What follows belongs to an exercise in optimizing a design on an open flow for small area; a production flow would make more cautious choices. Only simulation tests tie the RTL to the original design; equivalence was not proved. The series may have gaps, and a smaller design here may also do less where the tests do not look.

--- flow/design.v: outline only ---
// module cordic_pipeline: 4139 lines
module cordic_pipeline(clk, x0, y0, z0, out_x, out_y, out_z);
  // ...
==> flow/flow/run.sh <==
#!/bin/bash
# Own layout flow: the standard synthesis, then a netlist clean-up that pushes inverters
# through full adders and xor/xnor cells (flow/invopt.py; registers and ports untouched),
# then the standard layout with smaller port buffers.
set -euo pipefail
R=orfs/results/${FLOW_PLATFORM}/cordic_pipeline/base
bash standard.sh synth > synth.log 2>&1
cp $R/1_2_yosys.v synth_netlist.v
python3 flow/invopt.py synth_netlist.v $R/1_2_yosys.v > invopt.log 2>&1
rm -f $R/1_synth.odb $R/1_synth.sdc
bash standard.sh BUFFER_PORTS_ARGS="-buffer_cell sky130_fd_sc_hd__buf_2" finish > layout.log 2>&1
==> flow/flow/invopt.py <==
#!/usr/bin/env python3
"""Inverter clean-up after synthesis. Full adders, majority gates, buffers and muxes are
self-dual and nand/nor, and/or, aoi/oai pairs are De Morgan duals, so complementing all
(data) inputs and the output of such a cell keeps its function (the cell type changes to its
dual). xor/xnor cells take either input polarity by swapping type. This pass chooses which
cells to complement so that as few inverters as possible are needed; registers, half adders and
ports are left as they are. usage: invopt2.py IN.v OUT.v"""
import re, sys, random, collections

LIB = '/OpenROAD-flow-scripts/flow/platforms/sky130hd/lib/sky130_fd_sc_hd__tt_025C_1v80.lib'
import os
if 'FLOW_HOME' in os.environ:
    LIB = os.path.join(os.environ['FLOW_HOME'], 'platforms/sky130hd/lib/sky130_fd_sc_hd__tt_025C_1v80.lib')
libtxt = open(LIB).read()
AREA = {}
for m in re.finditer(r'cell\s*\(\s*"?(\w+)"?\s*\)\s*\{(.*?)area\s*:\s*([\d.]+)', libtxt, re.S):
    AREA[m.group(1)] = float(m.group(3))
DONT = set()
PFX = 'sky130_fd_sc_hd__'
PAIRS = [('nand2', 'nor2'), ('nand3', 'nor3'), ('nand4', 'nor4'), ('and2', 'or2'), ('and3', 'or3'),
         ('and4', 'or4'), ('a21oi', 'o21ai'), ('a21o', 'o21a'), ('a31oi', 'o31ai'), ('a31o', 'o31a'),
         ('a22oi', 'o22ai'), ('a22o', 'o22a'), ('a211oi', 'o211ai'), ('a211o', 'o211a'),
         ('a41oi', 'o41ai'), ('a41o', 'o41a'), ('a221oi', 'o221ai'), ('a311oi', 'o311ai'),
         ('a2111oi', 'o2111ai'), ('a32oi', 'o32ai'), ('a32o', 'o32a')]
DUAL = {}
for a, b in PAIRS:
    DUAL[a] = b; DUAL[b] = a
for s in ('fa', 'maj3', 'buf', 'mux2', 'mux2i'):
    DUAL[s] = s
DATA_ONLY = {'mux2': {'A0', 'A1'}, 'mux2i': {'A0', 'A1'}}

def split(t):
    m = re.fullmatch(PFX + r'([a-z0-9]+?)_(\d+)', t)
    return (m.group(1), m.group(2)) if m else (None, None)

def dual_type(t):
    base, drv = split(t)
    if base not in DUAL: return None
    d = DUAL[base]
    cand = [c for c in AREA if split(c)[0] == d]
    if not cand: return None
    same = PFX + d + '_' + drv
    if same in AREA: return same
    # closest area
    return min(cand, key=lambda c: abs(AREA[c] - AREA[t]))

src = open(sys.argv[1]).read()
cell_re = re.compile(r'\n  (sky130_fd_sc_hd__\w+)\s+(\S+)\s*\((.*?)\);', re.S)
OUTPINS = {'X', 'Y', 'Q', 'Q_N', 'SUM', 'COUT', 'HI', 'LO'}
cells = []
for mm in cell_re.finditer(src):
    typ, name, body = mm.group(1), mm.group(2), mm.group(3)
    pins = [(p, n.strip()) for p, n in re.findall(r'\.(\w+)\(([^()]*)\)', body)]
    cells.append([typ, name, pins, mm.start(), mm.end()])
ports_in = set(); ports_out = set()
for kind, rng, names in re.findall(r'\n  (input|output)\s+(\[\d+:\d+\])?\s*([^;]+);', src):
    for nm in names.split(','):
        nm = nm.strip()
        if rng:
            hi, lo = map(int, rng[1:-1].split(':'))
            for i in range(min(hi, lo), max(hi, lo) + 1):
                (ports_in if kind == 'input' else ports_out).add('%s[%d]' % (nm, i))
        else:
            (ports_in if kind == 'input' else ports_out).add(nm)

def is_inv(t): return re.fullmatch(PFX + r'(clk)?inv_\d+', t) is not None
def is_xor(t): return re.fullmatch(PFX + r'x(n)?or2_\d+', t) is not None
def flippable(t): return dual_type(t) is not None

drv = {}
for ci, (typ, name, pins, a, b) in enumerate(cells):
    for p, n in pins:
        if p in OUTPINS: drv[n] = (ci, p)

def root(n):
    pol = 0; seen = 0
    while n in drv and is_inv(cells[drv[n][0]][0]) and seen < 50:
        ci = drv[n][0]
        n = dict(cells[ci][2])['A']; pol ^= 1; seen += 1
    return n, pol

frozen_roots = set()
for ci, c in enumerate(cells):
    if is_inv(c[0]):
        pins = dict(c[2])
        if pins['A'] in ports_in or pins['Y'] in ports_out:
            frozen_roots.add(root(pins['A'])[0])
for p in ports_out:
    frozen_roots.add(root(p)[0])

def data_pin(ci, p):
    base = split(cells[ci][0])[0]
    if base in DATA_ONLY: return p in DATA_ONLY[base]
    return True

cons = collections.defaultdict(list)
for ci, c in enumerate(cells):
    if is_inv(c[0]): continue
    for p, n in c[2]:
        if p in OUTPINS or n.startswith("1'"): continue
        r, pol = root(n)
        if is_xor(c[0]): continue
        cons[r].append((ci, p, pol))
for p in ports_out:
    r, pol = root(p)
    cons[r].append((-1, p, pol))
producer = {}
for ci, c in enumerate(cells):
    if is_inv(c[0]): continue
    for p, n in c[2]:
        if p in OUTPINS: producer[n] = ci
flip = [0] * len(cells)

def sig_cost(r):
    if r in frozen_roots: return 0
    pi = flip[producer[r]] if r in producer else 0
    for ci, p, pol in cons[r]:
        need = pol
        if ci >= 0 and flip[ci] and data_pin(ci, p): need ^= 1
        if need != pi: return 1
    return 0

def area_delta(ci):
    t = cells[ci][0]
    if is_xor(t): return 0.0
    d = dual_type(t)
    return (AREA[d] - AREA[t]) / 3.75 if flip[ci] else 0.0

def cell_sigs(ci):
    s = set()
    for p, n in cells[ci][2]:
        if n.startswith("1'"): continue
        if is_xor(cells[ci][0]) and p not in OUTPINS: continue
        s.add(root(n)[0])
    return s

cands = [ci for ci, c in enumerate(cells) if (flippable(c[0]) or is_xor(c[0])) and not is_inv(c[0])]
# cells with constant inputs are not flipped
cands = [ci for ci in cands if not any(n.startswith("1'") for p, n in cells[ci][2])]
sigs = {ci: cell_sigs(ci) for ci in cands}
movable = [ci for ci in cands if not (sigs[ci] & frozen_roots)]
allroots = set(cons) | set(producer)
def total():
    return sum(sig_cost(r) for r in allroots) + sum(area_delta(ci) for ci in movable)
before = total()
def try_group(g):
    ss = set()
    for ci in g: ss |= sigs[ci]
    c0 = sum(sig_cost(r) for r in ss) + sum(area_delta(ci) for ci in g)
    for ci in g: flip[ci] ^= 1
    c1 = sum(sig_cost(r) for r in ss) + sum(area_delta(ci) for ci in g)
    if c1 < c0 - 1e-9: return True
    for ci in g: flip[ci] ^= 1
    return False
# neighbours for pair moves
nbr = collections.defaultdict(set)
mset = set(movable)
for ci in movable:
    for r in sigs[ci]:
        if r in producer and producer[r] in mset and producer[r] != ci: nbr[ci].add(producer[r])
        for cj, p, pol in cons[r]:
            if cj in mset and cj != ci: nbr[ci].add(cj)
random.seed(1)
for it in range(30):
    changed = False
    order = movable[:]; random.shuffle(order)
    for ci in order:
        if try_group([ci]): changed = True
    for ci in order:
        for cj in nbr[ci]:
            if try_group([ci, cj]): changed = True
    if not changed: break
after = total()
pass

newcells = []; newwires = []; net_for = {}; cnt = 0
def get_net(r, pol):
    global cnt
    pi = flip[producer[r]] if r in producer else 0
    if pol == pi: return r
    key = (r, pol)
    if key not in net_for:
        cnt += 1
        nn = 'invopt_n%d' % cnt
        newwires.append(nn)
        newcells.append('  sky130_fd_sc_hd__inv_1 invopt_i%d (\n    .A(%s),\n    .Y(%s)\n  );' % (cnt, r, nn))
        net_for[key] = nn
    return net_for[key]

keep_inv = set()
for ci, c in enumerate(cells):
    if is_inv(c[0]):
        pins = dict(c[2])
        if root(pins['A'])[0] in frozen_roots: keep_inv.add(ci)
out = []; pos = 0
for ci, c in enumerate(cells):
    typ, name, pins, a, b = c
    out.append(src[pos:a]); pos = b
    if is_inv(typ) and ci not in keep_inv: continue
    if is_inv(typ): out.append(src[a:b]); continue
    fl = flip[ci]
    newpins = []
    if is_xor(typ):
        par = fl
        for p, n in pins:
            if p in OUTPINS or n.startswith("1'") or root(n)[0] in frozen_roots:
                newpins.append((p, n)); continue
            r, pol = root(n)
            pi = flip[producer[r]] if r in producer else 0
            newpins.append((p, get_net(r, pi)))
            par ^= pi ^ pol
        if par:
            if 'xnor2' in typ:
                typ = typ.replace('xnor2', 'xor2'); newpins = [('X' if p == 'Y' else p, n) for p, n in newpins]
            else:
                typ = typ.replace('xor2', 'xnor2'); newpins = [('Y' if p == 'X' else p, n) for p, n in newpins]
    else:
        for p, n in pins:
            if p in OUTPINS or n.startswith("1'") or root(n)[0] in frozen_roots:
                newpins.append((p, n)); continue
            r, pol = root(n)
            inv = fl and data_pin(ci, p)
            newpins.append((p, get_net(r, pol ^ inv)))
        if fl:
            typ = dual_type(typ)
    body = ',\n'.join('    .%s(%s)' % (p, n) for p, n in newpins)
    out.append('\n  %s %s (\n%s\n  );' % (typ, name, body))
out.append(src[pos:])
res = ''.join(out)
decl = ''.join('  wire %s;\n' % w for w in newwires)
ins = res.index(';\n', res.index('module')) + 2
res = res[:ins] + decl + res[ins:]
endm = res.rindex('endmodule')
res = res[:endm] + '\n'.join(newcells) + '\n' + res[endm:]
open(sys.argv[2], 'w').write(res)
==> flow/standard.sh <==
#!/bin/bash
# synth_recipe.tcl (not shown) runs the flow's synth.tcl, then flattens the netlist and writes it again
# the make line also repeats each setting of config.mk as NAME=value (left out here)
make -C /OpenROAD-flow-scripts/flow DESIGN_CONFIG=/design/flow/config.mk WORK_HOME=/design/flow/orfs CLKGATE_MAP_FILE= SYNTH_SCRIPT=/design/flow/synth_recipe.tcl "${@:-finish}"
==> flow/config.mk <==
export PLATFORM = sky130hd
export DESIGN_NAME = cordic_pipeline
export DESIGN_NICKNAME = cordic_pipeline
export VERILOG_FILES = /design/flow/design.v
export SDC_FILE = /design/flow/constraint.sdc
export NUM_CORES = 4
export LEC_CHECK = 0
export CAP_MARGIN = 20
export CORE_MARGIN = 2
export CORE_UTILIZATION = 70
export CTS_BUF_LIST = sky130_fd_sc_hd__clkbuf_8
export CTS_CLUSTER_DIAMETER = 60
export CTS_CLUSTER_SIZE = 20
export PLACE_DENSITY = 0.8
export SLEW_MARGIN = 20
==> flow/constraint.sdc <==
create_clock -name core_clock -period 4.0 [get_ports {clk}]
set_input_delay 0.8000 -clock core_clock [delete_from_list [all_inputs] [get_ports {clk}]]
set_output_delay 0.8000 -clock core_clock [all_outputs]
set_load 0.01 [all_outputs]
Run 1, critical path on the layout:
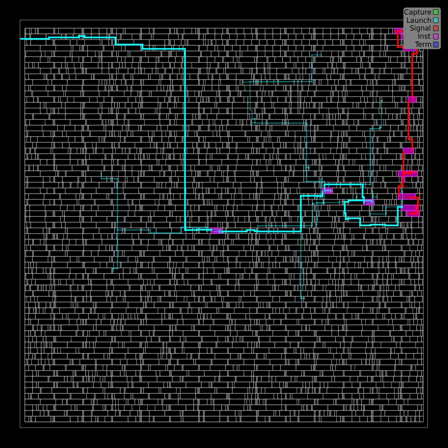
clock period minus worst slack: 3920 ps
final core occ: 75.6%

Run 1, M3 wires:
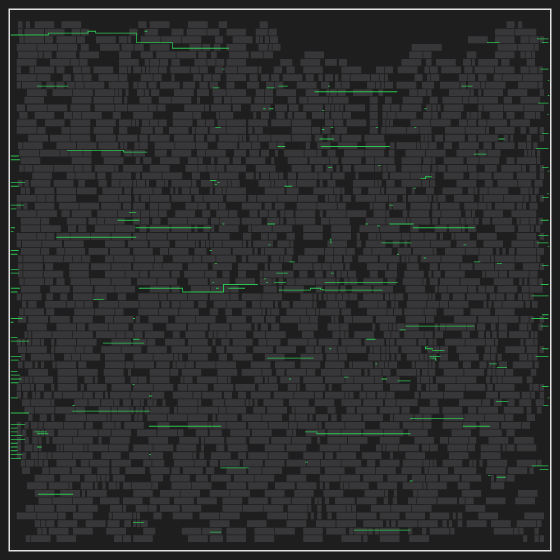
- share of all routed wire: 2.6%
- wire length on this layer: 934 um
- longest straight run: 33.6 um
- nets with wire on the layer: 109
- main direction: horizontal

Run 1, the metal 1 layer:
Scale bar: 50 um.
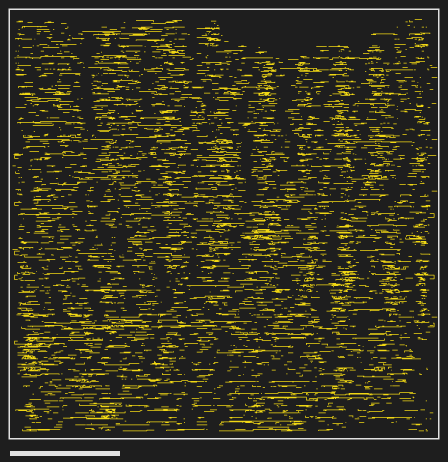
- share of all routed wire: 35%
- main direction: horizontal

Run 1, metal 2:
Scale bar: 50 um.
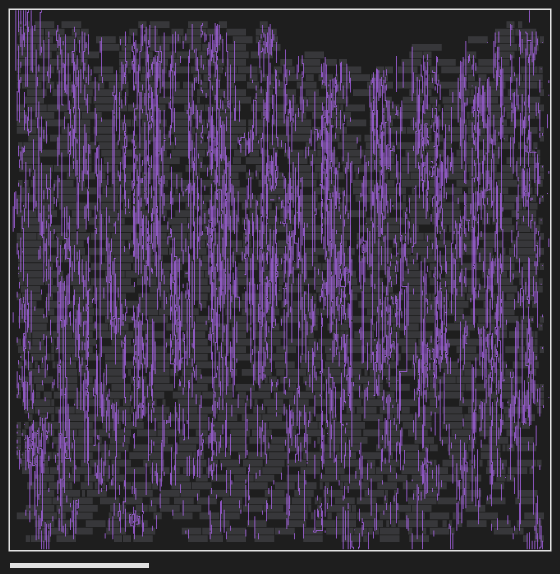
- nets with wire on the layer: 2089
- main direction: vertical

==> flow_summary.yaml, run 1 <==
setup_path:
  crit_type: "reg2out"
  regToRegSetupSlack_ps: 130
  arrival_ps: 3120
  worstPathCellList: "xor2_2 > fa_2 > inv_2 > ha_4 > or4b_4 > or4_4 > nor4_4 > a41oi_2 > xnor2_1 > buf_2"
  worstSetupPathDepth: 10
  end_kind: "output port"
  cp_slowest_cell: "or4_4"
  worst-path-max-fanout: 4
  cp_slowest_stage_delay_ps: 470
  path_delay_family: "simple AND/OR/NAND/NOR gates"
  rr_worst_depth: 9
  critPathBufInv: 2
  start_kind: "flop"
  cp.required_ps: 3200
sta:
  skew_ps: 20.9
  tightestPinTransition_ps: 778
  report.final.slew_viol_count: 0
  hold_viol_final: 0
  timing.fmax_mhz: 255
  timing.final.crit_share_pct: 98.0
  finalSetupViolCount: 0
  holdWs_ps: 288
  maxSlewHeadroom_pct: 47.8
  rsz0062_at_grt: "true"
finish:
  multi_input_area_um2: 12500
  multi_input_area_share_pct: 46.3
  bufAreaShareNonClock_pct: 2.62
  largest_class: "multi-input combinational cells"
  nFlopsAndLatches: 592
  clockNetworkAreaShare_pct: 2.67
  final_nets: 2503
  multi_input_cells: 1164
  layout_commonest_cell: "dfxtp_1"
  layout-drive-gt1-share_pct: 10.7
  stdcell_area_um2: 27000
  nNonClkBuffers: 126
  fillers: 2334
  antenna_cells: 0
  num-clock-buffers: 44
  regArea_um2: 11900
  area_delta_synth_final_pct: 6.35
  final_cell_mix: "dfxtp_1 (586), xor2_1 (250), fa_1 (243), xnor2_1 (182), inv_1 (163)"
  num-nonclk-inverters: 162
  seq_share_pct: 44.0
detailed_routing:
  via_per_inst: 4.99
  dr.pass1.iters: 23
  dr_total_vias: 12773
  wire_per_inst_um: 14.1
  drc: 0
  drt_iter0_markers: 366
  totalWireLength_um: 36200
  ant_nets: 0
global_route:
  antenna_found_initial: 0
  overflow: 0
  grt_pass1_wl_um: 62000
  grt_pass1_vias: 13924
  track_usage_pct: 20.3
  grt_max_degree: 24
floorplanning:
  dieArea_um2: 37800
  start_util_pct: 71.1
  die_w_um: 194
  rows: 69
  core_area_um2: 35700
  taps: 461
  pin_count: 97
  die_y_um: 194
cts:
  htreeDepth: 2
  clkSinkCount: 592
  numCtsBuffers: 38
  ctsHoldBuffers: 0
  clockBufferDepth: 3
  clock_latency_ps: 600
  root_buffer: "clkbuf_8"
  cts_tree: "built"
  clkTransAtPathRegs_ps: 110
synthesis:
  synth_area_per_cell_um2: 12.6
  syn_nets: 2427
  yosys_warnings: 1
  syn_inst: 2008
  netlist_area_um2: 25400
placement:
  placed_area_um2: 26100
  gp_congestion: 0.870
  post-dp-hpwl_um: 29300
  portBuffers: 96
run_status:
  status: "timing/DRC/antenna clean"
min_path:
  hold_path_class: "in2reg"
  holdPathStages: 1
flow_run:
  cap_violations: 0
==> run 1: routing by layer <==
layer | vias up | wire length (um) | GRT usage, %
met5 | - | 0 | 0
met4 | 0 | 1780 | 10.2
met3 | 103 | 934 | 2.64
met2 | 193 | 20900 | 41.8
met1 | 6092 | 12600 | 19.3
li1 | 6385 | - | -
==> run 1: metrics by stage <==
| stage | util, % | std cells | TNS (ps) | worst slack (ps) |
|---|---|---|---|---|
| floorplan | - | 2008 | -50.9 | -50.9 |
| global placement | 73.2 | 2501 | -196 | -118 |
| detailed placement | 73.2 | 2501 | -395 | -194 |
| CTS | 75.4 | 2561 | -1.12 | -1.12 |
| global route | 75.6 | 2562 | -212 | -87.8 |
| finish | 75.6 | 2562 | 0 | 79.3 |
==> run 1: timing repair <==
action | 4_1_cts | 5_1_grt
pin swaps | 2 | 2
setup endpoints to repair | 8 | 14
setup buffers | 3 | 1
gates resized for setup | 12 | 20
Run 1, signal wires on met4:
Scale bar: 50 um.
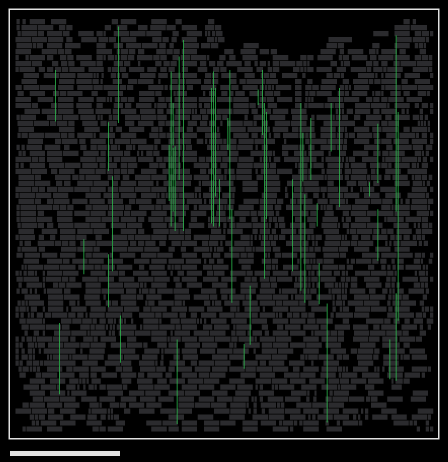

==> run 2: changes to the inputs <==
--- a/flow/flow/run.sh
+++ b/flow/flow/run.sh
@@ -8,4 +8,4 @@
 cp $R/1_2_yosys.v synth_netlist.v
 python3 flow/invopt.py synth_netlist.v $R/1_2_yosys.v > invopt.log 2>&1
 rm -f $R/1_synth.odb $R/1_synth.sdc
-bash standard.sh BUFFER_PORTS_ARGS="-buffer_cell sky130_fd_sc_hd__buf_2" finish > layout.log 2>&1
+bash standard.sh BUFFER_PORTS_ARGS="-buffer_cell sky130_fd_sc_hd__buf_1" finish > layout.log 2>&1
Run 2, signal wires on met4:
Scale bar: 50 um.
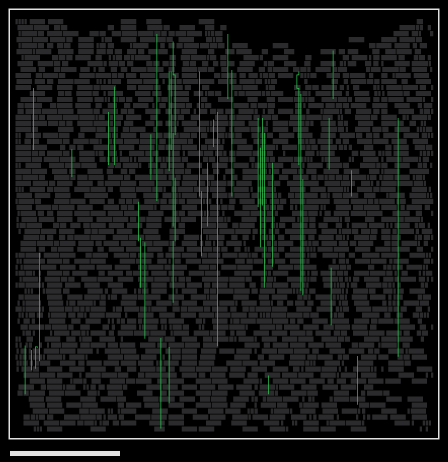
- main direction: vertical
- share of all routed wire: 4.5%
- wire length on this layer: 1620 um
- longest straight run: 108 um
- nets with wire on the layer: 35

Run 2, critical path on the layout:
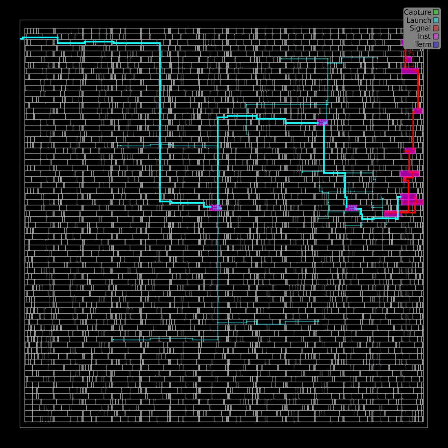
final core occ: 75.4%
Setup TNS: 0 ps

Run 2, the metal 1 layer:
Scale bar: 50 um.
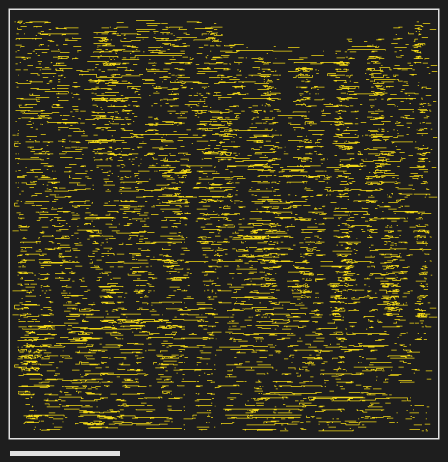
- main direction: horizontal
- wire length on this layer: 12500 um
- nets with wire on the layer: 2320
- longest straight run: 34.3 um
- share of all routed wire: 35%

==> flow_summary.yaml, run 2 <==
detailed_routing:
  drc: 0
  drt_iter0_markers: 326
  dr_wl_met3_um: 1070
  ant_nets: 0
  wire_per_inst_um: 14.1
  highest_layer: "met4"
  dr_wl_met2_um: 21000
  dr.pass1.iters: 23
  totalWireLength_um: 36200
  dr_total_vias: 12875
  wl_met1_um: 12500
  via_per_inst: 5.02
global_route:
  grt_pass1_vias: 13936
  grt_busiest_layer: "met2"
  overflow: 0
  grt_pass1_wl_um: 61300
  grt_max_degree: 24
  track_usage_pct: 20.2
  antenna_found_initial: 0
  grtUsageMet3_pct: 3.54
  grt_util_met2_pct: 42.4
  grtUsageMet1_pct: 18.4
finish:
  antenna_cells: 0
  stdcell_area_um2: 26900
  num-nonclk-inverters: 162
  nFlopsAndLatches: 592
  area_delta_synth_final_pct: 6.12
  nNonClkBuffers: 125
  num-clock-buffers: 44
  clockNetworkAreaShare_pct: 2.88
  regArea_um2: 11900
  multi_input_area_share_pct: 46.5
  fillers: 2325
  multi_input_cells: 1164
  bufAreaShareNonClock_pct: 2.17
  multi_input_area_um2: 12500
  largest_class: "multi-input combinational cells"
  layout-drive-gt1-share_pct: 6.23
  final_nets: 2503
  seq_share_pct: 44.1
  final_cell_mix: "dfxtp_1 (586), xor2_1 (250), fa_1 (244), xnor2_1 (182), inv_1 (165)"
  layout_commonest_cell: "dfxtp_1"
floorplanning:
  die_w_um: 194
  pin_count: 97
  rows: 69
  taps: 461
  dieArea_um2: 37800
  core_area_um2: 35700
  die_y_um: 194
  start_util_pct: 71.1
synthesis:
  syn_inst: 2008
  netlist_area_um2: 25400
  yosys_warnings: 1
  synth_area_per_cell_um2: 12.6
  syn_nets: 2427
min_path:
  hold_path_class: "in2reg"
  holdPathStages: 1
cts:
  clkTransAtPathRegs_ps: 110
  numCtsBuffers: 39
  cts_tree: "built"
  root_buffer: "clkbuf_8"
  clkSinkCount: 592
  htreeDepth: 2
  clockBufferDepth: 3
  clock_latency_ps: 610
placement:
  post-dp-hpwl_um: 29400
  gp_congestion: 0.935
  pre_cts_slack_ps: -174
  placed_area_um2: 26000
  portBuffers: 96
setup_path:
  crit_type: "reg2out"
  rr_worst_depth: 12
  critPathBufInv: 2
  arrival_ps: 3180
  cp_slowest_stage_delay_ps: 480
  end_kind: "output port"
  start_kind: "flop"
  worst-path-max-fanout: 4
  cp_slowest_cell: "or4_4"
  regToRegSetupSlack_ps: 170
  path_delay_family: "simple AND/OR/NAND/NOR gates"
  worstPathCellList: "xor2_4 > fa_2 > inv_2 > ha_4 > or4b_4 > or4_4 > nor4_4 > a41oi_1 > xnor2_1 > buf_2"
  cp.required_ps: 3200
  worstSetupPathDepth: 10
flow_run:
  cap_violations: 0
sta:
  rsz0062_at_grt: "true"
  hold_viol_final: 0
  report.final.slew_viol_count: 0
  finalSetupViolCount: 0
  maxSlewHeadroom_pct: 53.4
  timing.final.crit_share_pct: 99.5
  tightestPinTransition_ps: 695
  worst_slack_ps: 20.0
  skew_ps: 23.8
  timing.fmax_mhz: 251
  period_needed_ps: 3980
run_status:
  status: "timing/DRC/antenna clean"
-- run 2: cell types whose count changed in the layout (fill, tap and decap cells not counted), sizes merged --
| cell | previous run | this run |
|---|---|---|
| buf | 126 | 124 |
| bufinv | 1 | 2 |
| clkbuf | 44 | 45 |
| clkinvlp | 3 | 2 |
| inv | 166 | 170 |
-- run 2: per-stage QoR --
stage / hold WS, ps / TNS (ps) / cells
6_report: 268 / 0 / 2565
2_1_floorplan: 310 / -50.9 / 2008
4_1_cts: 200 / -116 / 2564
3_5_place_dp: 312 / -322 / 2501
3_3_place_gp: 310 / -176 / 2501
5_1_grt: 212 / -541 / 2565
-- run 2: what timing repair did --
| item | in CTS | in global routing |
|---|---|---|
| pin swaps | 3 | 2 |
| endpoints found under the hold margin | 0 | 0 |
| endpoints found under the setup margin | 8 | 18 |
| gates resized for setup | 18 | 17 |
| setup buffers | 2 | 1 |
| hold buffers | 0 | 0 |
Run 2, metal 2:
Scale bar: 50 um.
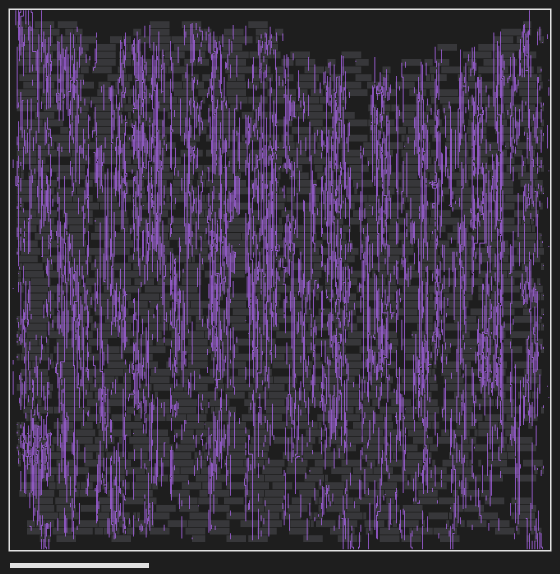

==> run 3: too many edits to list; what changed since run 2 <==
flow/design.v: 4139 -> 4071 lines; modules unchanged: 0
  cordic_pipeline: edited, 4139 -> 4071 lines
--- a/flow/flow/run.sh
+++ b/flow/flow/run.sh
@@ -9,3 +9,3 @@
 python3 flow/invopt.py synth_netlist.v $R/1_2_yosys.v > invopt.log 2>&1
 rm -f $R/1_synth.odb $R/1_synth.sdc
-bash standard.sh BUFFER_PORTS_ARGS="-buffer_cell sky130_fd_sc_hd__buf_1" finish > layout.log 2>&1
+bash standard.sh BUFFER_PORTS_ARGS="-buffer_cell sky130_fd_sc_hd__buf_2" finish > layout.log 2>&1
--- a/flow/config.mk
+++ b/flow/config.mk
@@ -9,7 +9,7 @@
 export CORE_MARGIN = 2
 export CORE_UTILIZATION = 70
-export CTS_BUF_LIST = sky130_fd_sc_hd__clkbuf_8
-export CTS_CLUSTER_DIAMETER = 60
-export CTS_CLUSTER_SIZE = 20
+export CTS_BUF_LIST = sky130_fd_sc_hd__clkbuf_4
+export CTS_CLUSTER_DIAMETER = 40
+export CTS_CLUSTER_SIZE = 12
 export PLACE_DENSITY = 0.8
 export SLEW_MARGIN = 20
Run 3, metal 2:
Scale bar: 50 um.
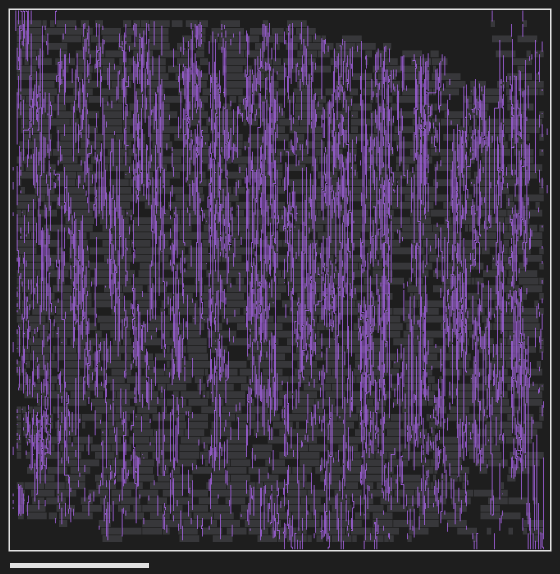
final wirelength: 38100 um
via count: 12906
grt met2 use: 43.2%

Run 3, signal wires on met4:
Scale bar: 50 um.
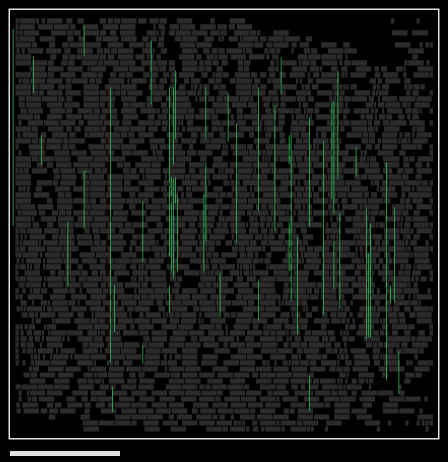
- longest straight run: 124 um
- nets with wire on the layer: 39

==> flow_summary.yaml, run 3 <==
run_status:
  status: "timing/DRC/antenna clean"
global_route:
  track_usage_pct: 20.8
  grt_pass1_vias: 14125
  antenna_found_initial: 1
  grt_pass1_wl_um: 62700
  overflow: 0
  grt_max_degree: 22
flow_run:
  cap_violations: 0
cts:
  clockBufferDepth: 3
  clock_latency_ps: 760
  numCtsBuffers: 71
  clkTransAtPathRegs_ps: 110
  htreeDepth: 3
  root_buffer: "clkbuf_4"
  cts_tree: "built"
  clkSinkCount: 585
setup_path:
  cp.required_ps: 4620
  worst-path-max-fanout: 7
  cpMostUsedCell: "fa_1"
  worstPathCellList: "mux2i_1 > inv_1 > fa_1 > fa_1 > fa_1 > a31o_2 > inv_1 > ha_1 > or4b_4 > or3_4 > nor4_4 > a2bb2oi_1 > xnor2_1"
  crit_type: "reg2reg"
  rr_worst_depth: 13
  regToRegSetupSlack_ps: 150
  path_delay_family: "adder cells"
  end_kind: "flop"
  arrival_ps: 4470
  cp_slowest_cell: "dfxtp_1"
  cp_slowest_stage_delay_ps: 500
  start_kind: "flop"
  critPathBufInv: 2
  worstSetupPathDepth: 13
min_path:
  holdPathStages: 1
  hold_path_class: "in2reg"
finish:
  fillers: 2317
  layout-drive-gt1-share_pct: 13.6
  final_nets: 2492
  final_cell_mix: "dfxtp_1 (577), fa_1 (259), xor2_1 (252), xnor2_1 (175), inv_1 (160)"
  area_delta_synth_final_pct: 7.28
  stdcell_area_um2: 27100
  layout_commonest_cell: "dfxtp_1"
  fin_util_pct: 76.2
synthesis:
  synth_area_per_cell_um2: 12.9
  syn_nets: 2381
  yosys_warnings: 1
  syn_inst: 1956
  netlist_area_um2: 25300
floorplanning:
  dieArea_um2: 37600
  rows: 69
  die_y_um: 194
  die_w_um: 194
  core_area_um2: 35600
  start_util_pct: 71.0
  pin_count: 97
sta:
  worst_slack_ps: 149
  finalSetupViolCount: 0
  skew_ps: 54.5
  period_needed_ps: 3850
  tightestPinTransition_ps: 807
  hold_viol_final: 0
  maxSlewHeadroom_pct: 46.1
  report.final.slew_viol_count: 0
  timing.final.crit_share_pct: 96.3
  timing.fmax_mhz: 260
  holdWs_ps: 151
placement:
  pre_cts_slack_ps: 21.1
  placed_area_um2: 26000
  portBuffers: 96
  post-dp-hpwl_um: 30400
  gp_congestion: 0.910
detailed_routing:
  dr.pass1.iters: 6
  wire_per_inst_um: 14.8
  via_per_inst: 5.02
  ant_nets: 0
  drc: 0
  drt_iter0_markers: 260
Run 3, the metal 1 layer:
Scale bar: 50 um.
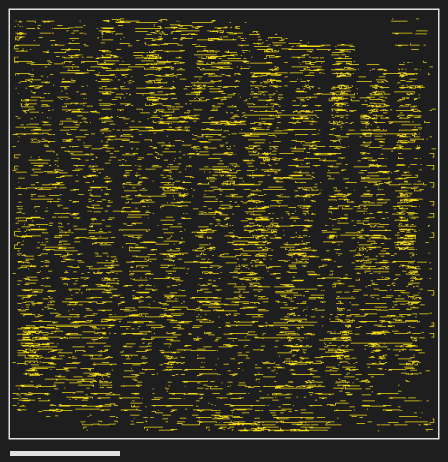
- wire length on this layer: 12500 um
- main direction: horizontal

==> run 3: layout make-up <==
cell class              instances  area (um2)  share of cell area, %
flip-flops and latches        585       11700                   43.3
diodes                          1        2.50                0.00923
multi-input cells            1110       12400                   45.9
well taps                     461         577                   2.13
inverters                     160         601                   2.22
clock buffers                  79         593                   2.19
repair buffers                139         803                   2.96
clock inverters                36         365                   1.35
==> run 3: what timing repair did <==
item                       CTS  global route
pin swaps                    0             4
gates resized for setup      1            23
setup endpoints to repair    1            19
cloned                       0             0
setup buffers                0             4
hold buffers                 0             0
==> run 3: stage by stage <==
stage               cells  TNS, ps
floorplan            1956        0
global route         2571    -62.2
CTS                  2566        0
finish               2571        0
global placement     2451        0
detailed placement   2451        0
==> run 3: layer usage <==
layer	part of all wire, %	vias up	track usage [%]
li1	-	6350	-
met1	33	6204	18.2
met2	59	238	43.2
met3	3.5	114	3.57
met4	4.9	0	11.9
met5	0	-	0
Run 3, M3 wires:
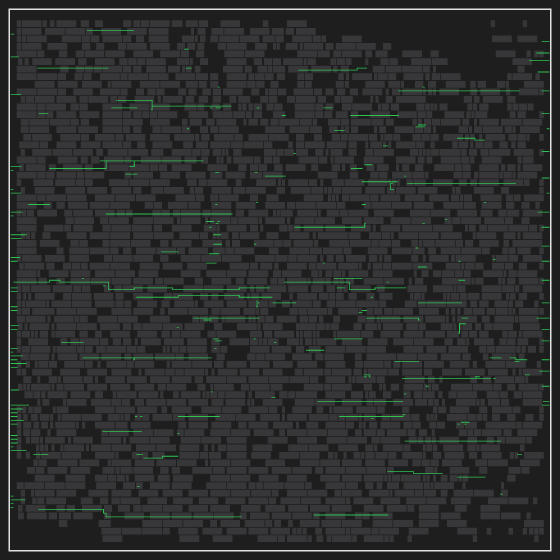

==> run 4: changes to the inputs <==
--- a/flow/config.mk
+++ b/flow/config.mk
@@ -8,8 +8,8 @@
 export CAP_MARGIN = 20
 export CORE_MARGIN = 2
 export CORE_UTILIZATION = 70
-export CTS_BUF_LIST = sky130_fd_sc_hd__clkbuf_4
-export CTS_CLUSTER_DIAMETER = 40
-export CTS_CLUSTER_SIZE = 12
+export CTS_BUF_LIST = sky130_fd_sc_hd__clkbuf_2 sky130_fd_sc_hd__clkbuf_4
+export CTS_CLUSTER_DIAMETER = 30
+export CTS_CLUSTER_SIZE = 8
 export PLACE_DENSITY = 0.8
 export SLEW_MARGIN = 20
Run 4, M3 wires:
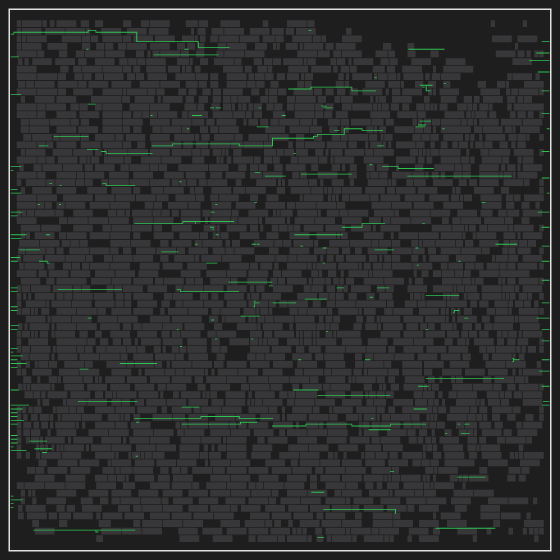
- share of all routed wire: 3.1%
- longest straight run: 37.3 um

Run 4, the metal 1 layer:
Scale bar: 50 um.
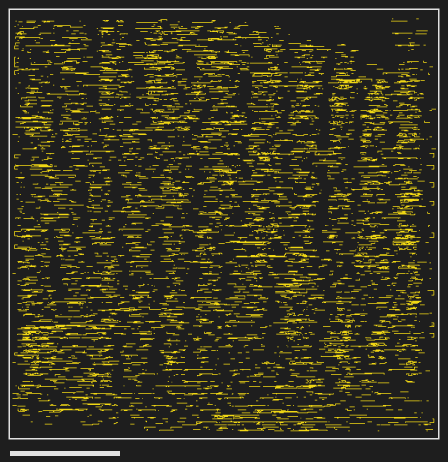
met1 GRT Util: 18.4%
final wirelength: 38600 um
via count: 13116

==> flow_summary.yaml, run 4 <==
floorplanning:
  rows: 69
  core_area_um2: 35600
  dieArea_um2: 37600
  pin_count: 97
  die_y_um: 194
  start_util_pct: 71.0
  die_w_um: 194
sta:
  skew_ps: 47.8
  tightestPinTransition_ps: 817
  finalSetupViolCount: 0
  holdWs_ps: 102
  maxSlewHeadroom_pct: 45.5
  timing.final.crit_share_pct: 96.2
  timing.fmax_mhz: 260
  hold_viol_final: 0
  report.final.slew_viol_count: 0
finish:
  final_cell_mix: "dfxtp_1 (578), fa_1 (261), xor2_1 (252), xnor2_1 (175), inv_1 (160)"
  stdcell_area_um2: 27700
  layout_commonest_cell: "dfxtp_1"
  layout-drive-gt1-share_pct: 15.4
  final_nets: 2524
  area_delta_synth_final_pct: 9.47
synthesis:
  syn_inst: 1956
  syn_nets: 2381
  yosys_warnings: 1
  netlist_area_um2: 25300
  synth_area_per_cell_um2: 12.9
detailed_routing:
  dr.pass1.iters: 4
  ant_nets: 0
  drt_iter0_markers: 268
  drc: 0
  wire_per_inst_um: 14.7
  via_per_inst: 4.98
setup_path:
  worstPathCellList: "xor2_1 > fa_1 > fa_1 > fa_1 > fa_1 > fa_1 > fa_1 > fa_1 > fa_1"
  end_kind: "flop"
  rr_worst_depth: 9
  start_kind: "flop"
  cp_slowest_stage_delay_ps: 430
  worst-path-max-fanout: 2
  cp.required_ps: 4660
  arrival_ps: 4510
  regToRegSetupSlack_ps: 150
  crit_type: "reg2reg"
  cp_slowest_cell: "fa_1"
  cpMostUsedCell: "fa_1"
min_path:
  hold_path_class: "in2reg"
  holdPathStages: 1
cts:
  clkTransAtPathRegs_ps: 90
  numCtsBuffers: 106
  htreeDepth: 3
  clock_latency_ps: 810
  clockBufferDepth: 3
  root_buffer: "clkbuf_4"
  cts_tree: "built"
  clkSinkCount: 585
global_route:
  antenna_found_initial: 2
  track_usage_pct: 21.3
  overflow: 0
  grt_max_degree: 22
  grt_pass1_wl_um: 64100
  grt_pass1_vias: 14524
placement:
  portBuffers: 96
  post-dp-hpwl_um: 30400
  placed_area_um2: 26000
  gp_congestion: 0.910
flow_run:
  cap_violations: 0
run_status:
  status: "timing/DRC/antenna clean"
Run 4, critical path on the layout:
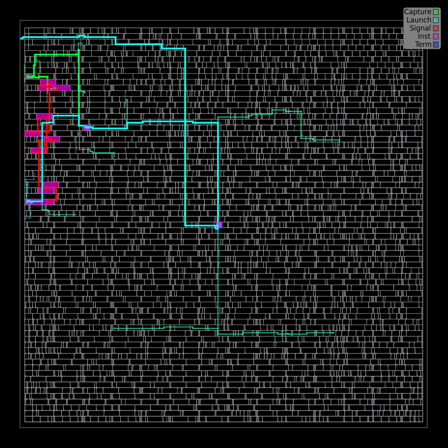
clock period minus worst slack: 3850 ps
Worst Setup Slack, final: 153 ps
final core occ: 77.7%
Final Instance Count excl. Fillers: 2633

[run 4: cell type report]
class / count / area, um2
clock buffers: 120 / 901
diodes: 2 / 5.00
multi-input cells: 1110 / 12400
flip-flops and latches: 585 / 11700
repair buffers: 136 / 781
fillers: 2239 / 7920
well taps: 461 / 577
inverters: 160 / 601
clock inverters: 59 / 636
[run 4: routing by layer]
layer	global-route usage, %	vias up	routed length, um
met2	43.7	240	22800
met5	0	-	0
met4	12.6	0	1870
met1	18.4	6299	12700
met3	4.37	112	1210
li1	-	6465	-
[run 4: what timing repair did]
item                       in CTS  in global routing
gates resized for setup         1                 21
setup endpoints to repair       1                 16
hold buffers                    0                  0
pin swaps                       0                  1
buffers inserted                0                  1
[run 4: worst max-delay path, delay by kind of cell, from the launching register on]
kind                     cells  cell delay [ps]
XOR/XNOR                     1              170
adder cells (fa/ha/maj)      8             3250
flip-flops                   1              320
[run 4: per-stage QoR]
stage               util, %  TNS [ps]  worst slack [ps]  instances
floorplan                 -         0              10.0       1956
global placement       73.2         0               146       2451
detailed placement     73.2         0              21.1       2451
CTS                    77.5         0              21.0       2630
global route           77.7     -22.4             -22.4       2633
finish                 77.7         0               153       2633
Run 4, metal 2:
Scale bar: 50 um.
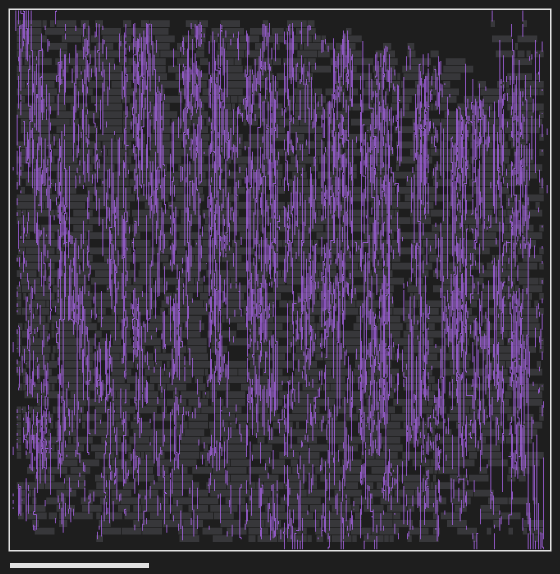

==> run 5: changes to the inputs <==
--- a/flow/config.mk
+++ b/flow/config.mk
@@ -8,8 +8,8 @@
 export CAP_MARGIN = 20
 export CORE_MARGIN = 2
 export CORE_UTILIZATION = 70
-export CTS_BUF_LIST = sky130_fd_sc_hd__clkbuf_2 sky130_fd_sc_hd__clkbuf_4
-export CTS_CLUSTER_DIAMETER = 30
-export CTS_CLUSTER_SIZE = 8
+export CTS_BUF_LIST = sky130_fd_sc_hd__clkbuf_8
+export CTS_CLUSTER_DIAMETER = 60
+export CTS_CLUSTER_SIZE = 20
 export PLACE_DENSITY = 0.8
 export SLEW_MARGIN = 20
Run 5, metal 2:
Scale bar: 50 um.
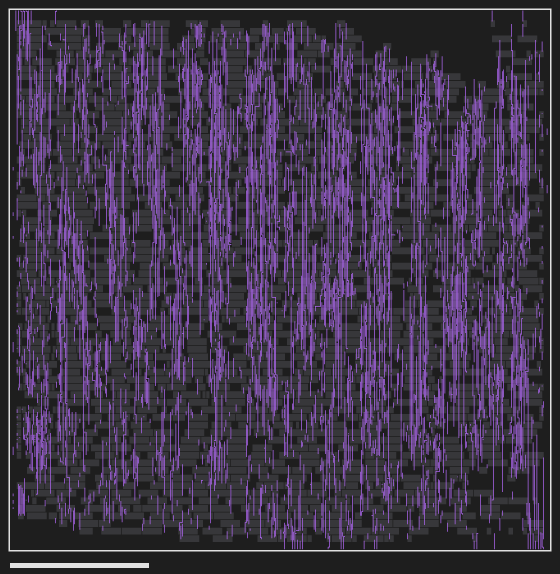
- longest straight run: 71.2 um
- wire length on this layer: 21.9 mm
- nets with wire on the layer: 2086
- share of all routed wire: 59%
- main direction: vertical

Run 5, signal wires on met4:
Scale bar: 50 um.
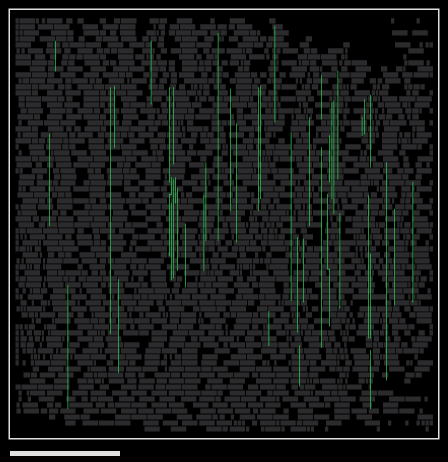
- nets with wire on the layer: 34
- longest straight run: 112 um
- main direction: vertical

Run 5, the metal 1 layer:
Scale bar: 50 um.
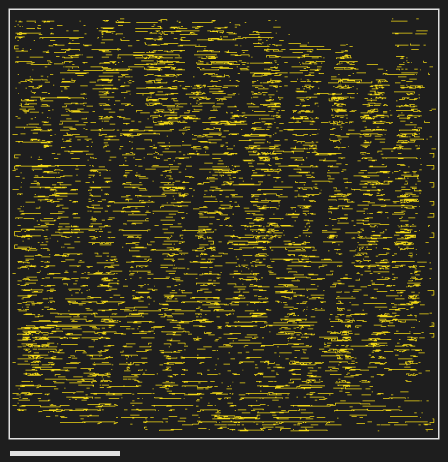
via count: 12683
final wirelength: 37400 um
met1 GRT Util: 18.2%

==> flow_summary.yaml, run 5 <==
run_status:
  status: "timing/DRC/antenna clean"
min_path:
  holdPathStages: 1
  hold_path_class: "in2reg"
detailed_routing:
  dr.pass1.iters: 7
  drc: 0
  drt_iter0_markers: 243
  via_per_inst: 5.04
  wire_per_inst_um: 14.8
  ant_nets: 0
cts:
  clockBufferDepth: 3
  clkTransAtPathRegs_ps: 110
  cts_tree: "built"
  ctsHoldBuffers: 0
  root_buffer: "clkbuf_8"
  htreeDepth: 2
  numCtsBuffers: 40
  cts_resized: 1
  clkSinkCount: 585
  clock_latency_ps: 640
  post_cts_buffers: 0
finish:
  clockNetworkAreaShare_pct: 3.03
  num-clock-buffers: 47
  stdcell_area_um2: 26900
  fillers: 2322
  regArea_um2: 11700
  seq_share_pct: 43.5
  area_delta_synth_final_pct: 6.67
  bufAreaShareNonClock_pct: 2.95
  nNonClkBuffers: 138
  multi_input_area_share_pct: 46.1
  multi_input_cells: 1110
  num-nonclk-inverters: 160
  multi_input_area_um2: 12400
  layout_commonest_cell: "dfxtp_1"
  largest_class: "multi-input combinational cells"
  layout-drive-gt1-share_pct: 11.5
  final_cell_mix: "dfxtp_1 (578), fa_1 (260), xor2_1 (252), xnor2_1 (175), inv_1 (163)"
  final_nets: 2460
  antenna_cells: 0
  final_cells: 2518
  nFlopsAndLatches: 585
placement:
  post-dp-hpwl_um: 30400
  gp_congestion: 0.910
  portBuffers: 96
  placed_cells: 2451
  placed_area_um2: 26000
setup_path:
  cp_slowest_stage_delay_ps: 490
  cp_slowest_cell: "or4b_4"
  critPathBufInv: 2
  start_kind: "flop"
  worstPathCellList: "buf_4 > xor2_1 > fa_1 > fa_1 > fa_1 > a31o_2 > inv_1 > ha_1 > or4b_4 > or3_4 > nor4_4 > a2bb2oi_1 > xnor2_1"
  crit_type: "reg2reg"
  end_kind: "flop"
  regToRegSetupSlack_ps: 150
  arrival_ps: 4360
  rr_worst_depth: 13
  worst-path-max-fanout: 9
  path_delay_family: "adder cells"
  cpMostUsedCell: "fa_1"
  worstSetupPathDepth: 13
  cp.required_ps: 4500
sta:
  finalSetupViolCount: 0
  timing.fmax_mhz: 260
  skew_ps: 38.0
  report.final.slew_viol_count: 0
  hold_viol_final: 0
  tns_ps: 0
  maxSlewHeadroom_pct: 45.8
  timing.final.crit_share_pct: 96.3
  rsz0062_at_grt: "true"
  period_needed_ps: 3850
  tightestPinTransition_ps: 812
synthesis:
  netlist_area_um2: 25300
  syn_nets: 2381
  synth_area_per_cell_um2: 12.9
  yosys_warnings: 1
  syn_inst: 1956
floorplanning:
  start_util_pct: 71.0
  die_w_um: 194
  die_y_um: 194
  taps: 461
  dieArea_um2: 37600
  pin_count: 97
  rows: 69
  core_area_um2: 35600
global_route:
  grt_max_degree: 22
  grt_pass1_wl_um: 61600
  track_usage_pct: 20.4
  overflow: 0
  grt_busiest_layer: "met2"
  grt_pass1_vias: 13819
  grtUsageMet3_pct: 2.70
  grt_util_met2_pct: 42.6
  antenna_found_initial: 0
flow_run:
  cap_violations: 0
## run 5: cell count changes in the layout (fill, tap and decap cells not counted), moves of 3 or more
| cell | before | now |
|---|---|---|
| clkbuf_4 | 120 | 0 |
| clkbuf_8 | 0 | 47 |
| clkinv_1 | 18 | 0 |
| clkinv_2 | 18 | 1 |
| bufinv_16 | 14 | 2 |
| inv_1 | 160 | 163 |
| inv_2 | 3 | 0 |
## run 5: stage by stage
stage                     setup slack (ps)  hold slack [ps]  utilization, %
after floorplan                       10.0              310               -
after global placement                 146              310            73.2
after detailed placement              21.1              312            73.2
after CTS                             35.3              214            75.5
after global routing                 -34.7              221            75.8
final                                  148              263            75.8
## run 5: metal layers
layer	part of all wire (%)	routed length [um]
met1	34	12500
met2	59	21900
met3	2.6	961
met4	5.4	2010
met5	0	0
Run 5, critical path on the layout:
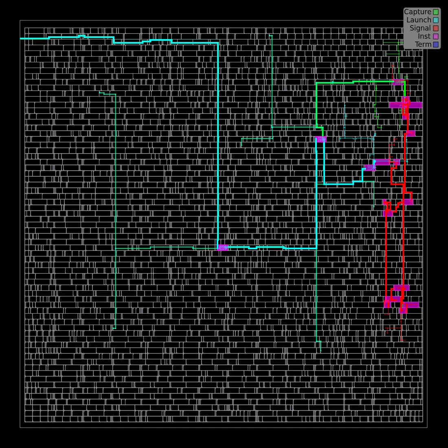

==> run 6: changes to the inputs <==
--- a/flow/flow/run.sh
+++ b/flow/flow/run.sh
@@ -8,4 +8,4 @@
 cp $R/1_2_yosys.v synth_netlist.v
 python3 flow/invopt.py synth_netlist.v $R/1_2_yosys.v > invopt.log 2>&1
 rm -f $R/1_synth.odb $R/1_synth.sdc
-bash standard.sh BUFFER_PORTS_ARGS="-buffer_cell sky130_fd_sc_hd__buf_2" finish > layout.log 2>&1
+bash standard.sh BUFFER_PORTS_ARGS="-buffer_cell sky130_fd_sc_hd__buf_1" finish > layout.log 2>&1
--- a/flow/config.mk
+++ b/flow/config.mk
@@ -5,11 +5,11 @@
 export SDC_FILE = /design/flow/constraint.sdc
 export NUM_CORES = 4
 export LEC_CHECK = 0
-export CAP_MARGIN = 20
+export CAP_MARGIN = 0
 export CORE_MARGIN = 2
 export CORE_UTILIZATION = 70
 export CTS_BUF_LIST = sky130_fd_sc_hd__clkbuf_8
 export CTS_CLUSTER_DIAMETER = 60
 export CTS_CLUSTER_SIZE = 20
 export PLACE_DENSITY = 0.8
-export SLEW_MARGIN = 20
+export SLEW_MARGIN = 0
Run 6, critical path on the layout:
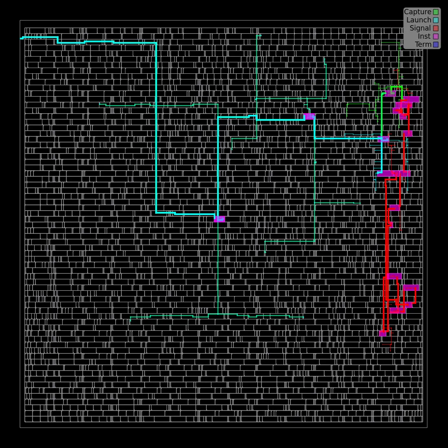
clock period minus worst slack: 3890 ps
Final Instance Count excl. Fillers: 2517
Worst Setup Slack, final: 109 ps
final core occ: 75.3%

Run 6, M3 wires:
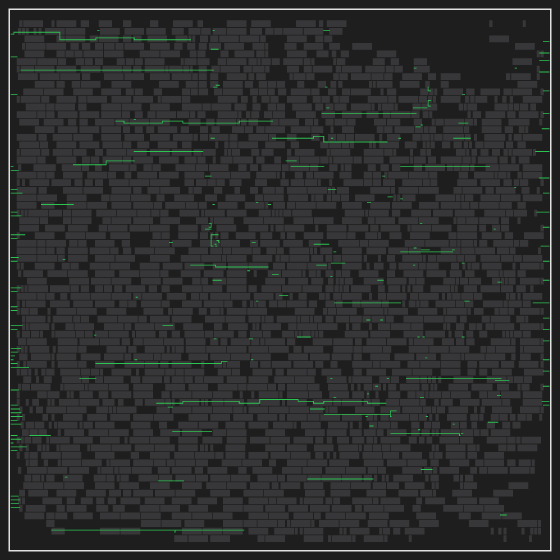
final wirelength: 37400 um
met3 usage: 3.57%
via count: 12617

Run 6, metal 2:
Scale bar: 50 um.
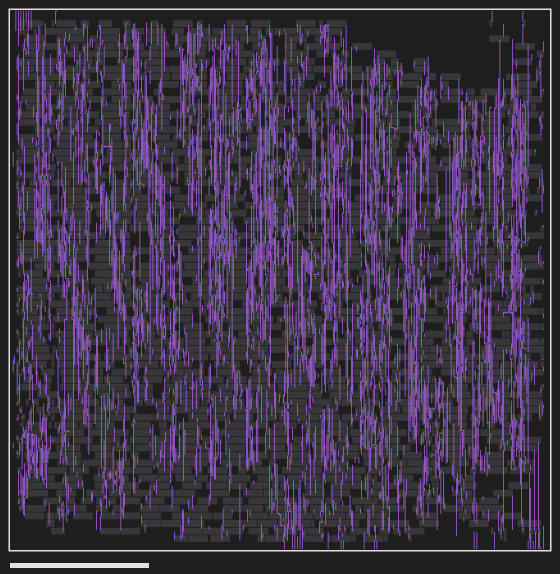
- nets with wire on the layer: 2094
- share of all routed wire: 58%
- wire length on this layer: 21.7 mm

==> flow_summary.yaml, run 6 <==
global_route:
  grt_busiest_layer: "met2"
  overflow: 0
  grtUsageMet1_pct: 18.2
  antenna_found_initial: 0
  grt_util_met2_pct: 42.8
  grt_max_degree: 22
  grt_pass1_vias: 13902
  grt_pass1_wl_um: 62100
  track_usage_pct: 20.6
cts:
  clock_latency_ps: 640
  post_cts_buffers: 0
  clockBufferDepth: 3
  clkTransAtPathRegs_ps: 110
  clkSinkCount: 585
  cts_tree: "built"
  root_buffer: "clkbuf_8"
  cts_resized: 2
  ctsHoldBuffers: 0
  numCtsBuffers: 40
synthesis:
  synth_area_per_cell_um2: 12.9
  syn_nets: 2381
  syn_inst: 1956
  yosys_warnings: 1
  netlist_area_um2: 25300
sta:
  timing.fmax_mhz: 257
  finalSetupViolCount: 0
  skew_ps: 41.4
  timing.final.crit_share_pct: 97.3
  report.final.slew_viol_count: 0
  tns_ps: 0
  hold_viol_final: 0
  tightestPinTransition_ps: 766
  maxSlewHeadroom_pct: 48.8
setup_path:
  worst-path-max-fanout: 9
  end_kind: "flop"
  rr_worst_depth: 13
  cp.required_ps: 4530
  crit_type: "reg2reg"
  regToRegSetupSlack_ps: 110
  arrival_ps: 4420
detailed_routing:
  dr.pass1.iters: 4
  drt_iter0_markers: 276
  via_per_inst: 5.01
  ant_nets: 0
  wire_per_inst_um: 14.9
  drc: 0
finish:
  layout-drive-gt1-share_pct: 6.91
  final_cell_mix: "dfxtp_1 (577), fa_1 (260), xor2_1 (252), xnor2_1 (174), inv_1 (163)"
  layout_commonest_cell: "dfxtp_1"
  antenna_cells: 0
  fillers: 2304
  area_delta_synth_final_pct: 6.09
floorplanning:
  pin_count: 97
  rows: 69
  core_area_um2: 35600
  dieArea_um2: 37600
  die_w_um: 194
  die_y_um: 194
  start_util_pct: 71.0
min_path:
  hold_path_class: "in2reg"
  holdPathStages: 1
placement:
  gp_congestion: 0.900
  portBuffers: 96
  post-dp-hpwl_um: 30300
flow_run:
  cap_violations: 0
run_status:
  status: "timing/DRC/antenna clean"
## run 6: critical path, cell delays in order (launching register included)
cell and delay [ps]:
dfxtp_2 370, buf_4 190, xor2_1 190, fa_1 420, fa_1 400, fa_1 430, a31o_2 260, inv_1 70
ha_1 180, or4b_4 490, or3_4 380, nor4_4 160, a2bb2oi_1 110, xnor2_1 140
## run 6: metrics by stage
stage | hold slack (ps) | area (um2) | util (%) | instances | worst slack, ps
final | 267 | 26800 | 75.3 | 2517 | 109
after global routing | 206 | 26800 | 75.3 | 2517 | -36.5
after CTS | 216 | 26700 | 75.0 | 2514 | 15.7
after detailed placement | 312 | 25900 | 72.9 | 2451 | 15.7
after global placement | 310 | 25900 | 72.9 | 2451 | 125
after floorplan | 310 | 25300 | - | 1956 | 10.0
## run 6: area by class of cell
class                   count  area [um2]  area share [%]
clock inverters            19         161           0.602
multi-input cells        1110       12500            46.5
inverters                 160         601            2.24
flip-flops and latches    585       11700            43.8
well taps                 461         577            2.15
clock buffers              44         606            2.26
repair buffers            138         676            2.52
## run 6: per-layer routing
layer  part of all wire, %  wire length (um)
met5                     0                 0
met3                   3.0              1120
met2                    58             21700
met4                   5.7              2140
met1                    33             12500
==> run 7: changes to the inputs <==
--- a/flow/config.mk
+++ b/flow/config.mk
@@ -5,11 +5,11 @@
 export SDC_FILE = /design/flow/constraint.sdc
 export NUM_CORES = 4
 export LEC_CHECK = 0
-export CAP_MARGIN = 0
+export CAP_MARGIN = 5
 export CORE_MARGIN = 2
 export CORE_UTILIZATION = 70
 export CTS_BUF_LIST = sky130_fd_sc_hd__clkbuf_8
 export CTS_CLUSTER_DIAMETER = 60
 export CTS_CLUSTER_SIZE = 20
 export PLACE_DENSITY = 0.8
-export SLEW_MARGIN = 0
+export SLEW_MARGIN = 5
Run 7, signal wires on met4:
Scale bar: 50 um.
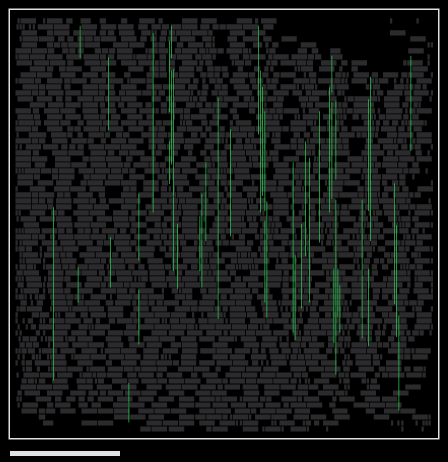
- share of all routed wire: 5.7%
- nets with wire on the layer: 42

Run 7, the metal 1 layer:
Scale bar: 50 um.
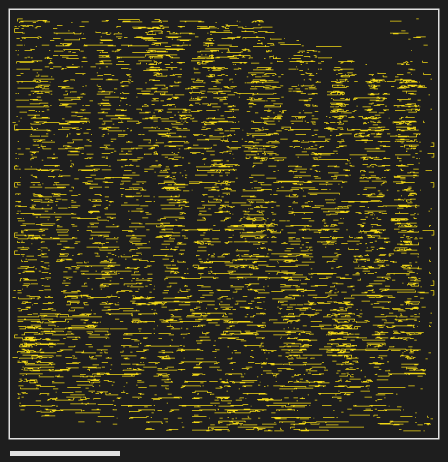
- nets with wire on the layer: 2273
- longest straight run: 21.6 um
- main direction: horizontal
- share of all routed wire: 33%
- wire length on this layer: 12500 um

==> flow_summary.yaml, run 7 <==
sta:
  tns_ps: 0
  timing.final.crit_share_pct: 97.3
  tightestPinTransition_ps: 766
  skew_ps: 41.4
  report.final.slew_viol_count: 0
  maxSlewHeadroom_pct: 48.8
  period_needed_ps: 3890
  holdWs_ps: 267
  hold_viol_final: 0
  finalSetupViolCount: 0
  worst_slack_ps: 109
  timing.fmax_mhz: 257
placement:
  placed_cells: 2451
  post-dp-hpwl_um: 30300
  gp_congestion: 0.900
  pre_cts_slack_ps: 15.7
  placed_area_um2: 25900
  portBuffers: 96
finish:
  final_nets: 2460
  stdcell_area_um2: 26800
  antenna_cells: 0
  final_cells: 2517
  multi_input_area_um2: 12500
  fillers: 2304
  layout-drive-gt1-share_pct: 6.91
  regArea_um2: 11700
  final_cell_mix: "dfxtp_1 (577), fa_1 (260), xor2_1 (252), xnor2_1 (174), inv_1 (163)"
  area_delta_synth_final_pct: 6.09
  fin_util_pct: 75.3
  layout_commonest_cell: "dfxtp_1"
cts:
  numCtsBuffers: 40
  clockBufferDepth: 3
  clkTransAtPathRegs_ps: 110
  cts_tree: "built"
  ctsHoldBuffers: 0
  clock_latency_ps: 640
  clkSinkCount: 585
  root_buffer: "clkbuf_8"
  post_cts_buffers: 0
  htreeDepth: 2
  cts_resized: 2
setup_path:
  crit_type: "reg2reg"
  arrival_ps: 4420
  regToRegSetupSlack_ps: 110
  worst-path-max-fanout: 9
  end_kind: "flop"
  cp.required_ps: 4530
  rr_worst_depth: 13
  start_kind: "flop"
global_route:
  antenna_found_initial: 0
  grt_pass1_vias: 13902
  overflow: 0
  track_usage_pct: 20.6
  grt_pass1_wl_um: 62100
  grt_max_degree: 22
detailed_routing:
  dr_total_vias: 12617
  dr.pass1.iters: 4
  via_per_inst: 5.01
  wire_per_inst_um: 14.9
  ant_nets: 0
  drt_iter0_markers: 276
  totalWireLength_um: 37400
  drc: 0
min_path:
  holdPathStages: 1
  hold_path_class: "in2reg"
floorplanning:
  core_area_um2: 35600
  pin_count: 97
  die_w_um: 194
  die_y_um: 194
  dieArea_um2: 37600
  start_util_pct: 71.0
  rows: 69
synthesis:
  synth_area_per_cell_um2: 12.9
  netlist_area_um2: 25300
  syn_inst: 1956
  yosys_warnings: 1
  syn_nets: 2381
flow_run:
  cap_violations: 0
run_status:
  status: "timing/DRC/antenna clean"
==> run 7: worst max-delay path: stages, from the launching register on <==
cell,delay (ps)
dfxtp_2,370
buf_4,190
xor2_1,190
fa_1,420
fa_1,400
fa_1,430
a31o_2,260
inv_1,70
ha_1,180
or4b_4,490
or3_4,380
nor4_4,160
a2bb2oi_1,110
xnor2_1,140
==> run 7: metal layers <==
metal | track usage [%] | up-vias | routed length (um)
li1 | - | 6246 | -
met1 | 18.2 | 6049 | 12500
met2 | 42.8 | 213 | 21700
met3 | 3.57 | 109 | 1120
met4 | 11.1 | 0 | 2140
met5 | 0 | - | 0
==> run 7: area by class of cell <==
cell class              instances  area share, %
well taps                     461           2.15
multi-input cells            1110           46.5
inverters                     160           2.24
clock inverters                19          0.602
clock buffers                  44           2.26
repair buffers                138           2.52
flip-flops and latches        585           43.8
==> run 8: changes to the inputs <==
--- a/flow/config.mk
+++ b/flow/config.mk
@@ -5,11 +5,11 @@
 export SDC_FILE = /design/flow/constraint.sdc
 export NUM_CORES = 4
 export LEC_CHECK = 0
-export CAP_MARGIN = 5
+export CAP_MARGIN = 20
 export CORE_MARGIN = 2
 export CORE_UTILIZATION = 70
 export CTS_BUF_LIST = sky130_fd_sc_hd__clkbuf_8
 export CTS_CLUSTER_DIAMETER = 60
 export CTS_CLUSTER_SIZE = 20
 export PLACE_DENSITY = 0.8
-export SLEW_MARGIN = 5
+export SLEW_MARGIN = 20
==> flow_summary.yaml, run 8 <==
synthesis:
  yosys_warnings: 1
  netlist_area_um2: 25300
  syn_nets: 2381
  synth_area_per_cell_um2: 12.9
  syn_inst: 1956
setup_path:
  worst-path-max-fanout: 9
  arrival_ps: 4420
  rr_worst_depth: 13
  cpMostUsedCell: "fa_1"
  crit_type: "reg2reg"
  cp_slowest_cell: "or4b_4"
  worstPathCellList: "buf_4 > xor2_1 > fa_1 > fa_1 > fa_1 > a31o_2 > inv_1 > ha_1 > or4b_4 > or3_4 > nor4_4 > a2bb2oi_1 > xnor2_1"
  cp_slowest_stage_delay_ps: 490
  critPathBufInv: 2
  regToRegSetupSlack_ps: 110
  end_kind: "flop"
  path_delay_family: "adder cells"
  start_kind: "flop"
  cp.required_ps: 4530
  worstSetupPathDepth: 13
finish:
  final_cell_mix: "dfxtp_1 (577), fa_1 (260), xor2_1 (252), xnor2_1 (174), inv_1 (163)"
  area_delta_synth_final_pct: 6.09
  fin_util_pct: 75.3
  layout_commonest_cell: "dfxtp_1"
  layout-drive-gt1-share_pct: 6.91
  final_nets: 2460
  final_cells: 2517
  antenna_cells: 0
min_path:
  hold_path_class: "in2reg"
  holdPathStages: 1
cts:
  numCtsBuffers: 40
  clkTransAtPathRegs_ps: 110
  htreeDepth: 2
  clkSinkCount: 585
  ctsHoldBuffers: 0
  cts_resized: 2
  post_cts_buffers: 0
  clockBufferDepth: 3
  cts_tree: "built"
  clock_latency_ps: 640
  root_buffer: "clkbuf_8"
placement:
  portBuffers: 96
  gp_congestion: 0.900
  post-dp-hpwl_um: 30300
  placed_cells: 2451
detailed_routing:
  via_per_inst: 5.01
  drc: 0
  dr.pass1.iters: 4
  ant_nets: 0
  wire_per_inst_um: 14.9
  dr_total_vias: 12617
  totalWireLength_um: 37400
  drt_iter0_markers: 276
floorplanning:
  start_util_pct: 71.0
  rows: 69
  pin_count: 97
  die_y_um: 194
  core_area_um2: 35600
  die_w_um: 194
  dieArea_um2: 37600
sta:
  period_needed_ps: 3890
  timing.fmax_mhz: 257
  tightestPinTransition_ps: 766
  tns_ps: 0
  timing.final.crit_share_pct: 97.3
  holdWs_ps: 267
  hold_viol_final: 0
  skew_ps: 41.4
  finalSetupViolCount: 0
  maxSlewHeadroom_pct: 48.8
  report.final.slew_viol_count: 0
global_route:
  grt_max_degree: 22
  overflow: 0
  grt_pass1_wl_um: 62100
  antenna_found_initial: 0
  track_usage_pct: 20.6
  grt_pass1_vias: 13902
flow_run:
  cap_violations: 0
run_status:
  status: "timing/DRC/antenna clean"
## run 8: metrics by stage
stage          worst slack, ps  area [um2]
3_5_place_dp              15.7       25900
5_1_grt                  -36.5       26800
4_1_cts                   15.7       26700
6_report                   109       26800
2_1_floorplan             10.0       25300
3_3_place_gp               125       25900
## run 8: area by class of cell
class | count | area, um2
clock buffer | 44 | 606
clock inverter | 19 | 161
fill | 2304 | 8770
inverter | 160 | 601
multi-input combinational | 1110 | 12500
sequential | 585 | 11700
tap | 461 | 577
timing repair buffer | 138 | 676
## run 8: layer usage
metal | track usage (%) | wire [um]
met1 | 18.2 | 12500
met2 | 42.8 | 21700
met5 | 0 | 0
met3 | 3.57 | 1120
met4 | 11.1 | 2140
==> run 9: too many edits to list; what changed since run 8 <==
flow/design.v: 4071 -> 4059 lines; modules unchanged: 0
  cordic_pipeline: edited, 4071 -> 4059 lines
Run 9, M3 wires:
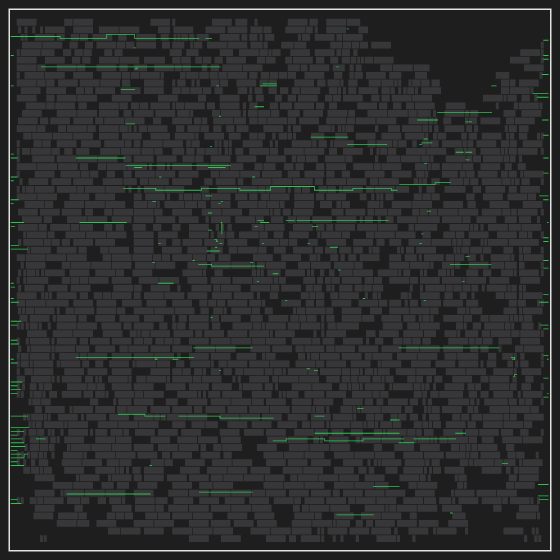
- wire length on this layer: 1060 um
- share of all routed wire: 2.9%
- longest straight run: 63.9 um

Run 9, critical path on the layout:
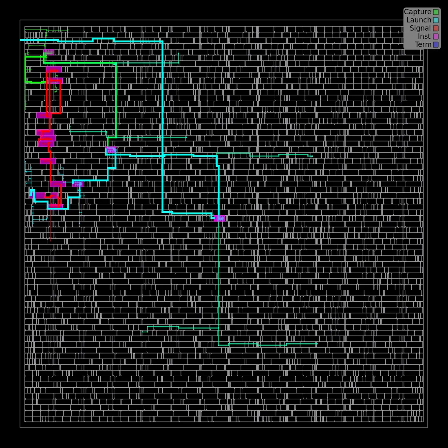
final core occ: 75.1%
Worst Setup Slack, final: 136 ps

Run 9, metal 2:
Scale bar: 50 um.
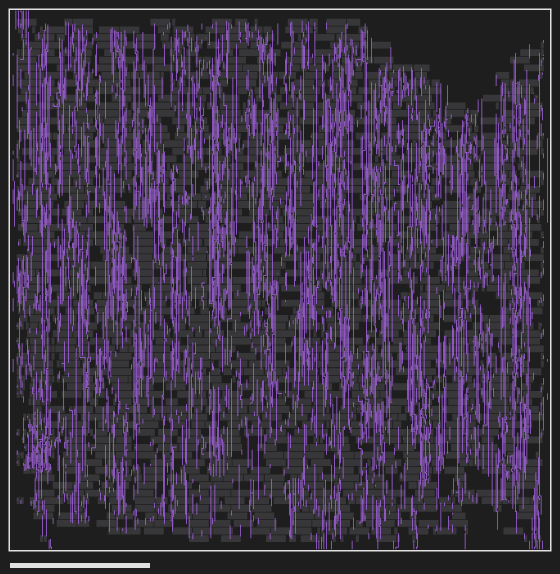
grt met2 use: 43.5%
via count: 12666
final wirelength: 37300 um

==> flow_summary.yaml, run 9 <==
setup_path:
  rr_worst_depth: 9
  regToRegSetupSlack_ps: 140
  crit_type: "reg2reg"
  cp.required_ps: 4490
  start_kind: "flop"
  end_kind: "flop"
  cp_slowest_stage_delay_ps: 460
  worstSetupPathDepth: 9
  critPathBufInv: 0
  arrival_ps: 4350
  cp_slowest_cell: "fa_1"
  worstPathCellList: "xor2_1 > fa_1 > fa_1 > fa_1 > fa_1 > fa_1 > fa_2 > fa_1 > fa_1"
  worst-path-max-fanout: 2
  path_delay_family: "adder cells"
  cpMostUsedCell: "fa_1"
cts:
  cts_resized: 2
  numCtsBuffers: 39
  clock_latency_ps: 630
  clkTransAtPathRegs_ps: 110
  post_cts_buffers: 0
  ctsHoldBuffers: 0
  clockBufferDepth: 3
  clkSinkCount: 579
  cts_tree: "built"
  htreeDepth: 2
  root_buffer: "clkbuf_8"
global_route:
  overflow: 0
  grt_pass1_vias: 13666
  grt_busiest_layer: "met2"
  grtUsageMet3_pct: 3.50
  grt_max_degree: 21
  grtUsageMet1_pct: 19.9
  grt_pass1_wl_um: 63000
  track_usage_pct: 21.0
  antenna_found_initial: 0
sta:
  period_needed_ps: 3860
  timing.final.crit_share_pct: 96.6
  holdWs_ps: 274
  tightestPinTransition_ps: 764
  timing.fmax_mhz: 259
  skew_ps: 30.1
  maxSlewHeadroom_pct: 48.4
  hold_viol_final: 0
  tns_ps: 0
  rsz0062_at_grt: "false"
  finalSetupViolCount: 0
  report.final.slew_viol_count: 0
detailed_routing:
  dr.pass1.iters: 4
  wl_met1_um: 12600
  highest_layer: "met4"
  via_per_inst: 5.01
  wire_per_inst_um: 14.8
  dr_wl_met3_um: 1060
  drt_iter0_markers: 231
  drc: 0
  dr_wl_met2_um: 22200
  ant_nets: 0
finish:
  regArea_um2: 11600
  stdcell_area_um2: 26600
  final_cells: 2530
  antenna_cells: 0
  layout_commonest_cell: "dfxtp_1"
  fillers: 2310
  multi_input_area_um2: 12300
  layout-drive-gt1-share_pct: 6.28
  final_cell_mix: "dfxtp_1 (571), xor2_1 (259), fa_1 (252), inv_1 (189), xnor2_1 (167)"
  area_delta_synth_final_pct: 6.06
  final_nets: 2471
floorplanning:
  die_y_um: 193
  die_w_um: 193
  pin_count: 97
  start_util_pct: 70.8
  core_area_um2: 35500
  dieArea_um2: 37400
  rows: 69
placement:
  gp_congestion: 0.880
  post-dp-hpwl_um: 30400
  placed_cells: 2469
  portBuffers: 96
  placed_area_um2: 25800
synthesis:
  yosys_warnings: 1
  syn_nets: 2390
  synth_area_per_cell_um2: 12.8
  syn_inst: 1968
  netlist_area_um2: 25100
min_path:
  holdPathStages: 1
  hold_path_class: "in2reg"
flow_run:
  cap_violations: 0
run_status:
  status: "timing/DRC/antenna clean"
run 9: changes by cell type in the layout (fill, tap and decap cells not counted), moves of 5 or more:
cell / delta
inv_1: +26
fa_1: -8
xnor2_1: -7
xor2_1: +7
dfxtp_1: -6
mux2i_1: +6
o21ai_0: -6
fa_2: +5
nor2_1: +5
run 9: final cells by class:
class,count,share of cell area [%]
multi-input combinational,1109,46.3
timing repair buffer,137,2.51
clock inverter,18,0.620
clock buffer,43,2.22
inverter,183,2.58
tap,461,2.17
sequential,579,43.6
run 9: stage by stage:
step / setup slack, ps
after floorplan: 0.458
final: 136
after global placement: 77.9
after global routing: 7.67
after CTS: 2.80
after detailed placement: -34.8
run 9: worst register-to-register path: stages, from the launching register on:
cell,delay (ps)
dfxtp_1,360
xor2_1,160
fa_1,400
fa_1,390
fa_1,400
fa_1,390
fa_1,390
fa_2,370
fa_1,410
fa_1,460
Run 9, signal wires on met4:
Scale bar: 50 um.
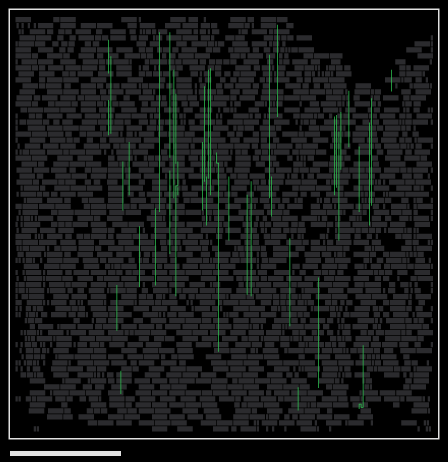

==> run 10: changes to the inputs <==
==> flow/flow/run.sh (replaced) <==
#!/bin/bash
# Own layout flow: the standard synthesis, then a netlist clean-up that removes inverters
# (flow/invopt.py complements self-dual or De Morgan-dual cells such as full adders, xor/xnor,
# nand/nor and aoi/oai so fewer inverters are needed; registers, half adders and ports are
# untouched), then the standard layout with buf_1 port buffers. Each tool writes its own
# log here: synth.log, invopt.log, layout.log.
set -euo pipefail
R=orfs/results/${FLOW_PLATFORM}/cordic_pipeline/base
bash standard.sh synth > synth.log 2>&1
cp $R/1_2_yosys.v synth_netlist.v
if ! python3 flow/invopt.py synth_netlist.v $R/1_2_yosys.v > invopt.log 2>&1; then
  echo "invopt failed; keeping the standard netlist" >> invopt.log
  cp synth_netlist.v $R/1_2_yosys.v
fi
rm -f $R/1_synth.odb $R/1_synth.sdc
bash standard.sh BUFFER_PORTS_ARGS="-buffer_cell sky130_fd_sc_hd__buf_1" finish > layout.log 2>&1
--- a/flow/config.mk
+++ b/flow/config.mk
@@ -7,9 +7,9 @@
 export LEC_CHECK = 0
 export CAP_MARGIN = 20
 export CORE_MARGIN = 2
-export CORE_UTILIZATION = 70
+export CORE_UTILIZATION = 75
 export CTS_BUF_LIST = sky130_fd_sc_hd__clkbuf_8
 export CTS_CLUSTER_DIAMETER = 60
 export CTS_CLUSTER_SIZE = 20
-export PLACE_DENSITY = 0.8
+export PLACE_DENSITY = 0.85
 export SLEW_MARGIN = 20
Run 10, signal wires on met4:
Scale bar: 50 um.
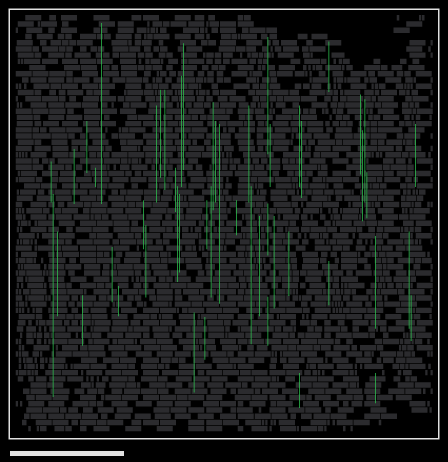
via count: 12846
final wirelength: 37500 um

Run 10, M3 wires:
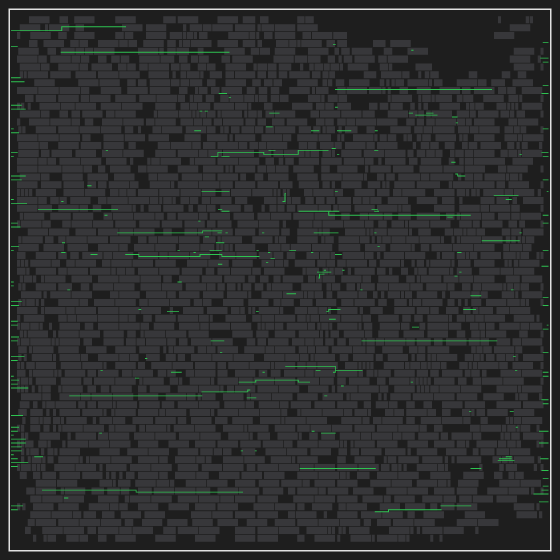
- wire length on this layer: 1060 um
- nets with wire on the layer: 140
- main direction: horizontal
- share of all routed wire: 2.8%

==> flow_summary.yaml, run 10 <==
floorplanning:
  die_w_um: 187
  pin_count: 97
  core_area_um2: 33300
  dieArea_um2: 35000
  start_util_pct: 75.5
  rows: 67
setup_path:
  cpMostUsedCell: "fa_1"
  cp_slowest_stage_delay_ps: 510
  worstSetupPathDepth: 10
  critPathBufInv: 1
  regToRegSetupSlack_ps: 110
  worst-path-max-fanout: 2
  arrival_ps: 4370
  rr_worst_depth: 10
  path_delay_family: "adder cells"
  worstPathCellList: "xor2_1 > fa_1 > fa_1 > fa_1 > fa_1 > fa_1 > fa_1 > xor2_2 > fa_1 > inv_1"
  start_kind: "flop"
  cp_slowest_cell: "fa_1"
finish:
  layout_commonest_cell: "dfxtp_1"
  antenna_cells: 0
  final_cells: 2513
  final_cell_mix: "dfxtp_1 (572), xor2_1 (258), fa_1 (252), inv_1 (183), xnor2_1 (167)"
  fillers: 1947
min_path:
  holdPathStages: 1
cts:
  root_buffer: "clkbuf_8"
  htreeDepth: 2
  clkTransAtPathRegs_ps: 110
  clock_latency_ps: 580
  clockBufferDepth: 3
  cts_tree: "built"
  numCtsBuffers: 39
  ctsHoldBuffers: 0
sta:
  timing.final.crit_share_pct: 97.2
  maxSlewHeadroom_pct: 60.2
  finalSetupViolCount: 0
  worst_slack_ps: 111
  rsz0062_at_grt: "true"
  tightestPinTransition_ps: 597
  period_needed_ps: 3890
  skew_ps: 30.2
  tns_ps: 0
  report.final.slew_viol_count: 0
  hold_viol_final: 0
  timing.fmax_mhz: 257
flow_run:
  cap_violations: 0
detailed_routing:
  dr.pass1.iters: 4
  ant_nets: 0
  via_per_inst: 5.11
  wire_per_inst_um: 14.9
  drt_iter0_markers: 435
  drc: 0
global_route:
  grtUsageMet3_pct: 2.89
  overflow: 0
  antenna_found_initial: 0
  grt_max_degree: 21
  track_usage_pct: 22.5
  grt_util_met2_pct: 47.2
  grt_busiest_layer: "met2"
placement:
  portBuffers: 96
  pre_cts_slack_ps: -16.8
  post-dp-hpwl_um: 30800
  gp_congestion: 0.877
  placed_cells: 2454
synthesis:
  yosys_warnings: 1
  synth_area_per_cell_um2: 12.8
  netlist_area_um2: 25100
run_status:
  status: "timing/DRC/antenna clean"
Run 10, metal 2:
Scale bar: 50 um.
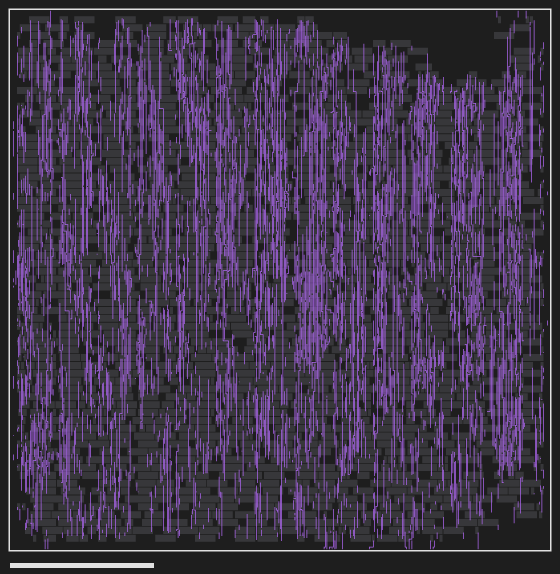
- nets with wire on the layer: 2159
- wire length on this layer: 22.3 mm
- share of all routed wire: 59%
- main direction: vertical

==> run 10: repair_timing <==
item / CTS / global route
pin swaps: 0 / 2
setup buffers: 0 / 1
gates resized for setup: 2 / 32
endpoints found under the setup margin: 3 / 24
==> run 10: metal layers <==
metal,part of all wire [%],routed length [um],up-vias
met5,0,0,-
met4,4.7,1760,0
met2,59,22300,245
met3,2.8,1060,113
li1,-,-,6242
met1,33,12500,6246
==> run 10: layout make-up <==
class	count	area share, %
multi-input combinational	1109	46.5
tap	448	2.10
sequential	579	43.5
inverter	183	2.57
clock inverter	15	0.633
timing repair buffer	136	2.48
clock buffer	43	2.22
==> run 10: per-stage QoR <==
step           utilization, %  hold WS, ps  cell area, um2
2_1_floorplan               -          310           25100
3_3_place_gp             77.5          310           25800
3_5_place_dp             77.5          312           25800
4_1_cts                  79.8          278           26600
5_1_grt                  80.2          278           26700
6_report                 80.2          306           26700
Run 10, the metal 1 layer:
Scale bar: 50 um.
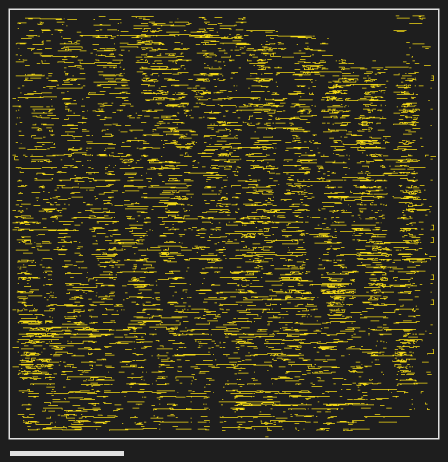

==> run 11: changes to the inputs <==
--- a/flow/config.mk
+++ b/flow/config.mk
@@ -7,9 +7,9 @@
 export LEC_CHECK = 0
 export CAP_MARGIN = 20
 export CORE_MARGIN = 2
-export CORE_UTILIZATION = 75
+export CORE_UTILIZATION = 70
 export CTS_BUF_LIST = sky130_fd_sc_hd__clkbuf_8
 export CTS_CLUSTER_DIAMETER = 60
 export CTS_CLUSTER_SIZE = 20
-export PLACE_DENSITY = 0.85
+export PLACE_DENSITY = 0.8
 export SLEW_MARGIN = 20
Run 11, the metal 1 layer:
Scale bar: 50 um.
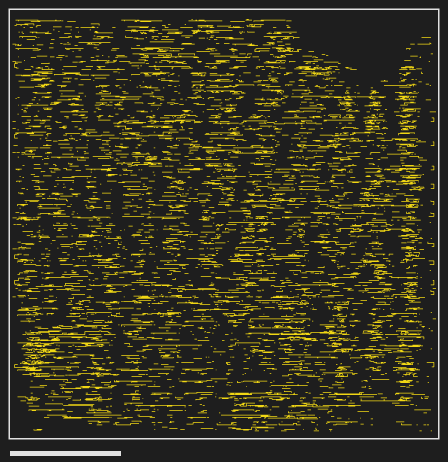
- longest straight run: 26.7 um
- main direction: horizontal

==> flow_summary.yaml, run 11 <==
run_status:
  status: "timing/DRC/antenna clean"
global_route:
  grt_max_degree: 21
  overflow: 0
  antenna_found_initial: 0
  grt_pass1_wl_um: 63000
  grt_pass1_vias: 13666
  track_usage_pct: 21.0
cts:
  clkTransAtPathRegs_ps: 110
  clockBufferDepth: 3
  post_cts_buffers: 0
  clkSinkCount: 579
  numCtsBuffers: 39
  cts_tree: "built"
  clock_latency_ps: 630
  htreeDepth: 2
  ctsHoldBuffers: 0
  root_buffer: "clkbuf_8"
floorplanning:
  rows: 69
  core_area_um2: 35500
  pin_count: 97
  start_util_pct: 70.8
  die_y_um: 193
  die_w_um: 193
  dieArea_um2: 37400
synthesis:
  syn_inst: 1968
  yosys_warnings: 1
  syn_nets: 2390
  synth_area_per_cell_um2: 12.8
  netlist_area_um2: 25100
detailed_routing:
  drt_iter0_markers: 231
  drc: 0
  dr.pass1.iters: 4
  dr_total_vias: 12666
  totalWireLength_um: 37300
  via_per_inst: 5.01
  wire_per_inst_um: 14.8
  ant_nets: 0
setup_path:
  crit_type: "reg2reg"
  cp.required_ps: 4490
  rr_worst_depth: 9
  end_kind: "flop"
  start_kind: "flop"
  arrival_ps: 4350
  regToRegSetupSlack_ps: 140
  worst-path-max-fanout: 2
placement:
  placed_area_um2: 25800
  gp_congestion: 0.880
  portBuffers: 96
  post-dp-hpwl_um: 30400
sta:
  skew_ps: 30.1
  report.final.slew_viol_count: 0
  period_needed_ps: 3860
  rsz0062_at_grt: "false"
  hold_viol_final: 0
  timing.fmax_mhz: 259
  tightestPinTransition_ps: 764
  finalSetupViolCount: 0
  timing.final.crit_share_pct: 96.6
  maxSlewHeadroom_pct: 48.4
finish:
  final_cell_mix: "dfxtp_1 (571), xor2_1 (259), fa_1 (252), inv_1 (189), xnor2_1 (167)"
  layout-drive-gt1-share_pct: 6.28
  final_nets: 2471
  fin_util_pct: 75.1
  area_delta_synth_final_pct: 6.06
  layout_commonest_cell: "dfxtp_1"
  antenna_cells: 0
  stdcell_area_um2: 26600
min_path:
  holdPathStages: 1
  hold_path_class: "in2reg"
flow_run:
  cap_violations: 0
run 11: layout make-up:
| class | instances | area (um2) |
|---|---|---|
| flip-flops and latches | 579 | 11600 |
| clock inverters | 18 | 165 |
| inverters | 183 | 687 |
| fillers | 2310 | 8840 |
| repair buffers | 137 | 668 |
| clock buffers | 43 | 592 |
| well taps | 461 | 577 |
| multi-input cells | 1109 | 12300 |
run 11: what timing repair did:
item	4_1_cts	5_1_grt
pin swaps	0	1
gates resized for setup	2	23
endpoints found under the setup margin	4	19
run 11: routing by layer:
layer  wire length, um  up-vias  track usage (%)
met5                 0        -                0
met4              1510        0             8.48
met3              1060       96             3.50
met2             22200      192             43.5
met1             12600     6113             19.9
li1                  -     6265                -
run 11: per-stage QoR:
step	worst slack [ps]	hold slack (ps)	setup TNS, ps	instances
finish	136	274	0	2530
global route	7.67	222	0	2530
CTS	2.80	228	0	2530
detailed placement	-34.8	312	-53.7	2469
global placement	77.9	310	0	2469
floorplan	0.458	310	0	1968
run 11: critical path: stages (launching register included):
cell and delay [ps]:
dfxtp_1 360, xor2_1 160, fa_1 400, fa_1 390, fa_1 400, fa_1 390
fa_1 390, fa_2 370, fa_1 410, fa_1 460
==> run 12: changes to the inputs <==
--- a/flow/flow/invopt.py
+++ b/flow/flow/invopt.py
@@ -65,7 +65,8 @@
 
 def is_inv(t): return re.fullmatch(PFX + r'(clk)?inv_\d+', t) is not None
 def is_xor(t): return re.fullmatch(PFX + r'x(n)?or2_\d+', t) is not None
-def flippable(t): return dual_type(t) is not None
+def is_ha(t): return re.fullmatch(PFX + r'ha_\d+', t) is not None
+def flippable(t): return dual_type(t) is not None or is_ha(t)
 
 drv = {}
 for ci, (typ, name, pins, a, b) in enumerate(cells):
@@ -83,12 +84,13 @@
 for ci, c in enumerate(cells):
     if is_inv(c[0]):
         pins = dict(c[2])
-        if pins['A'] in ports_in or pins['Y'] in ports_out:
+        if pins['Y'] in ports_out:
             frozen_roots.add(root(pins['A'])[0])
 for p in ports_out:
     frozen_roots.add(root(p)[0])
 
 def data_pin(ci, p):
+    if is_ha(cells[ci][0]): return False
     base = split(cells[ci][0])[0]
     if base in DATA_ONLY: return p in DATA_ONLY[base]
     return True
@@ -111,9 +113,15 @@
         if p in OUTPINS: producer[n] = ci
 flip = [0] * len(cells)
 
+def prod_pol(r):
+    if r not in producer: return 0
+    ci = producer[r]
+    if is_ha(cells[ci][0]) and dict(cells[ci][2]).get('COUT') != r: return 0
+    return flip[ci]
+
 def sig_cost(r):
     if r in frozen_roots: return 0
-    pi = flip[producer[r]] if r in producer else 0
+    pi = prod_pol(r)
     for ci, p, pol in cons[r]:
         need = pol
         if ci >= 0 and flip[ci] and data_pin(ci, p): need ^= 1
@@ -122,7 +130,7 @@
 
 def area_delta(ci):
     t = cells[ci][0]
-    if is_xor(t): return 0.0
+    if is_xor(t) or is_ha(t): return 0.0
     d = dual_type(t)
     return (AREA[d] - AREA[t]) / 3.75 if flip[ci] else 0.0
 
@@ -131,6 +139,7 @@
     for p, n in cells[ci][2]:
         if n.startswith("1'"): continue
         if is_xor(cells[ci][0]) and p not in OUTPINS: continue
+        if is_ha(cells[ci][0]) and p != 'COUT': continue
         s.add(root(n)[0])
     return s
 
@@ -176,7 +185,7 @@
 newcells = []; newwires = []; net_for = {}; cnt = 0
 def get_net(r, pol):
     global cnt
-    pi = flip[producer[r]] if r in producer else 0
+    pi = prod_pol(r)
     if pol == pi: return r
     key = (r, pol)
     if key not in net_for:
@@ -206,7 +215,7 @@
             if p in OUTPINS or n.startswith("1'") or root(n)[0] in frozen_roots:
                 newpins.append((p, n)); continue
             r, pol = root(n)
-            pi = flip[producer[r]] if r in producer else 0
+            pi = prod_pol(r)
             newpins.append((p, get_net(r, pi)))
             par ^= pi ^ pol
         if par:
@@ -214,6 +223,16 @@
                 typ = typ.replace('xnor2', 'xor2'); newpins = [('X' if p == 'Y' else p, n) for p, n in newpins]
             else:
                 typ = typ.replace('xor2', 'xnor2'); newpins = [('Y' if p == 'X' else p, n) for p, n in newpins]
+    elif is_ha(typ) and fl:
+        pd = dict(pins)
+        def inp(n):
+            if n.startswith("1'") or root(n)[0] in frozen_roots: return n
+            r, pol = root(n)
+            return get_net(r, pol)
+        a_, b_ = inp(pd['A']), inp(pd['B'])
+        out.append('\n  sky130_fd_sc_hd__xor2_1 %s_hx (\n    .A(%s),\n    .B(%s),\n    .X(%s)\n  );' % (name.strip().lstrip('\\').replace('$', '_'), a_, b_, pd['SUM']))
+        out.append('\n  sky130_fd_sc_hd__nand2_1 %s_hn (\n    .A(%s),\n    .B(%s),\n    .Y(%s)\n  );' % (name.strip().lstrip('\\').replace('$', '_'), a_, b_, pd['COUT']))
+        continue
     else:
         for p, n in pins:
             if p in OUTPINS or n.startswith("1'") or root(n)[0] in frozen_roots:
@@ -221,7 +240,7 @@
             r, pol = root(n)
             inv = fl and data_pin(ci, p)
             newpins.append((p, get_net(r, pol ^ inv)))
-        if fl:
+        if fl and not is_ha(typ):
             typ = dual_type(typ)
     body = ',\n'.join('    .%s(%s)' % (p, n) for p, n in newpins)
     out.append('\n  %s %s (\n%s\n  );' % (typ, name, body))
Run 12, the metal 1 layer:
Scale bar: 50 um.
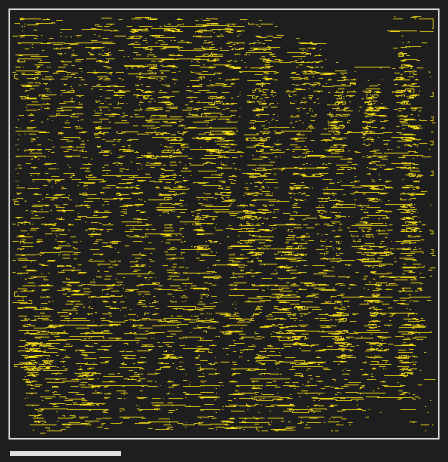
via count: 12534
met1 GRT Util: 18.5%
final wirelength: 36600 um

Run 12, metal 2:
Scale bar: 50 um.
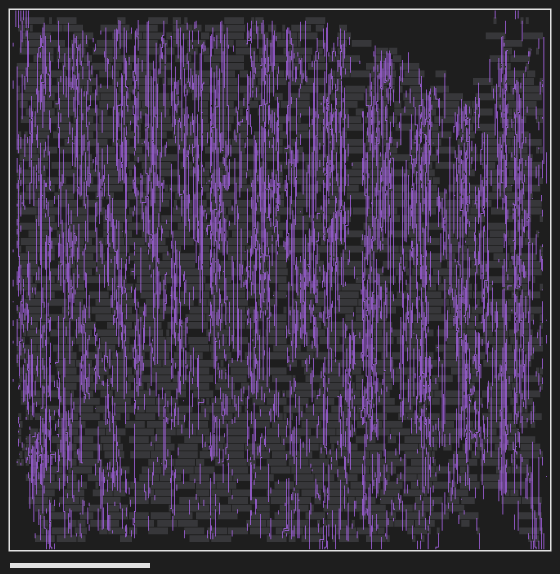
- wire length on this layer: 21.3 mm
- share of all routed wire: 58%
- nets with wire on the layer: 2054
- longest straight run: 84.0 um

==> flow_summary.yaml, run 12 <==
run_status:
  status: "timing/DRC/antenna clean"
setup_path:
  cp.required_ps: 4510
  start_kind: "flop"
  path_delay_family: "adder cells"
  worstSetupPathDepth: 13
  cpMostUsedCell: "fa_1"
  regToRegSetupSlack_ps: 130
  end_kind: "flop"
  worstPathCellList: "nor2_1 > a21oi_1 > inv_1 > fa_1 > fa_1 > fa_1 > a31oi_2 > ha_1 > or4b_4 > or4_4 > nor3_1 > a31oi_1 > xnor2_1"
  critPathBufInv: 1
  arrival_ps: 4380
  rr_worst_depth: 13
  crit_type: "reg2reg"
  worst-path-max-fanout: 6
  cp_slowest_cell: "or4b_4"
  cp_slowest_stage_delay_ps: 510
floorplanning:
  dieArea_um2: 37200
  die_y_um: 193
  pin_count: 97
  rows: 69
  core_area_um2: 35300
  start_util_pct: 70.7
  die_w_um: 193
synthesis:
  syn_inst: 1945
  syn_nets: 2347
  yosys_warnings: 1
  synth_area_per_cell_um2: 12.8
  netlist_area_um2: 25000
cts:
  clkTransAtPathRegs_ps: 110
  numCtsBuffers: 39
  cts_tree: "built"
  htreeDepth: 2
  clockBufferDepth: 3
  root_buffer: "clkbuf_8"
  clkSinkCount: 579
  clock_latency_ps: 630
sta:
  maxSlewHeadroom_pct: 44.6
  holdWs_ps: 266
  tns_ps: 0
  timing.fmax_mhz: 258
  worst_slack_ps: 129
  skew_ps: 29.9
  tightestPinTransition_ps: 831
  timing.final.crit_share_pct: 96.8
  finalSetupViolCount: 0
  report.final.slew_viol_count: 0
  hold_viol_final: 0
  period_needed_ps: 3870
global_route:
  grt_pass1_vias: 13683
  track_usage_pct: 21.1
  overflow: 0
  grt_pass1_wl_um: 61100
  antenna_found_initial: 0
  grt_max_degree: 21
detailed_routing:
  dr.pass1.iters: 4
  drt_iter0_markers: 211
  via_per_inst: 5.01
  wire_per_inst_um: 14.6
  ant_nets: 0
  drc: 0
finish:
  area_delta_synth_final_pct: 6.14
  fillers: 2316
  antenna_cells: 0
  final_nets: 2424
  stdcell_area_um2: 26500
  layout-drive-gt1-share_pct: 6.36
  final_cell_mix: "dfxtp_1 (569), xor2_1 (269), fa_1 (256), xnor2_1 (176), inv_1 (143)"
  layout_commonest_cell: "dfxtp_1"
  final_cells: 2504
  fin_util_pct: 75.0
placement:
  pre_cts_slack_ps: -31.3
  post-dp-hpwl_um: 30000
  placed_cells: 2441
  portBuffers: 96
  gp_congestion: 0.887
  placed_area_um2: 25600
min_path:
  holdPathStages: 1
  hold_path_class: "in2reg"
flow_run:
  cap_violations: 0
Run 12, M3 wires:
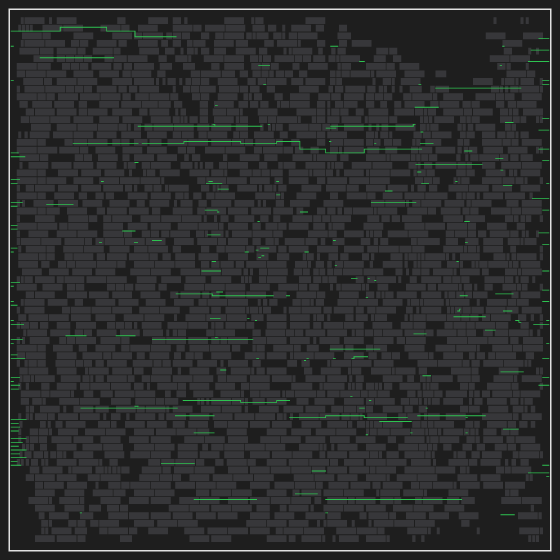
- longest straight run: 48.5 um
- wire length on this layer: 1110 um
- main direction: horizontal

run 12: cell types whose count changed in the layout (fill, tap and decap cells not counted), moves of 9 or more:
cell,change
xor2_1,+10
nand2_1,+20
ha_1,-21
xnor2_1,+9
inv_1,-46
run 12: cell type report:
type	count	area [um2]	share of cell area, %
multi-input cells	1129	12300	46.6
flip-flops and latches	579	11600	43.8
repair buffers	133	638	2.41
clock buffers	44	606	2.29
well taps	461	577	2.18
inverters	140	526	1.98
clock inverters	18	186	0.704
run 12: repair_timing:
item	CTS	global route
buffers inserted	0	1
hold buffers	0	0
gates resized for setup	1	23
setup endpoints to repair	2	23
pin swaps	0	1
run 12: routing by layer:
layer	global-route usage [%]	part of all wire [%]	vias to the layer above
li1	-	-	6190
met1	18.5	33	6023
met5	0	0	-
met3	3.75	3.0	109
met2	43.9	58	212
met4	11.1	5.3	0
Run 12, signal wires on met4:
Scale bar: 50 um.
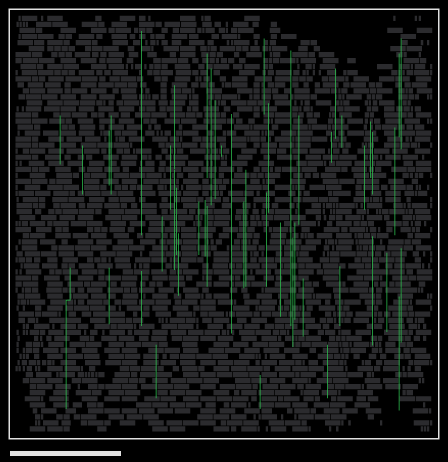

==> run 13: changes to the inputs <==
--- a/flow/flow/run.sh
+++ b/flow/flow/run.sh
@@ -1,8 +1,9 @@
 #!/bin/bash
 # Own layout flow: the standard synthesis, then a netlist clean-up that removes inverters
 # (flow/invopt.py complements self-dual or De Morgan-dual cells such as full adders, xor/xnor,
-# nand/nor and aoi/oai so fewer inverters are needed; registers, half adders and ports are
-# untouched), then the standard layout with buf_1 port buffers. Each tool writes its own
+# nand/nor and aoi/oai, and splits a half adder into xor2 + nand2 where its carry is wanted
+# inverted, so fewer inverters are needed; registers and output ports are untouched), then
+# the standard layout with buf_1 port buffers. Each tool writes its own
 # log here: synth.log, invopt.log, layout.log.
 set -euo pipefail
 R=orfs/results/${FLOW_PLATFORM}/cordic_pipeline/base
--- a/flow/config.mk
+++ b/flow/config.mk
@@ -10,6 +10,6 @@
 export CORE_UTILIZATION = 70
 export CTS_BUF_LIST = sky130_fd_sc_hd__clkbuf_8
 export CTS_CLUSTER_DIAMETER = 60
-export CTS_CLUSTER_SIZE = 20
+export CTS_CLUSTER_SIZE = 22
 export PLACE_DENSITY = 0.8
 export SLEW_MARGIN = 20
Run 13, signal wires on met4:
Scale bar: 50 um.
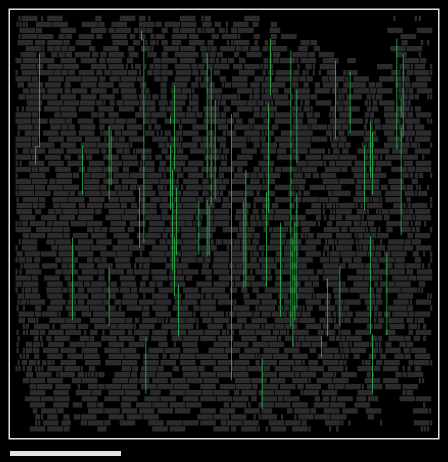
- main direction: vertical
- wire length on this layer: 1910 um
- longest straight run: 124 um
- nets with wire on the layer: 40

Run 13, critical path on the layout:
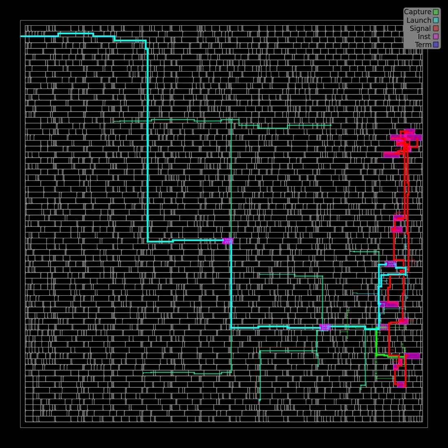
clock period minus worst slack: 3870 ps
Worst Setup Slack, final: 127 ps
final core occ: 75.2%
Final Instance Count excl. Fillers: 2505

Run 13, metal 2:
Scale bar: 50 um.
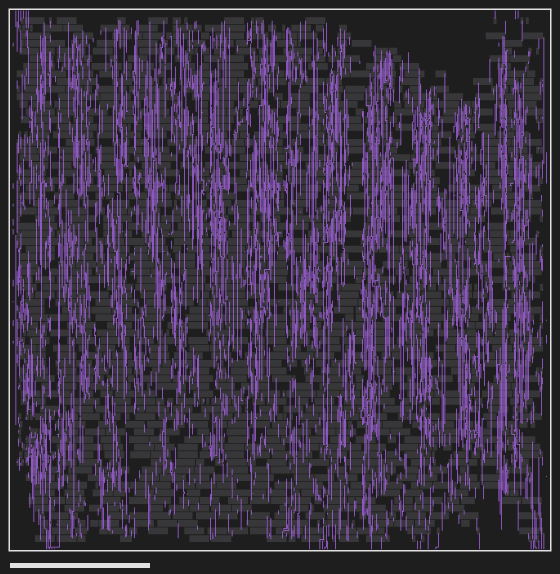
- nets with wire on the layer: 2055
- wire length on this layer: 21.3 mm
- main direction: vertical

==> flow_summary.yaml, run 13 <==
run_status:
  status: "timing/DRC/antenna clean"
sta:
  tns_ps: 0
  tightestPinTransition_ps: 842
  holdWs_ps: 257
  report.final.slew_viol_count: 0
  finalSetupViolCount: 0
  skew_ps: 23.1
  timing.fmax_mhz: 258
  timing.final.crit_share_pct: 96.8
  maxSlewHeadroom_pct: 43.8
placement:
  gp_congestion: 0.887
  pre_cts_slack_ps: -31.3
  portBuffers: 96
  placed_area_um2: 25600
  post-dp-hpwl_um: 30000
  placed_cells: 2441
floorplanning:
  die_w_um: 193
  start_util_pct: 70.7
  dieArea_um2: 37200
  rows: 69
  core_area_um2: 35300
setup_path:
  end_kind: "flop"
  crit_type: "reg2reg"
  arrival_ps: 4390
  start_kind: "flop"
  rr_worst_depth: 13
  cp.required_ps: 4510
  worst-path-max-fanout: 6
cts:
  clockBufferDepth: 3
  numCtsBuffers: 38
  clkTransAtPathRegs_ps: 120
  clock_latency_ps: 630
  ctsHoldBuffers: 0
  htreeDepth: 2
  clkSinkCount: 579
  root_buffer: "clkbuf_8"
global_route:
  grt_max_degree: 23
  track_usage_pct: 21.2
  grt_pass1_wl_um: 61100
  grt_pass1_vias: 13668
  antenna_found_initial: 0
  overflow: 0
flow_run:
  cap_violations: 0
synthesis:
  netlist_area_um2: 25000
  yosys_warnings: 1
  syn_nets: 2347
  syn_inst: 1945
min_path:
  holdPathStages: 1
  hold_path_class: "in2reg"
detailed_routing:
  totalWireLength_um: 36700
  drc: 0
  via_per_inst: 5.00
  dr_total_vias: 12523
  ant_nets: 0
  drt_iter0_markers: 234
finish:
  stdcell_area_um2: 26500
  antenna_cells: 0
  final_nets: 2423
  layout_commonest_cell: "dfxtp_1"
  final_cell_mix: "dfxtp_1 (569), xor2_1 (269), fa_1 (256), xnor2_1 (176), inv_1 (143)"
  layout-drive-gt1-share_pct: 6.41
  fillers: 2290
  area_delta_synth_final_pct: 6.36
run 13: layout make-up:
cell class / instances / area, um2 / area share [%]
multi-input combinational: 1129 / 12300 / 46.5
sequential: 579 / 11600 / 43.7
timing repair buffer: 133 / 638 / 2.40
clock buffer: 42 / 578 / 2.18
tap: 461 / 577 / 2.17
inverter: 140 / 526 / 1.98
clock inverter: 21 / 269 / 1.01
run 13: metal layers:
layer / global-route usage, % / vias up / share of wire [%] / routed length [um]
met4: 11.2 / 0 / 5.2 / 1910
met2: 44.0 / 222 / 58 / 21300
met1: 18.8 / 6009 / 34 / 12400
li1: - / 6183 / - / -
met5: 0 / - / 0 / 0
met3: 3.51 / 109 / 2.9 / 1080
run 13: worst max-delay path, cell delays in order (launching register included):
cell     delay, ps
dfxtp_4        420
nor2_1          50
a21oi_1        120
inv_1           70
fa_1           390
fa_1           420
fa_1           430
a31oi_2        270
ha_1           220
or4b_4         510
or4_4          470
nor3_1         160
a31oi_1         80
xnor2_1        160
==> run 14: changes to the inputs <==
--- a/flow/config.mk
+++ b/flow/config.mk
@@ -10,6 +10,6 @@
 export CORE_UTILIZATION = 70
 export CTS_BUF_LIST = sky130_fd_sc_hd__clkbuf_8
 export CTS_CLUSTER_DIAMETER = 60
-export CTS_CLUSTER_SIZE = 22
+export CTS_CLUSTER_SIZE = 20
 export PLACE_DENSITY = 0.8
 export SLEW_MARGIN = 20
Run 14, critical path on the layout:
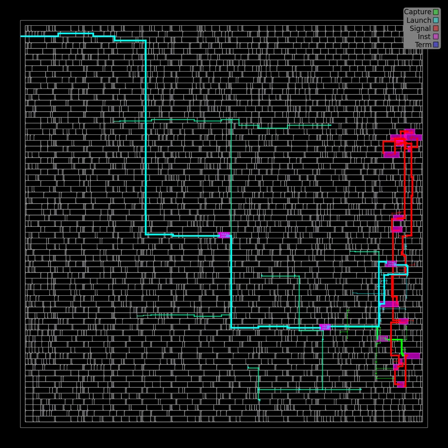
clock period minus worst slack: 3870 ps
final core occ: 75.0%
Worst Setup Slack, final: 129 ps

==> flow_summary.yaml, run 14 <==
cts:
  clockBufferDepth: 3
  clkSinkCount: 579
  clock_latency_ps: 630
  post_cts_buffers: 0
  clkTransAtPathRegs_ps: 110
  cts_tree: "built"
  htreeDepth: 2
  numCtsBuffers: 39
  cts_resized: 1
  root_buffer: "clkbuf_8"
  ctsHoldBuffers: 0
global_route:
  grt_util_met2_pct: 43.9
  track_usage_pct: 21.1
  grt_pass1_vias: 13683
  grt_pass1_wl_um: 61100
  grt_busiest_layer: "met2"
  grtUsageMet3_pct: 3.75
  grtUsageMet1_pct: 18.5
  overflow: 0
  grt_max_degree: 21
  antenna_found_initial: 0
finish:
  final_nets: 2424
  final_cell_mix: "dfxtp_1 (569), xor2_1 (269), fa_1 (256), xnor2_1 (176), inv_1 (143)"
  layout-drive-gt1-share_pct: 6.36
  antenna_cells: 0
  fillers: 2316
  area_delta_synth_final_pct: 6.14
  layout_commonest_cell: "dfxtp_1"
setup_path:
  worst-path-max-fanout: 6
  crit_type: "reg2reg"
  regToRegSetupSlack_ps: 130
  start_kind: "flop"
  end_kind: "flop"
  cp.required_ps: 4510
  rr_worst_depth: 13
  arrival_ps: 4380
detailed_routing:
  dr_total_vias: 12534
  dr.pass1.iters: 4
  totalWireLength_um: 36600
  wl_met1_um: 12200
  via_per_inst: 5.01
  drc: 0
  ant_nets: 0
  dr_wl_met3_um: 1110
  wire_per_inst_um: 14.6
  highest_layer: "met4"
  dr_wl_met2_um: 21300
  drt_iter0_markers: 211
floorplanning:
  core_area_um2: 35300
  die_w_um: 193
  pin_count: 97
  rows: 69
  die_y_um: 193
  dieArea_um2: 37200
  start_util_pct: 70.7
placement:
  portBuffers: 96
  gp_congestion: 0.887
  post-dp-hpwl_um: 30000
sta:
  timing.fmax_mhz: 258
  timing.final.crit_share_pct: 96.8
  skew_ps: 29.9
  finalSetupViolCount: 0
  hold_viol_final: 0
  holdWs_ps: 266
  tightestPinTransition_ps: 831
  report.final.slew_viol_count: 0
  maxSlewHeadroom_pct: 44.6
flow_run:
  cap_violations: 0
synthesis:
  syn_inst: 1945
  synth_area_per_cell_um2: 12.8
  netlist_area_um2: 25000
  syn_nets: 2347
  yosys_warnings: 1
min_path:
  holdPathStages: 1
  hold_path_class: "in2reg"
run_status:
  status: "timing/DRC/antenna clean"
run 14: worst max-delay path: stages, from the launching register on:
cell and delay, ps:
dfxtp_4 420, nor2_1 50, a21oi_1 130, inv_1 70
fa_1 390, fa_1 410, fa_1 430, a31oi_2 270
ha_1 220, or4b_4 510, or4_4 470, nor3_1 160
a31oi_1 80, xnor2_1 150
run 14: area by class of cell:
type	count	area [um2]	area share, %
inverter	140	526	1.98
multi-input combinational	1129	12300	46.6
sequential	579	11600	43.8
clock buffer	44	606	2.29
clock inverter	18	186	0.704
tap	461	577	2.18
timing repair buffer	133	638	2.41
run 14: per-stage QoR:
| step | area, um2 | utilization [%] | instances | setup slack, ps | TNS (ps) |
|---|---|---|---|---|---|
| 6_report | 26500 | 75.0 | 2504 | 129 | 0 |
| 5_1_grt | 26500 | 75.0 | 2504 | -22.9 | -34.5 |
| 3_5_place_dp | 25600 | 72.6 | 2441 | -31.3 | -31.3 |
| 2_1_floorplan | 25000 | - | 1945 | 11.5 | 0 |
| 3_3_place_gp | 25600 | 72.6 | 2441 | 85.1 | 0 |
| 4_1_cts | 26400 | 74.8 | 2503 | 6.91 | 0 |
==> run 15: changes to the inputs <==
--- a/flow/config.mk
+++ b/flow/config.mk
@@ -11,5 +11,6 @@
 export CTS_BUF_LIST = sky130_fd_sc_hd__clkbuf_8
 export CTS_CLUSTER_DIAMETER = 60
 export CTS_CLUSTER_SIZE = 20
+export GPL_TIMING_DRIVEN = 0
 export PLACE_DENSITY = 0.8
 export SLEW_MARGIN = 20
Run 15, critical path on the layout:
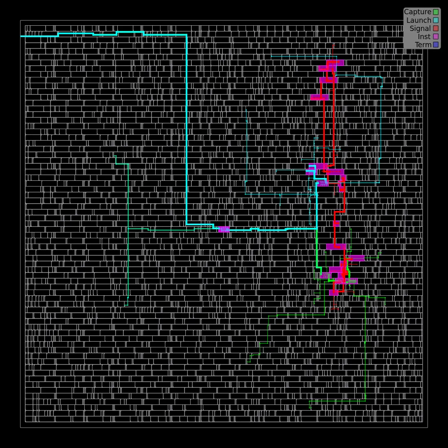
clock period minus worst slack: 3930 ps
final core occ: 77.0%
Final Instance Count excl. Fillers: 2567
Worst Setup Slack, final: 66.3 ps

Run 15, the metal 1 layer:
Scale bar: 50 um.
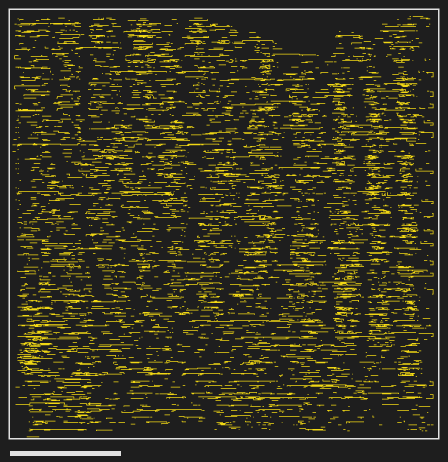
final wirelength: 38600 um
via count: 12958
met1 GRT Util: 18.8%

==> flow_summary.yaml, run 15 <==
detailed_routing:
  dr.pass1.iters: 4
  ant_nets: 0
  wire_per_inst_um: 15.0
  drt_iter0_markers: 208
  drc: 0
  via_per_inst: 5.05
global_route:
  antenna_found_initial: 0
  grt_pass1_wl_um: 62600
  grt_max_degree: 21
  track_usage_pct: 21.7
  overflow: 0
  grt_pass1_vias: 13925
run_status:
  status: "timing/DRC/antenna clean"
cts:
  clkSinkCount: 579
  clock_latency_ps: 600
  numCtsBuffers: 41
  ctsHoldBuffers: 0
  clockBufferDepth: 3
  root_buffer: "clkbuf_8"
  clkTransAtPathRegs_ps: 110
  post_cts_buffers: 2
  cts_resized: 50
  cts_tree: "built"
  htreeDepth: 2
setup_path:
  worstSetupPathDepth: 15
  cp.required_ps: 4480
  critPathBufInv: 1
  end_kind: "flop"
  worst-path-max-fanout: 6
  start_kind: "flop"
  worstPathCellList: "fa_2 > fa_2 > fa_2 > fa_2 > fa_2 > inv_2 > nor2_2 > nand2_2 > o21a_1 > ha_4 > nand2b_4 > or4_4 > nor4_4 > a31oi_1 > xnor2_1"
  rr_worst_depth: 15
  cp_slowest_cell: "or4_4"
  path_delay_family: "adder cells"
  regToRegSetupSlack_ps: 70
  crit_type: "reg2reg"
  arrival_ps: 4410
  cp_slowest_stage_delay_ps: 580
  cpMostUsedCell: "fa_2"
sta:
  timing.fmax_mhz: 254
  hold_viol_final: 0
  rsz0062_at_grt: "true"
  finalSetupViolCount: 0
  tightestPinTransition_ps: 932
  maxSlewHeadroom_pct: 37.4
  holdWs_ps: 286
  timing.final.crit_share_pct: 98.3
  report.final.slew_viol_count: 0
  skew_ps: 25.9
floorplanning:
  dieArea_um2: 37200
  die_w_um: 193
  core_area_um2: 35300
  start_util_pct: 70.7
  rows: 69
  die_y_um: 193
  pin_count: 97
placement:
  placed_area_um2: 25900
  gp_congestion: 0.930
  portBuffers: 96
  post-dp-hpwl_um: 30900
  placed_cells: 2502
synthesis:
  netlist_area_um2: 25000
  yosys_warnings: 1
  synth_area_per_cell_um2: 12.8
  syn_nets: 2347
  syn_inst: 1945
finish:
  layout-drive-gt1-share_pct: 10.7
  area_delta_synth_final_pct: 9.01
  final_cell_mix: "dfxtp_1 (562), xor2_1 (269), fa_1 (234), xnor2_1 (175), inv_1 (140)"
  stdcell_area_um2: 27200
  layout_commonest_cell: "dfxtp_1"
  final_nets: 2485
  antenna_cells: 0
min_path:
  holdPathStages: 1
  hold_path_class: "in2reg"
flow_run:
  cap_violations: 0
Run 15, metal 2:
Scale bar: 50 um.
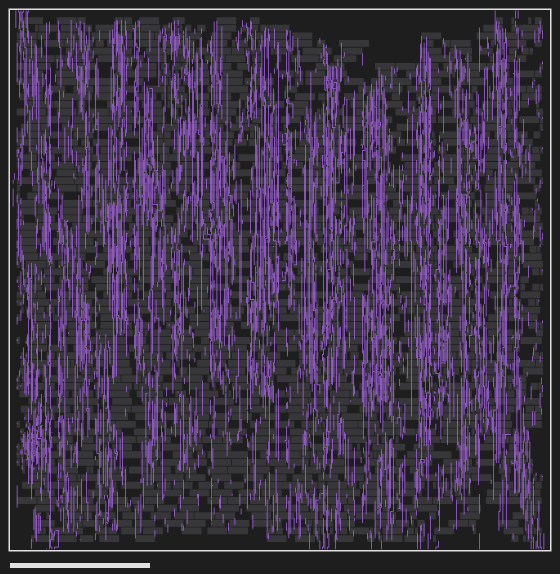
- main direction: vertical
- wire length on this layer: 23.0 mm
- longest straight run: 80.6 um

==> run 15: metal layers <==
metal	GRT usage [%]	up-vias	wire length (um)	share of wire [%]
met2	46.0	232	23000	59
met1	18.8	6286	12600	33
li1	-	6333	-	-
met3	2.75	107	1030	2.7
met5	0	-	0	0
met4	11.8	0	1990	5.2
==> run 15: stage by stage <==
step | TNS (ps) | setup slack (ps)
floorplan | 0 | 11.5
global placement | -13860 | -617
detailed placement | -19460 | -749
CTS | 0 | 0.463
global route | -150 | -70.9
finish | 0 | 66.3
==> run 15: cell type report <==
cell class,instances,area (um2)
plain buffers,81,566
clock buffers,46,633
clock inverters,20,284
fillers,2251,8100
inverters,140,526
multi-input cells,1129,12500
flip-flops and latches,579,11600
well taps,461,577
repair buffers,111,473

==> notes/layouts.md <==
Pictures saved along the way, in no particular order.

M3 wires.
image #1
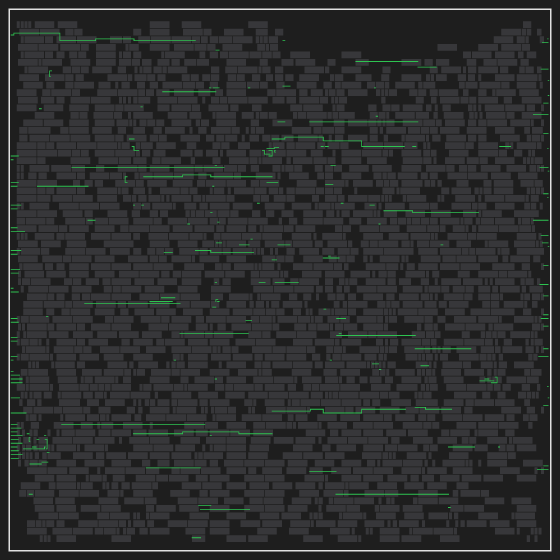
image #2
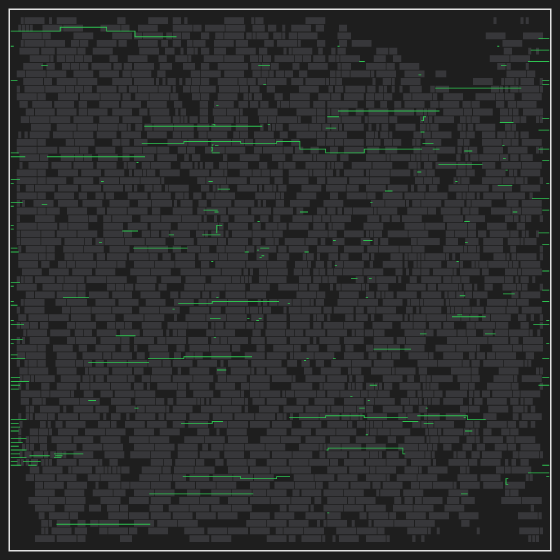
image #3
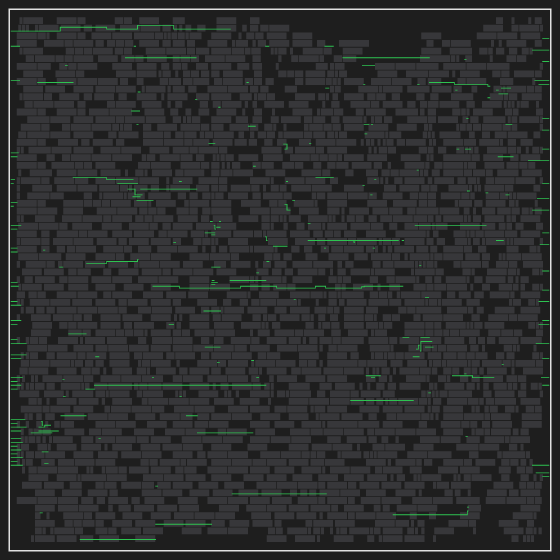
image #4
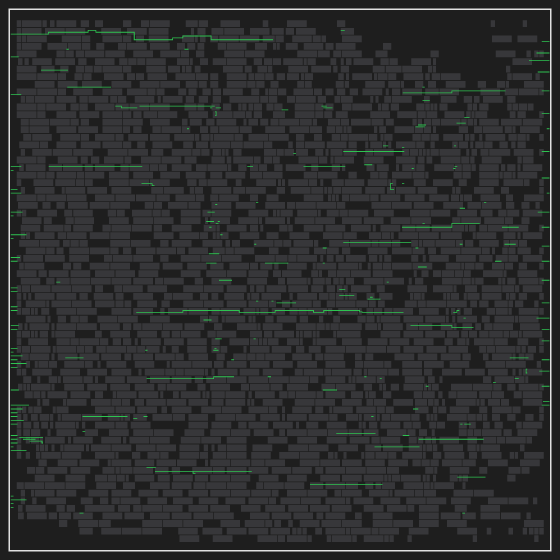
Image #2 is run 13.
Image #3 is run 15.
Image #4 is run 5.
Image #1 is run 2.

Key to image #2:
- longest straight run: 41.9 um
- main direction: horizontal

## static timing again, ports no longer ideal
Ports are ideal in the flow. The routed layouts listed here were re-timed in OpenROAD.
Step 1, drivers: a clkbuf_16 drives clk and a buf_2 each remaining input, both assumed.
Step 2 adds t to the input delays and takes it off the output delays; t is the mean of the earliest and latest rising clock arrival at the registers after step 1. Input paths then give back, and output paths get back, about the clock's delay inside the block.
a / b / c = no drivers / after step 1 / after step 2; a / b = the first two.
| run | t, ns | setup WS [ns] | clock arrival spread, ns | worst data-port slew with drivers (ns) |
|---|---|---|---|---|
| run 1 | 0.641 | 0.079 / 0.030 / 0.135 | 0.028 / 0.027 | 0.04 |
| run 2 | 0.649 | 0.020 / -0.028 / 0.170 | 0.029 / 0.029 | 0.04 |
| run 3 | 0.784 | 0.149 / 0.149 / 0.149 | 0.057 / 0.058 | 0.04 |
| run 4 | 0.831 | 0.153 / 0.153 / 0.153 | 0.050 / 0.050 | 0.04 |
| run 5 | 0.669 | 0.148 / 0.148 / 0.148 | 0.038 / 0.038 | 0.04 |
| run 6 | 0.665 | 0.109 / 0.109 / 0.109 | 0.042 / 0.041 | 0.03 |
| run 7 | 0.665 | 0.109 / 0.109 / 0.109 | 0.042 / 0.041 | 0.03 |
| run 8 | 0.665 | 0.109 / 0.109 / 0.109 | 0.042 / 0.041 | 0.03 |
| run 9 | 0.659 | 0.136 / 0.136 / 0.136 | 0.036 / 0.036 | 0.03 |
| run 10 | 0.613 | 0.111 / 0.111 / 0.100 | 0.032 / 0.031 | 0.03 |
| run 11 | 0.659 | 0.136 / 0.136 / 0.136 | 0.036 / 0.036 | 0.03 |
| run 12 | 0.666 | 0.129 / 0.129 / 0.129 | 0.032 / 0.032 | 0.04 |
| run 13 | 0.665 | 0.127 / 0.127 / 0.127 | 0.028 / 0.028 | 0.04 |
| run 14 | 0.666 | 0.129 / 0.129 / 0.129 | 0.032 / 0.032 | 0.04 |
| run 15 | 0.637 | 0.066 / 0.066 / -0.360 | 0.031 / 0.031 | 0.04 |
With both steps, setup timing fails in run 15, where it was met with ideal ports. The setup slack of run 15, which loses most, moves by 0.000 ns with the drivers and by -0.426 ns with both steps.
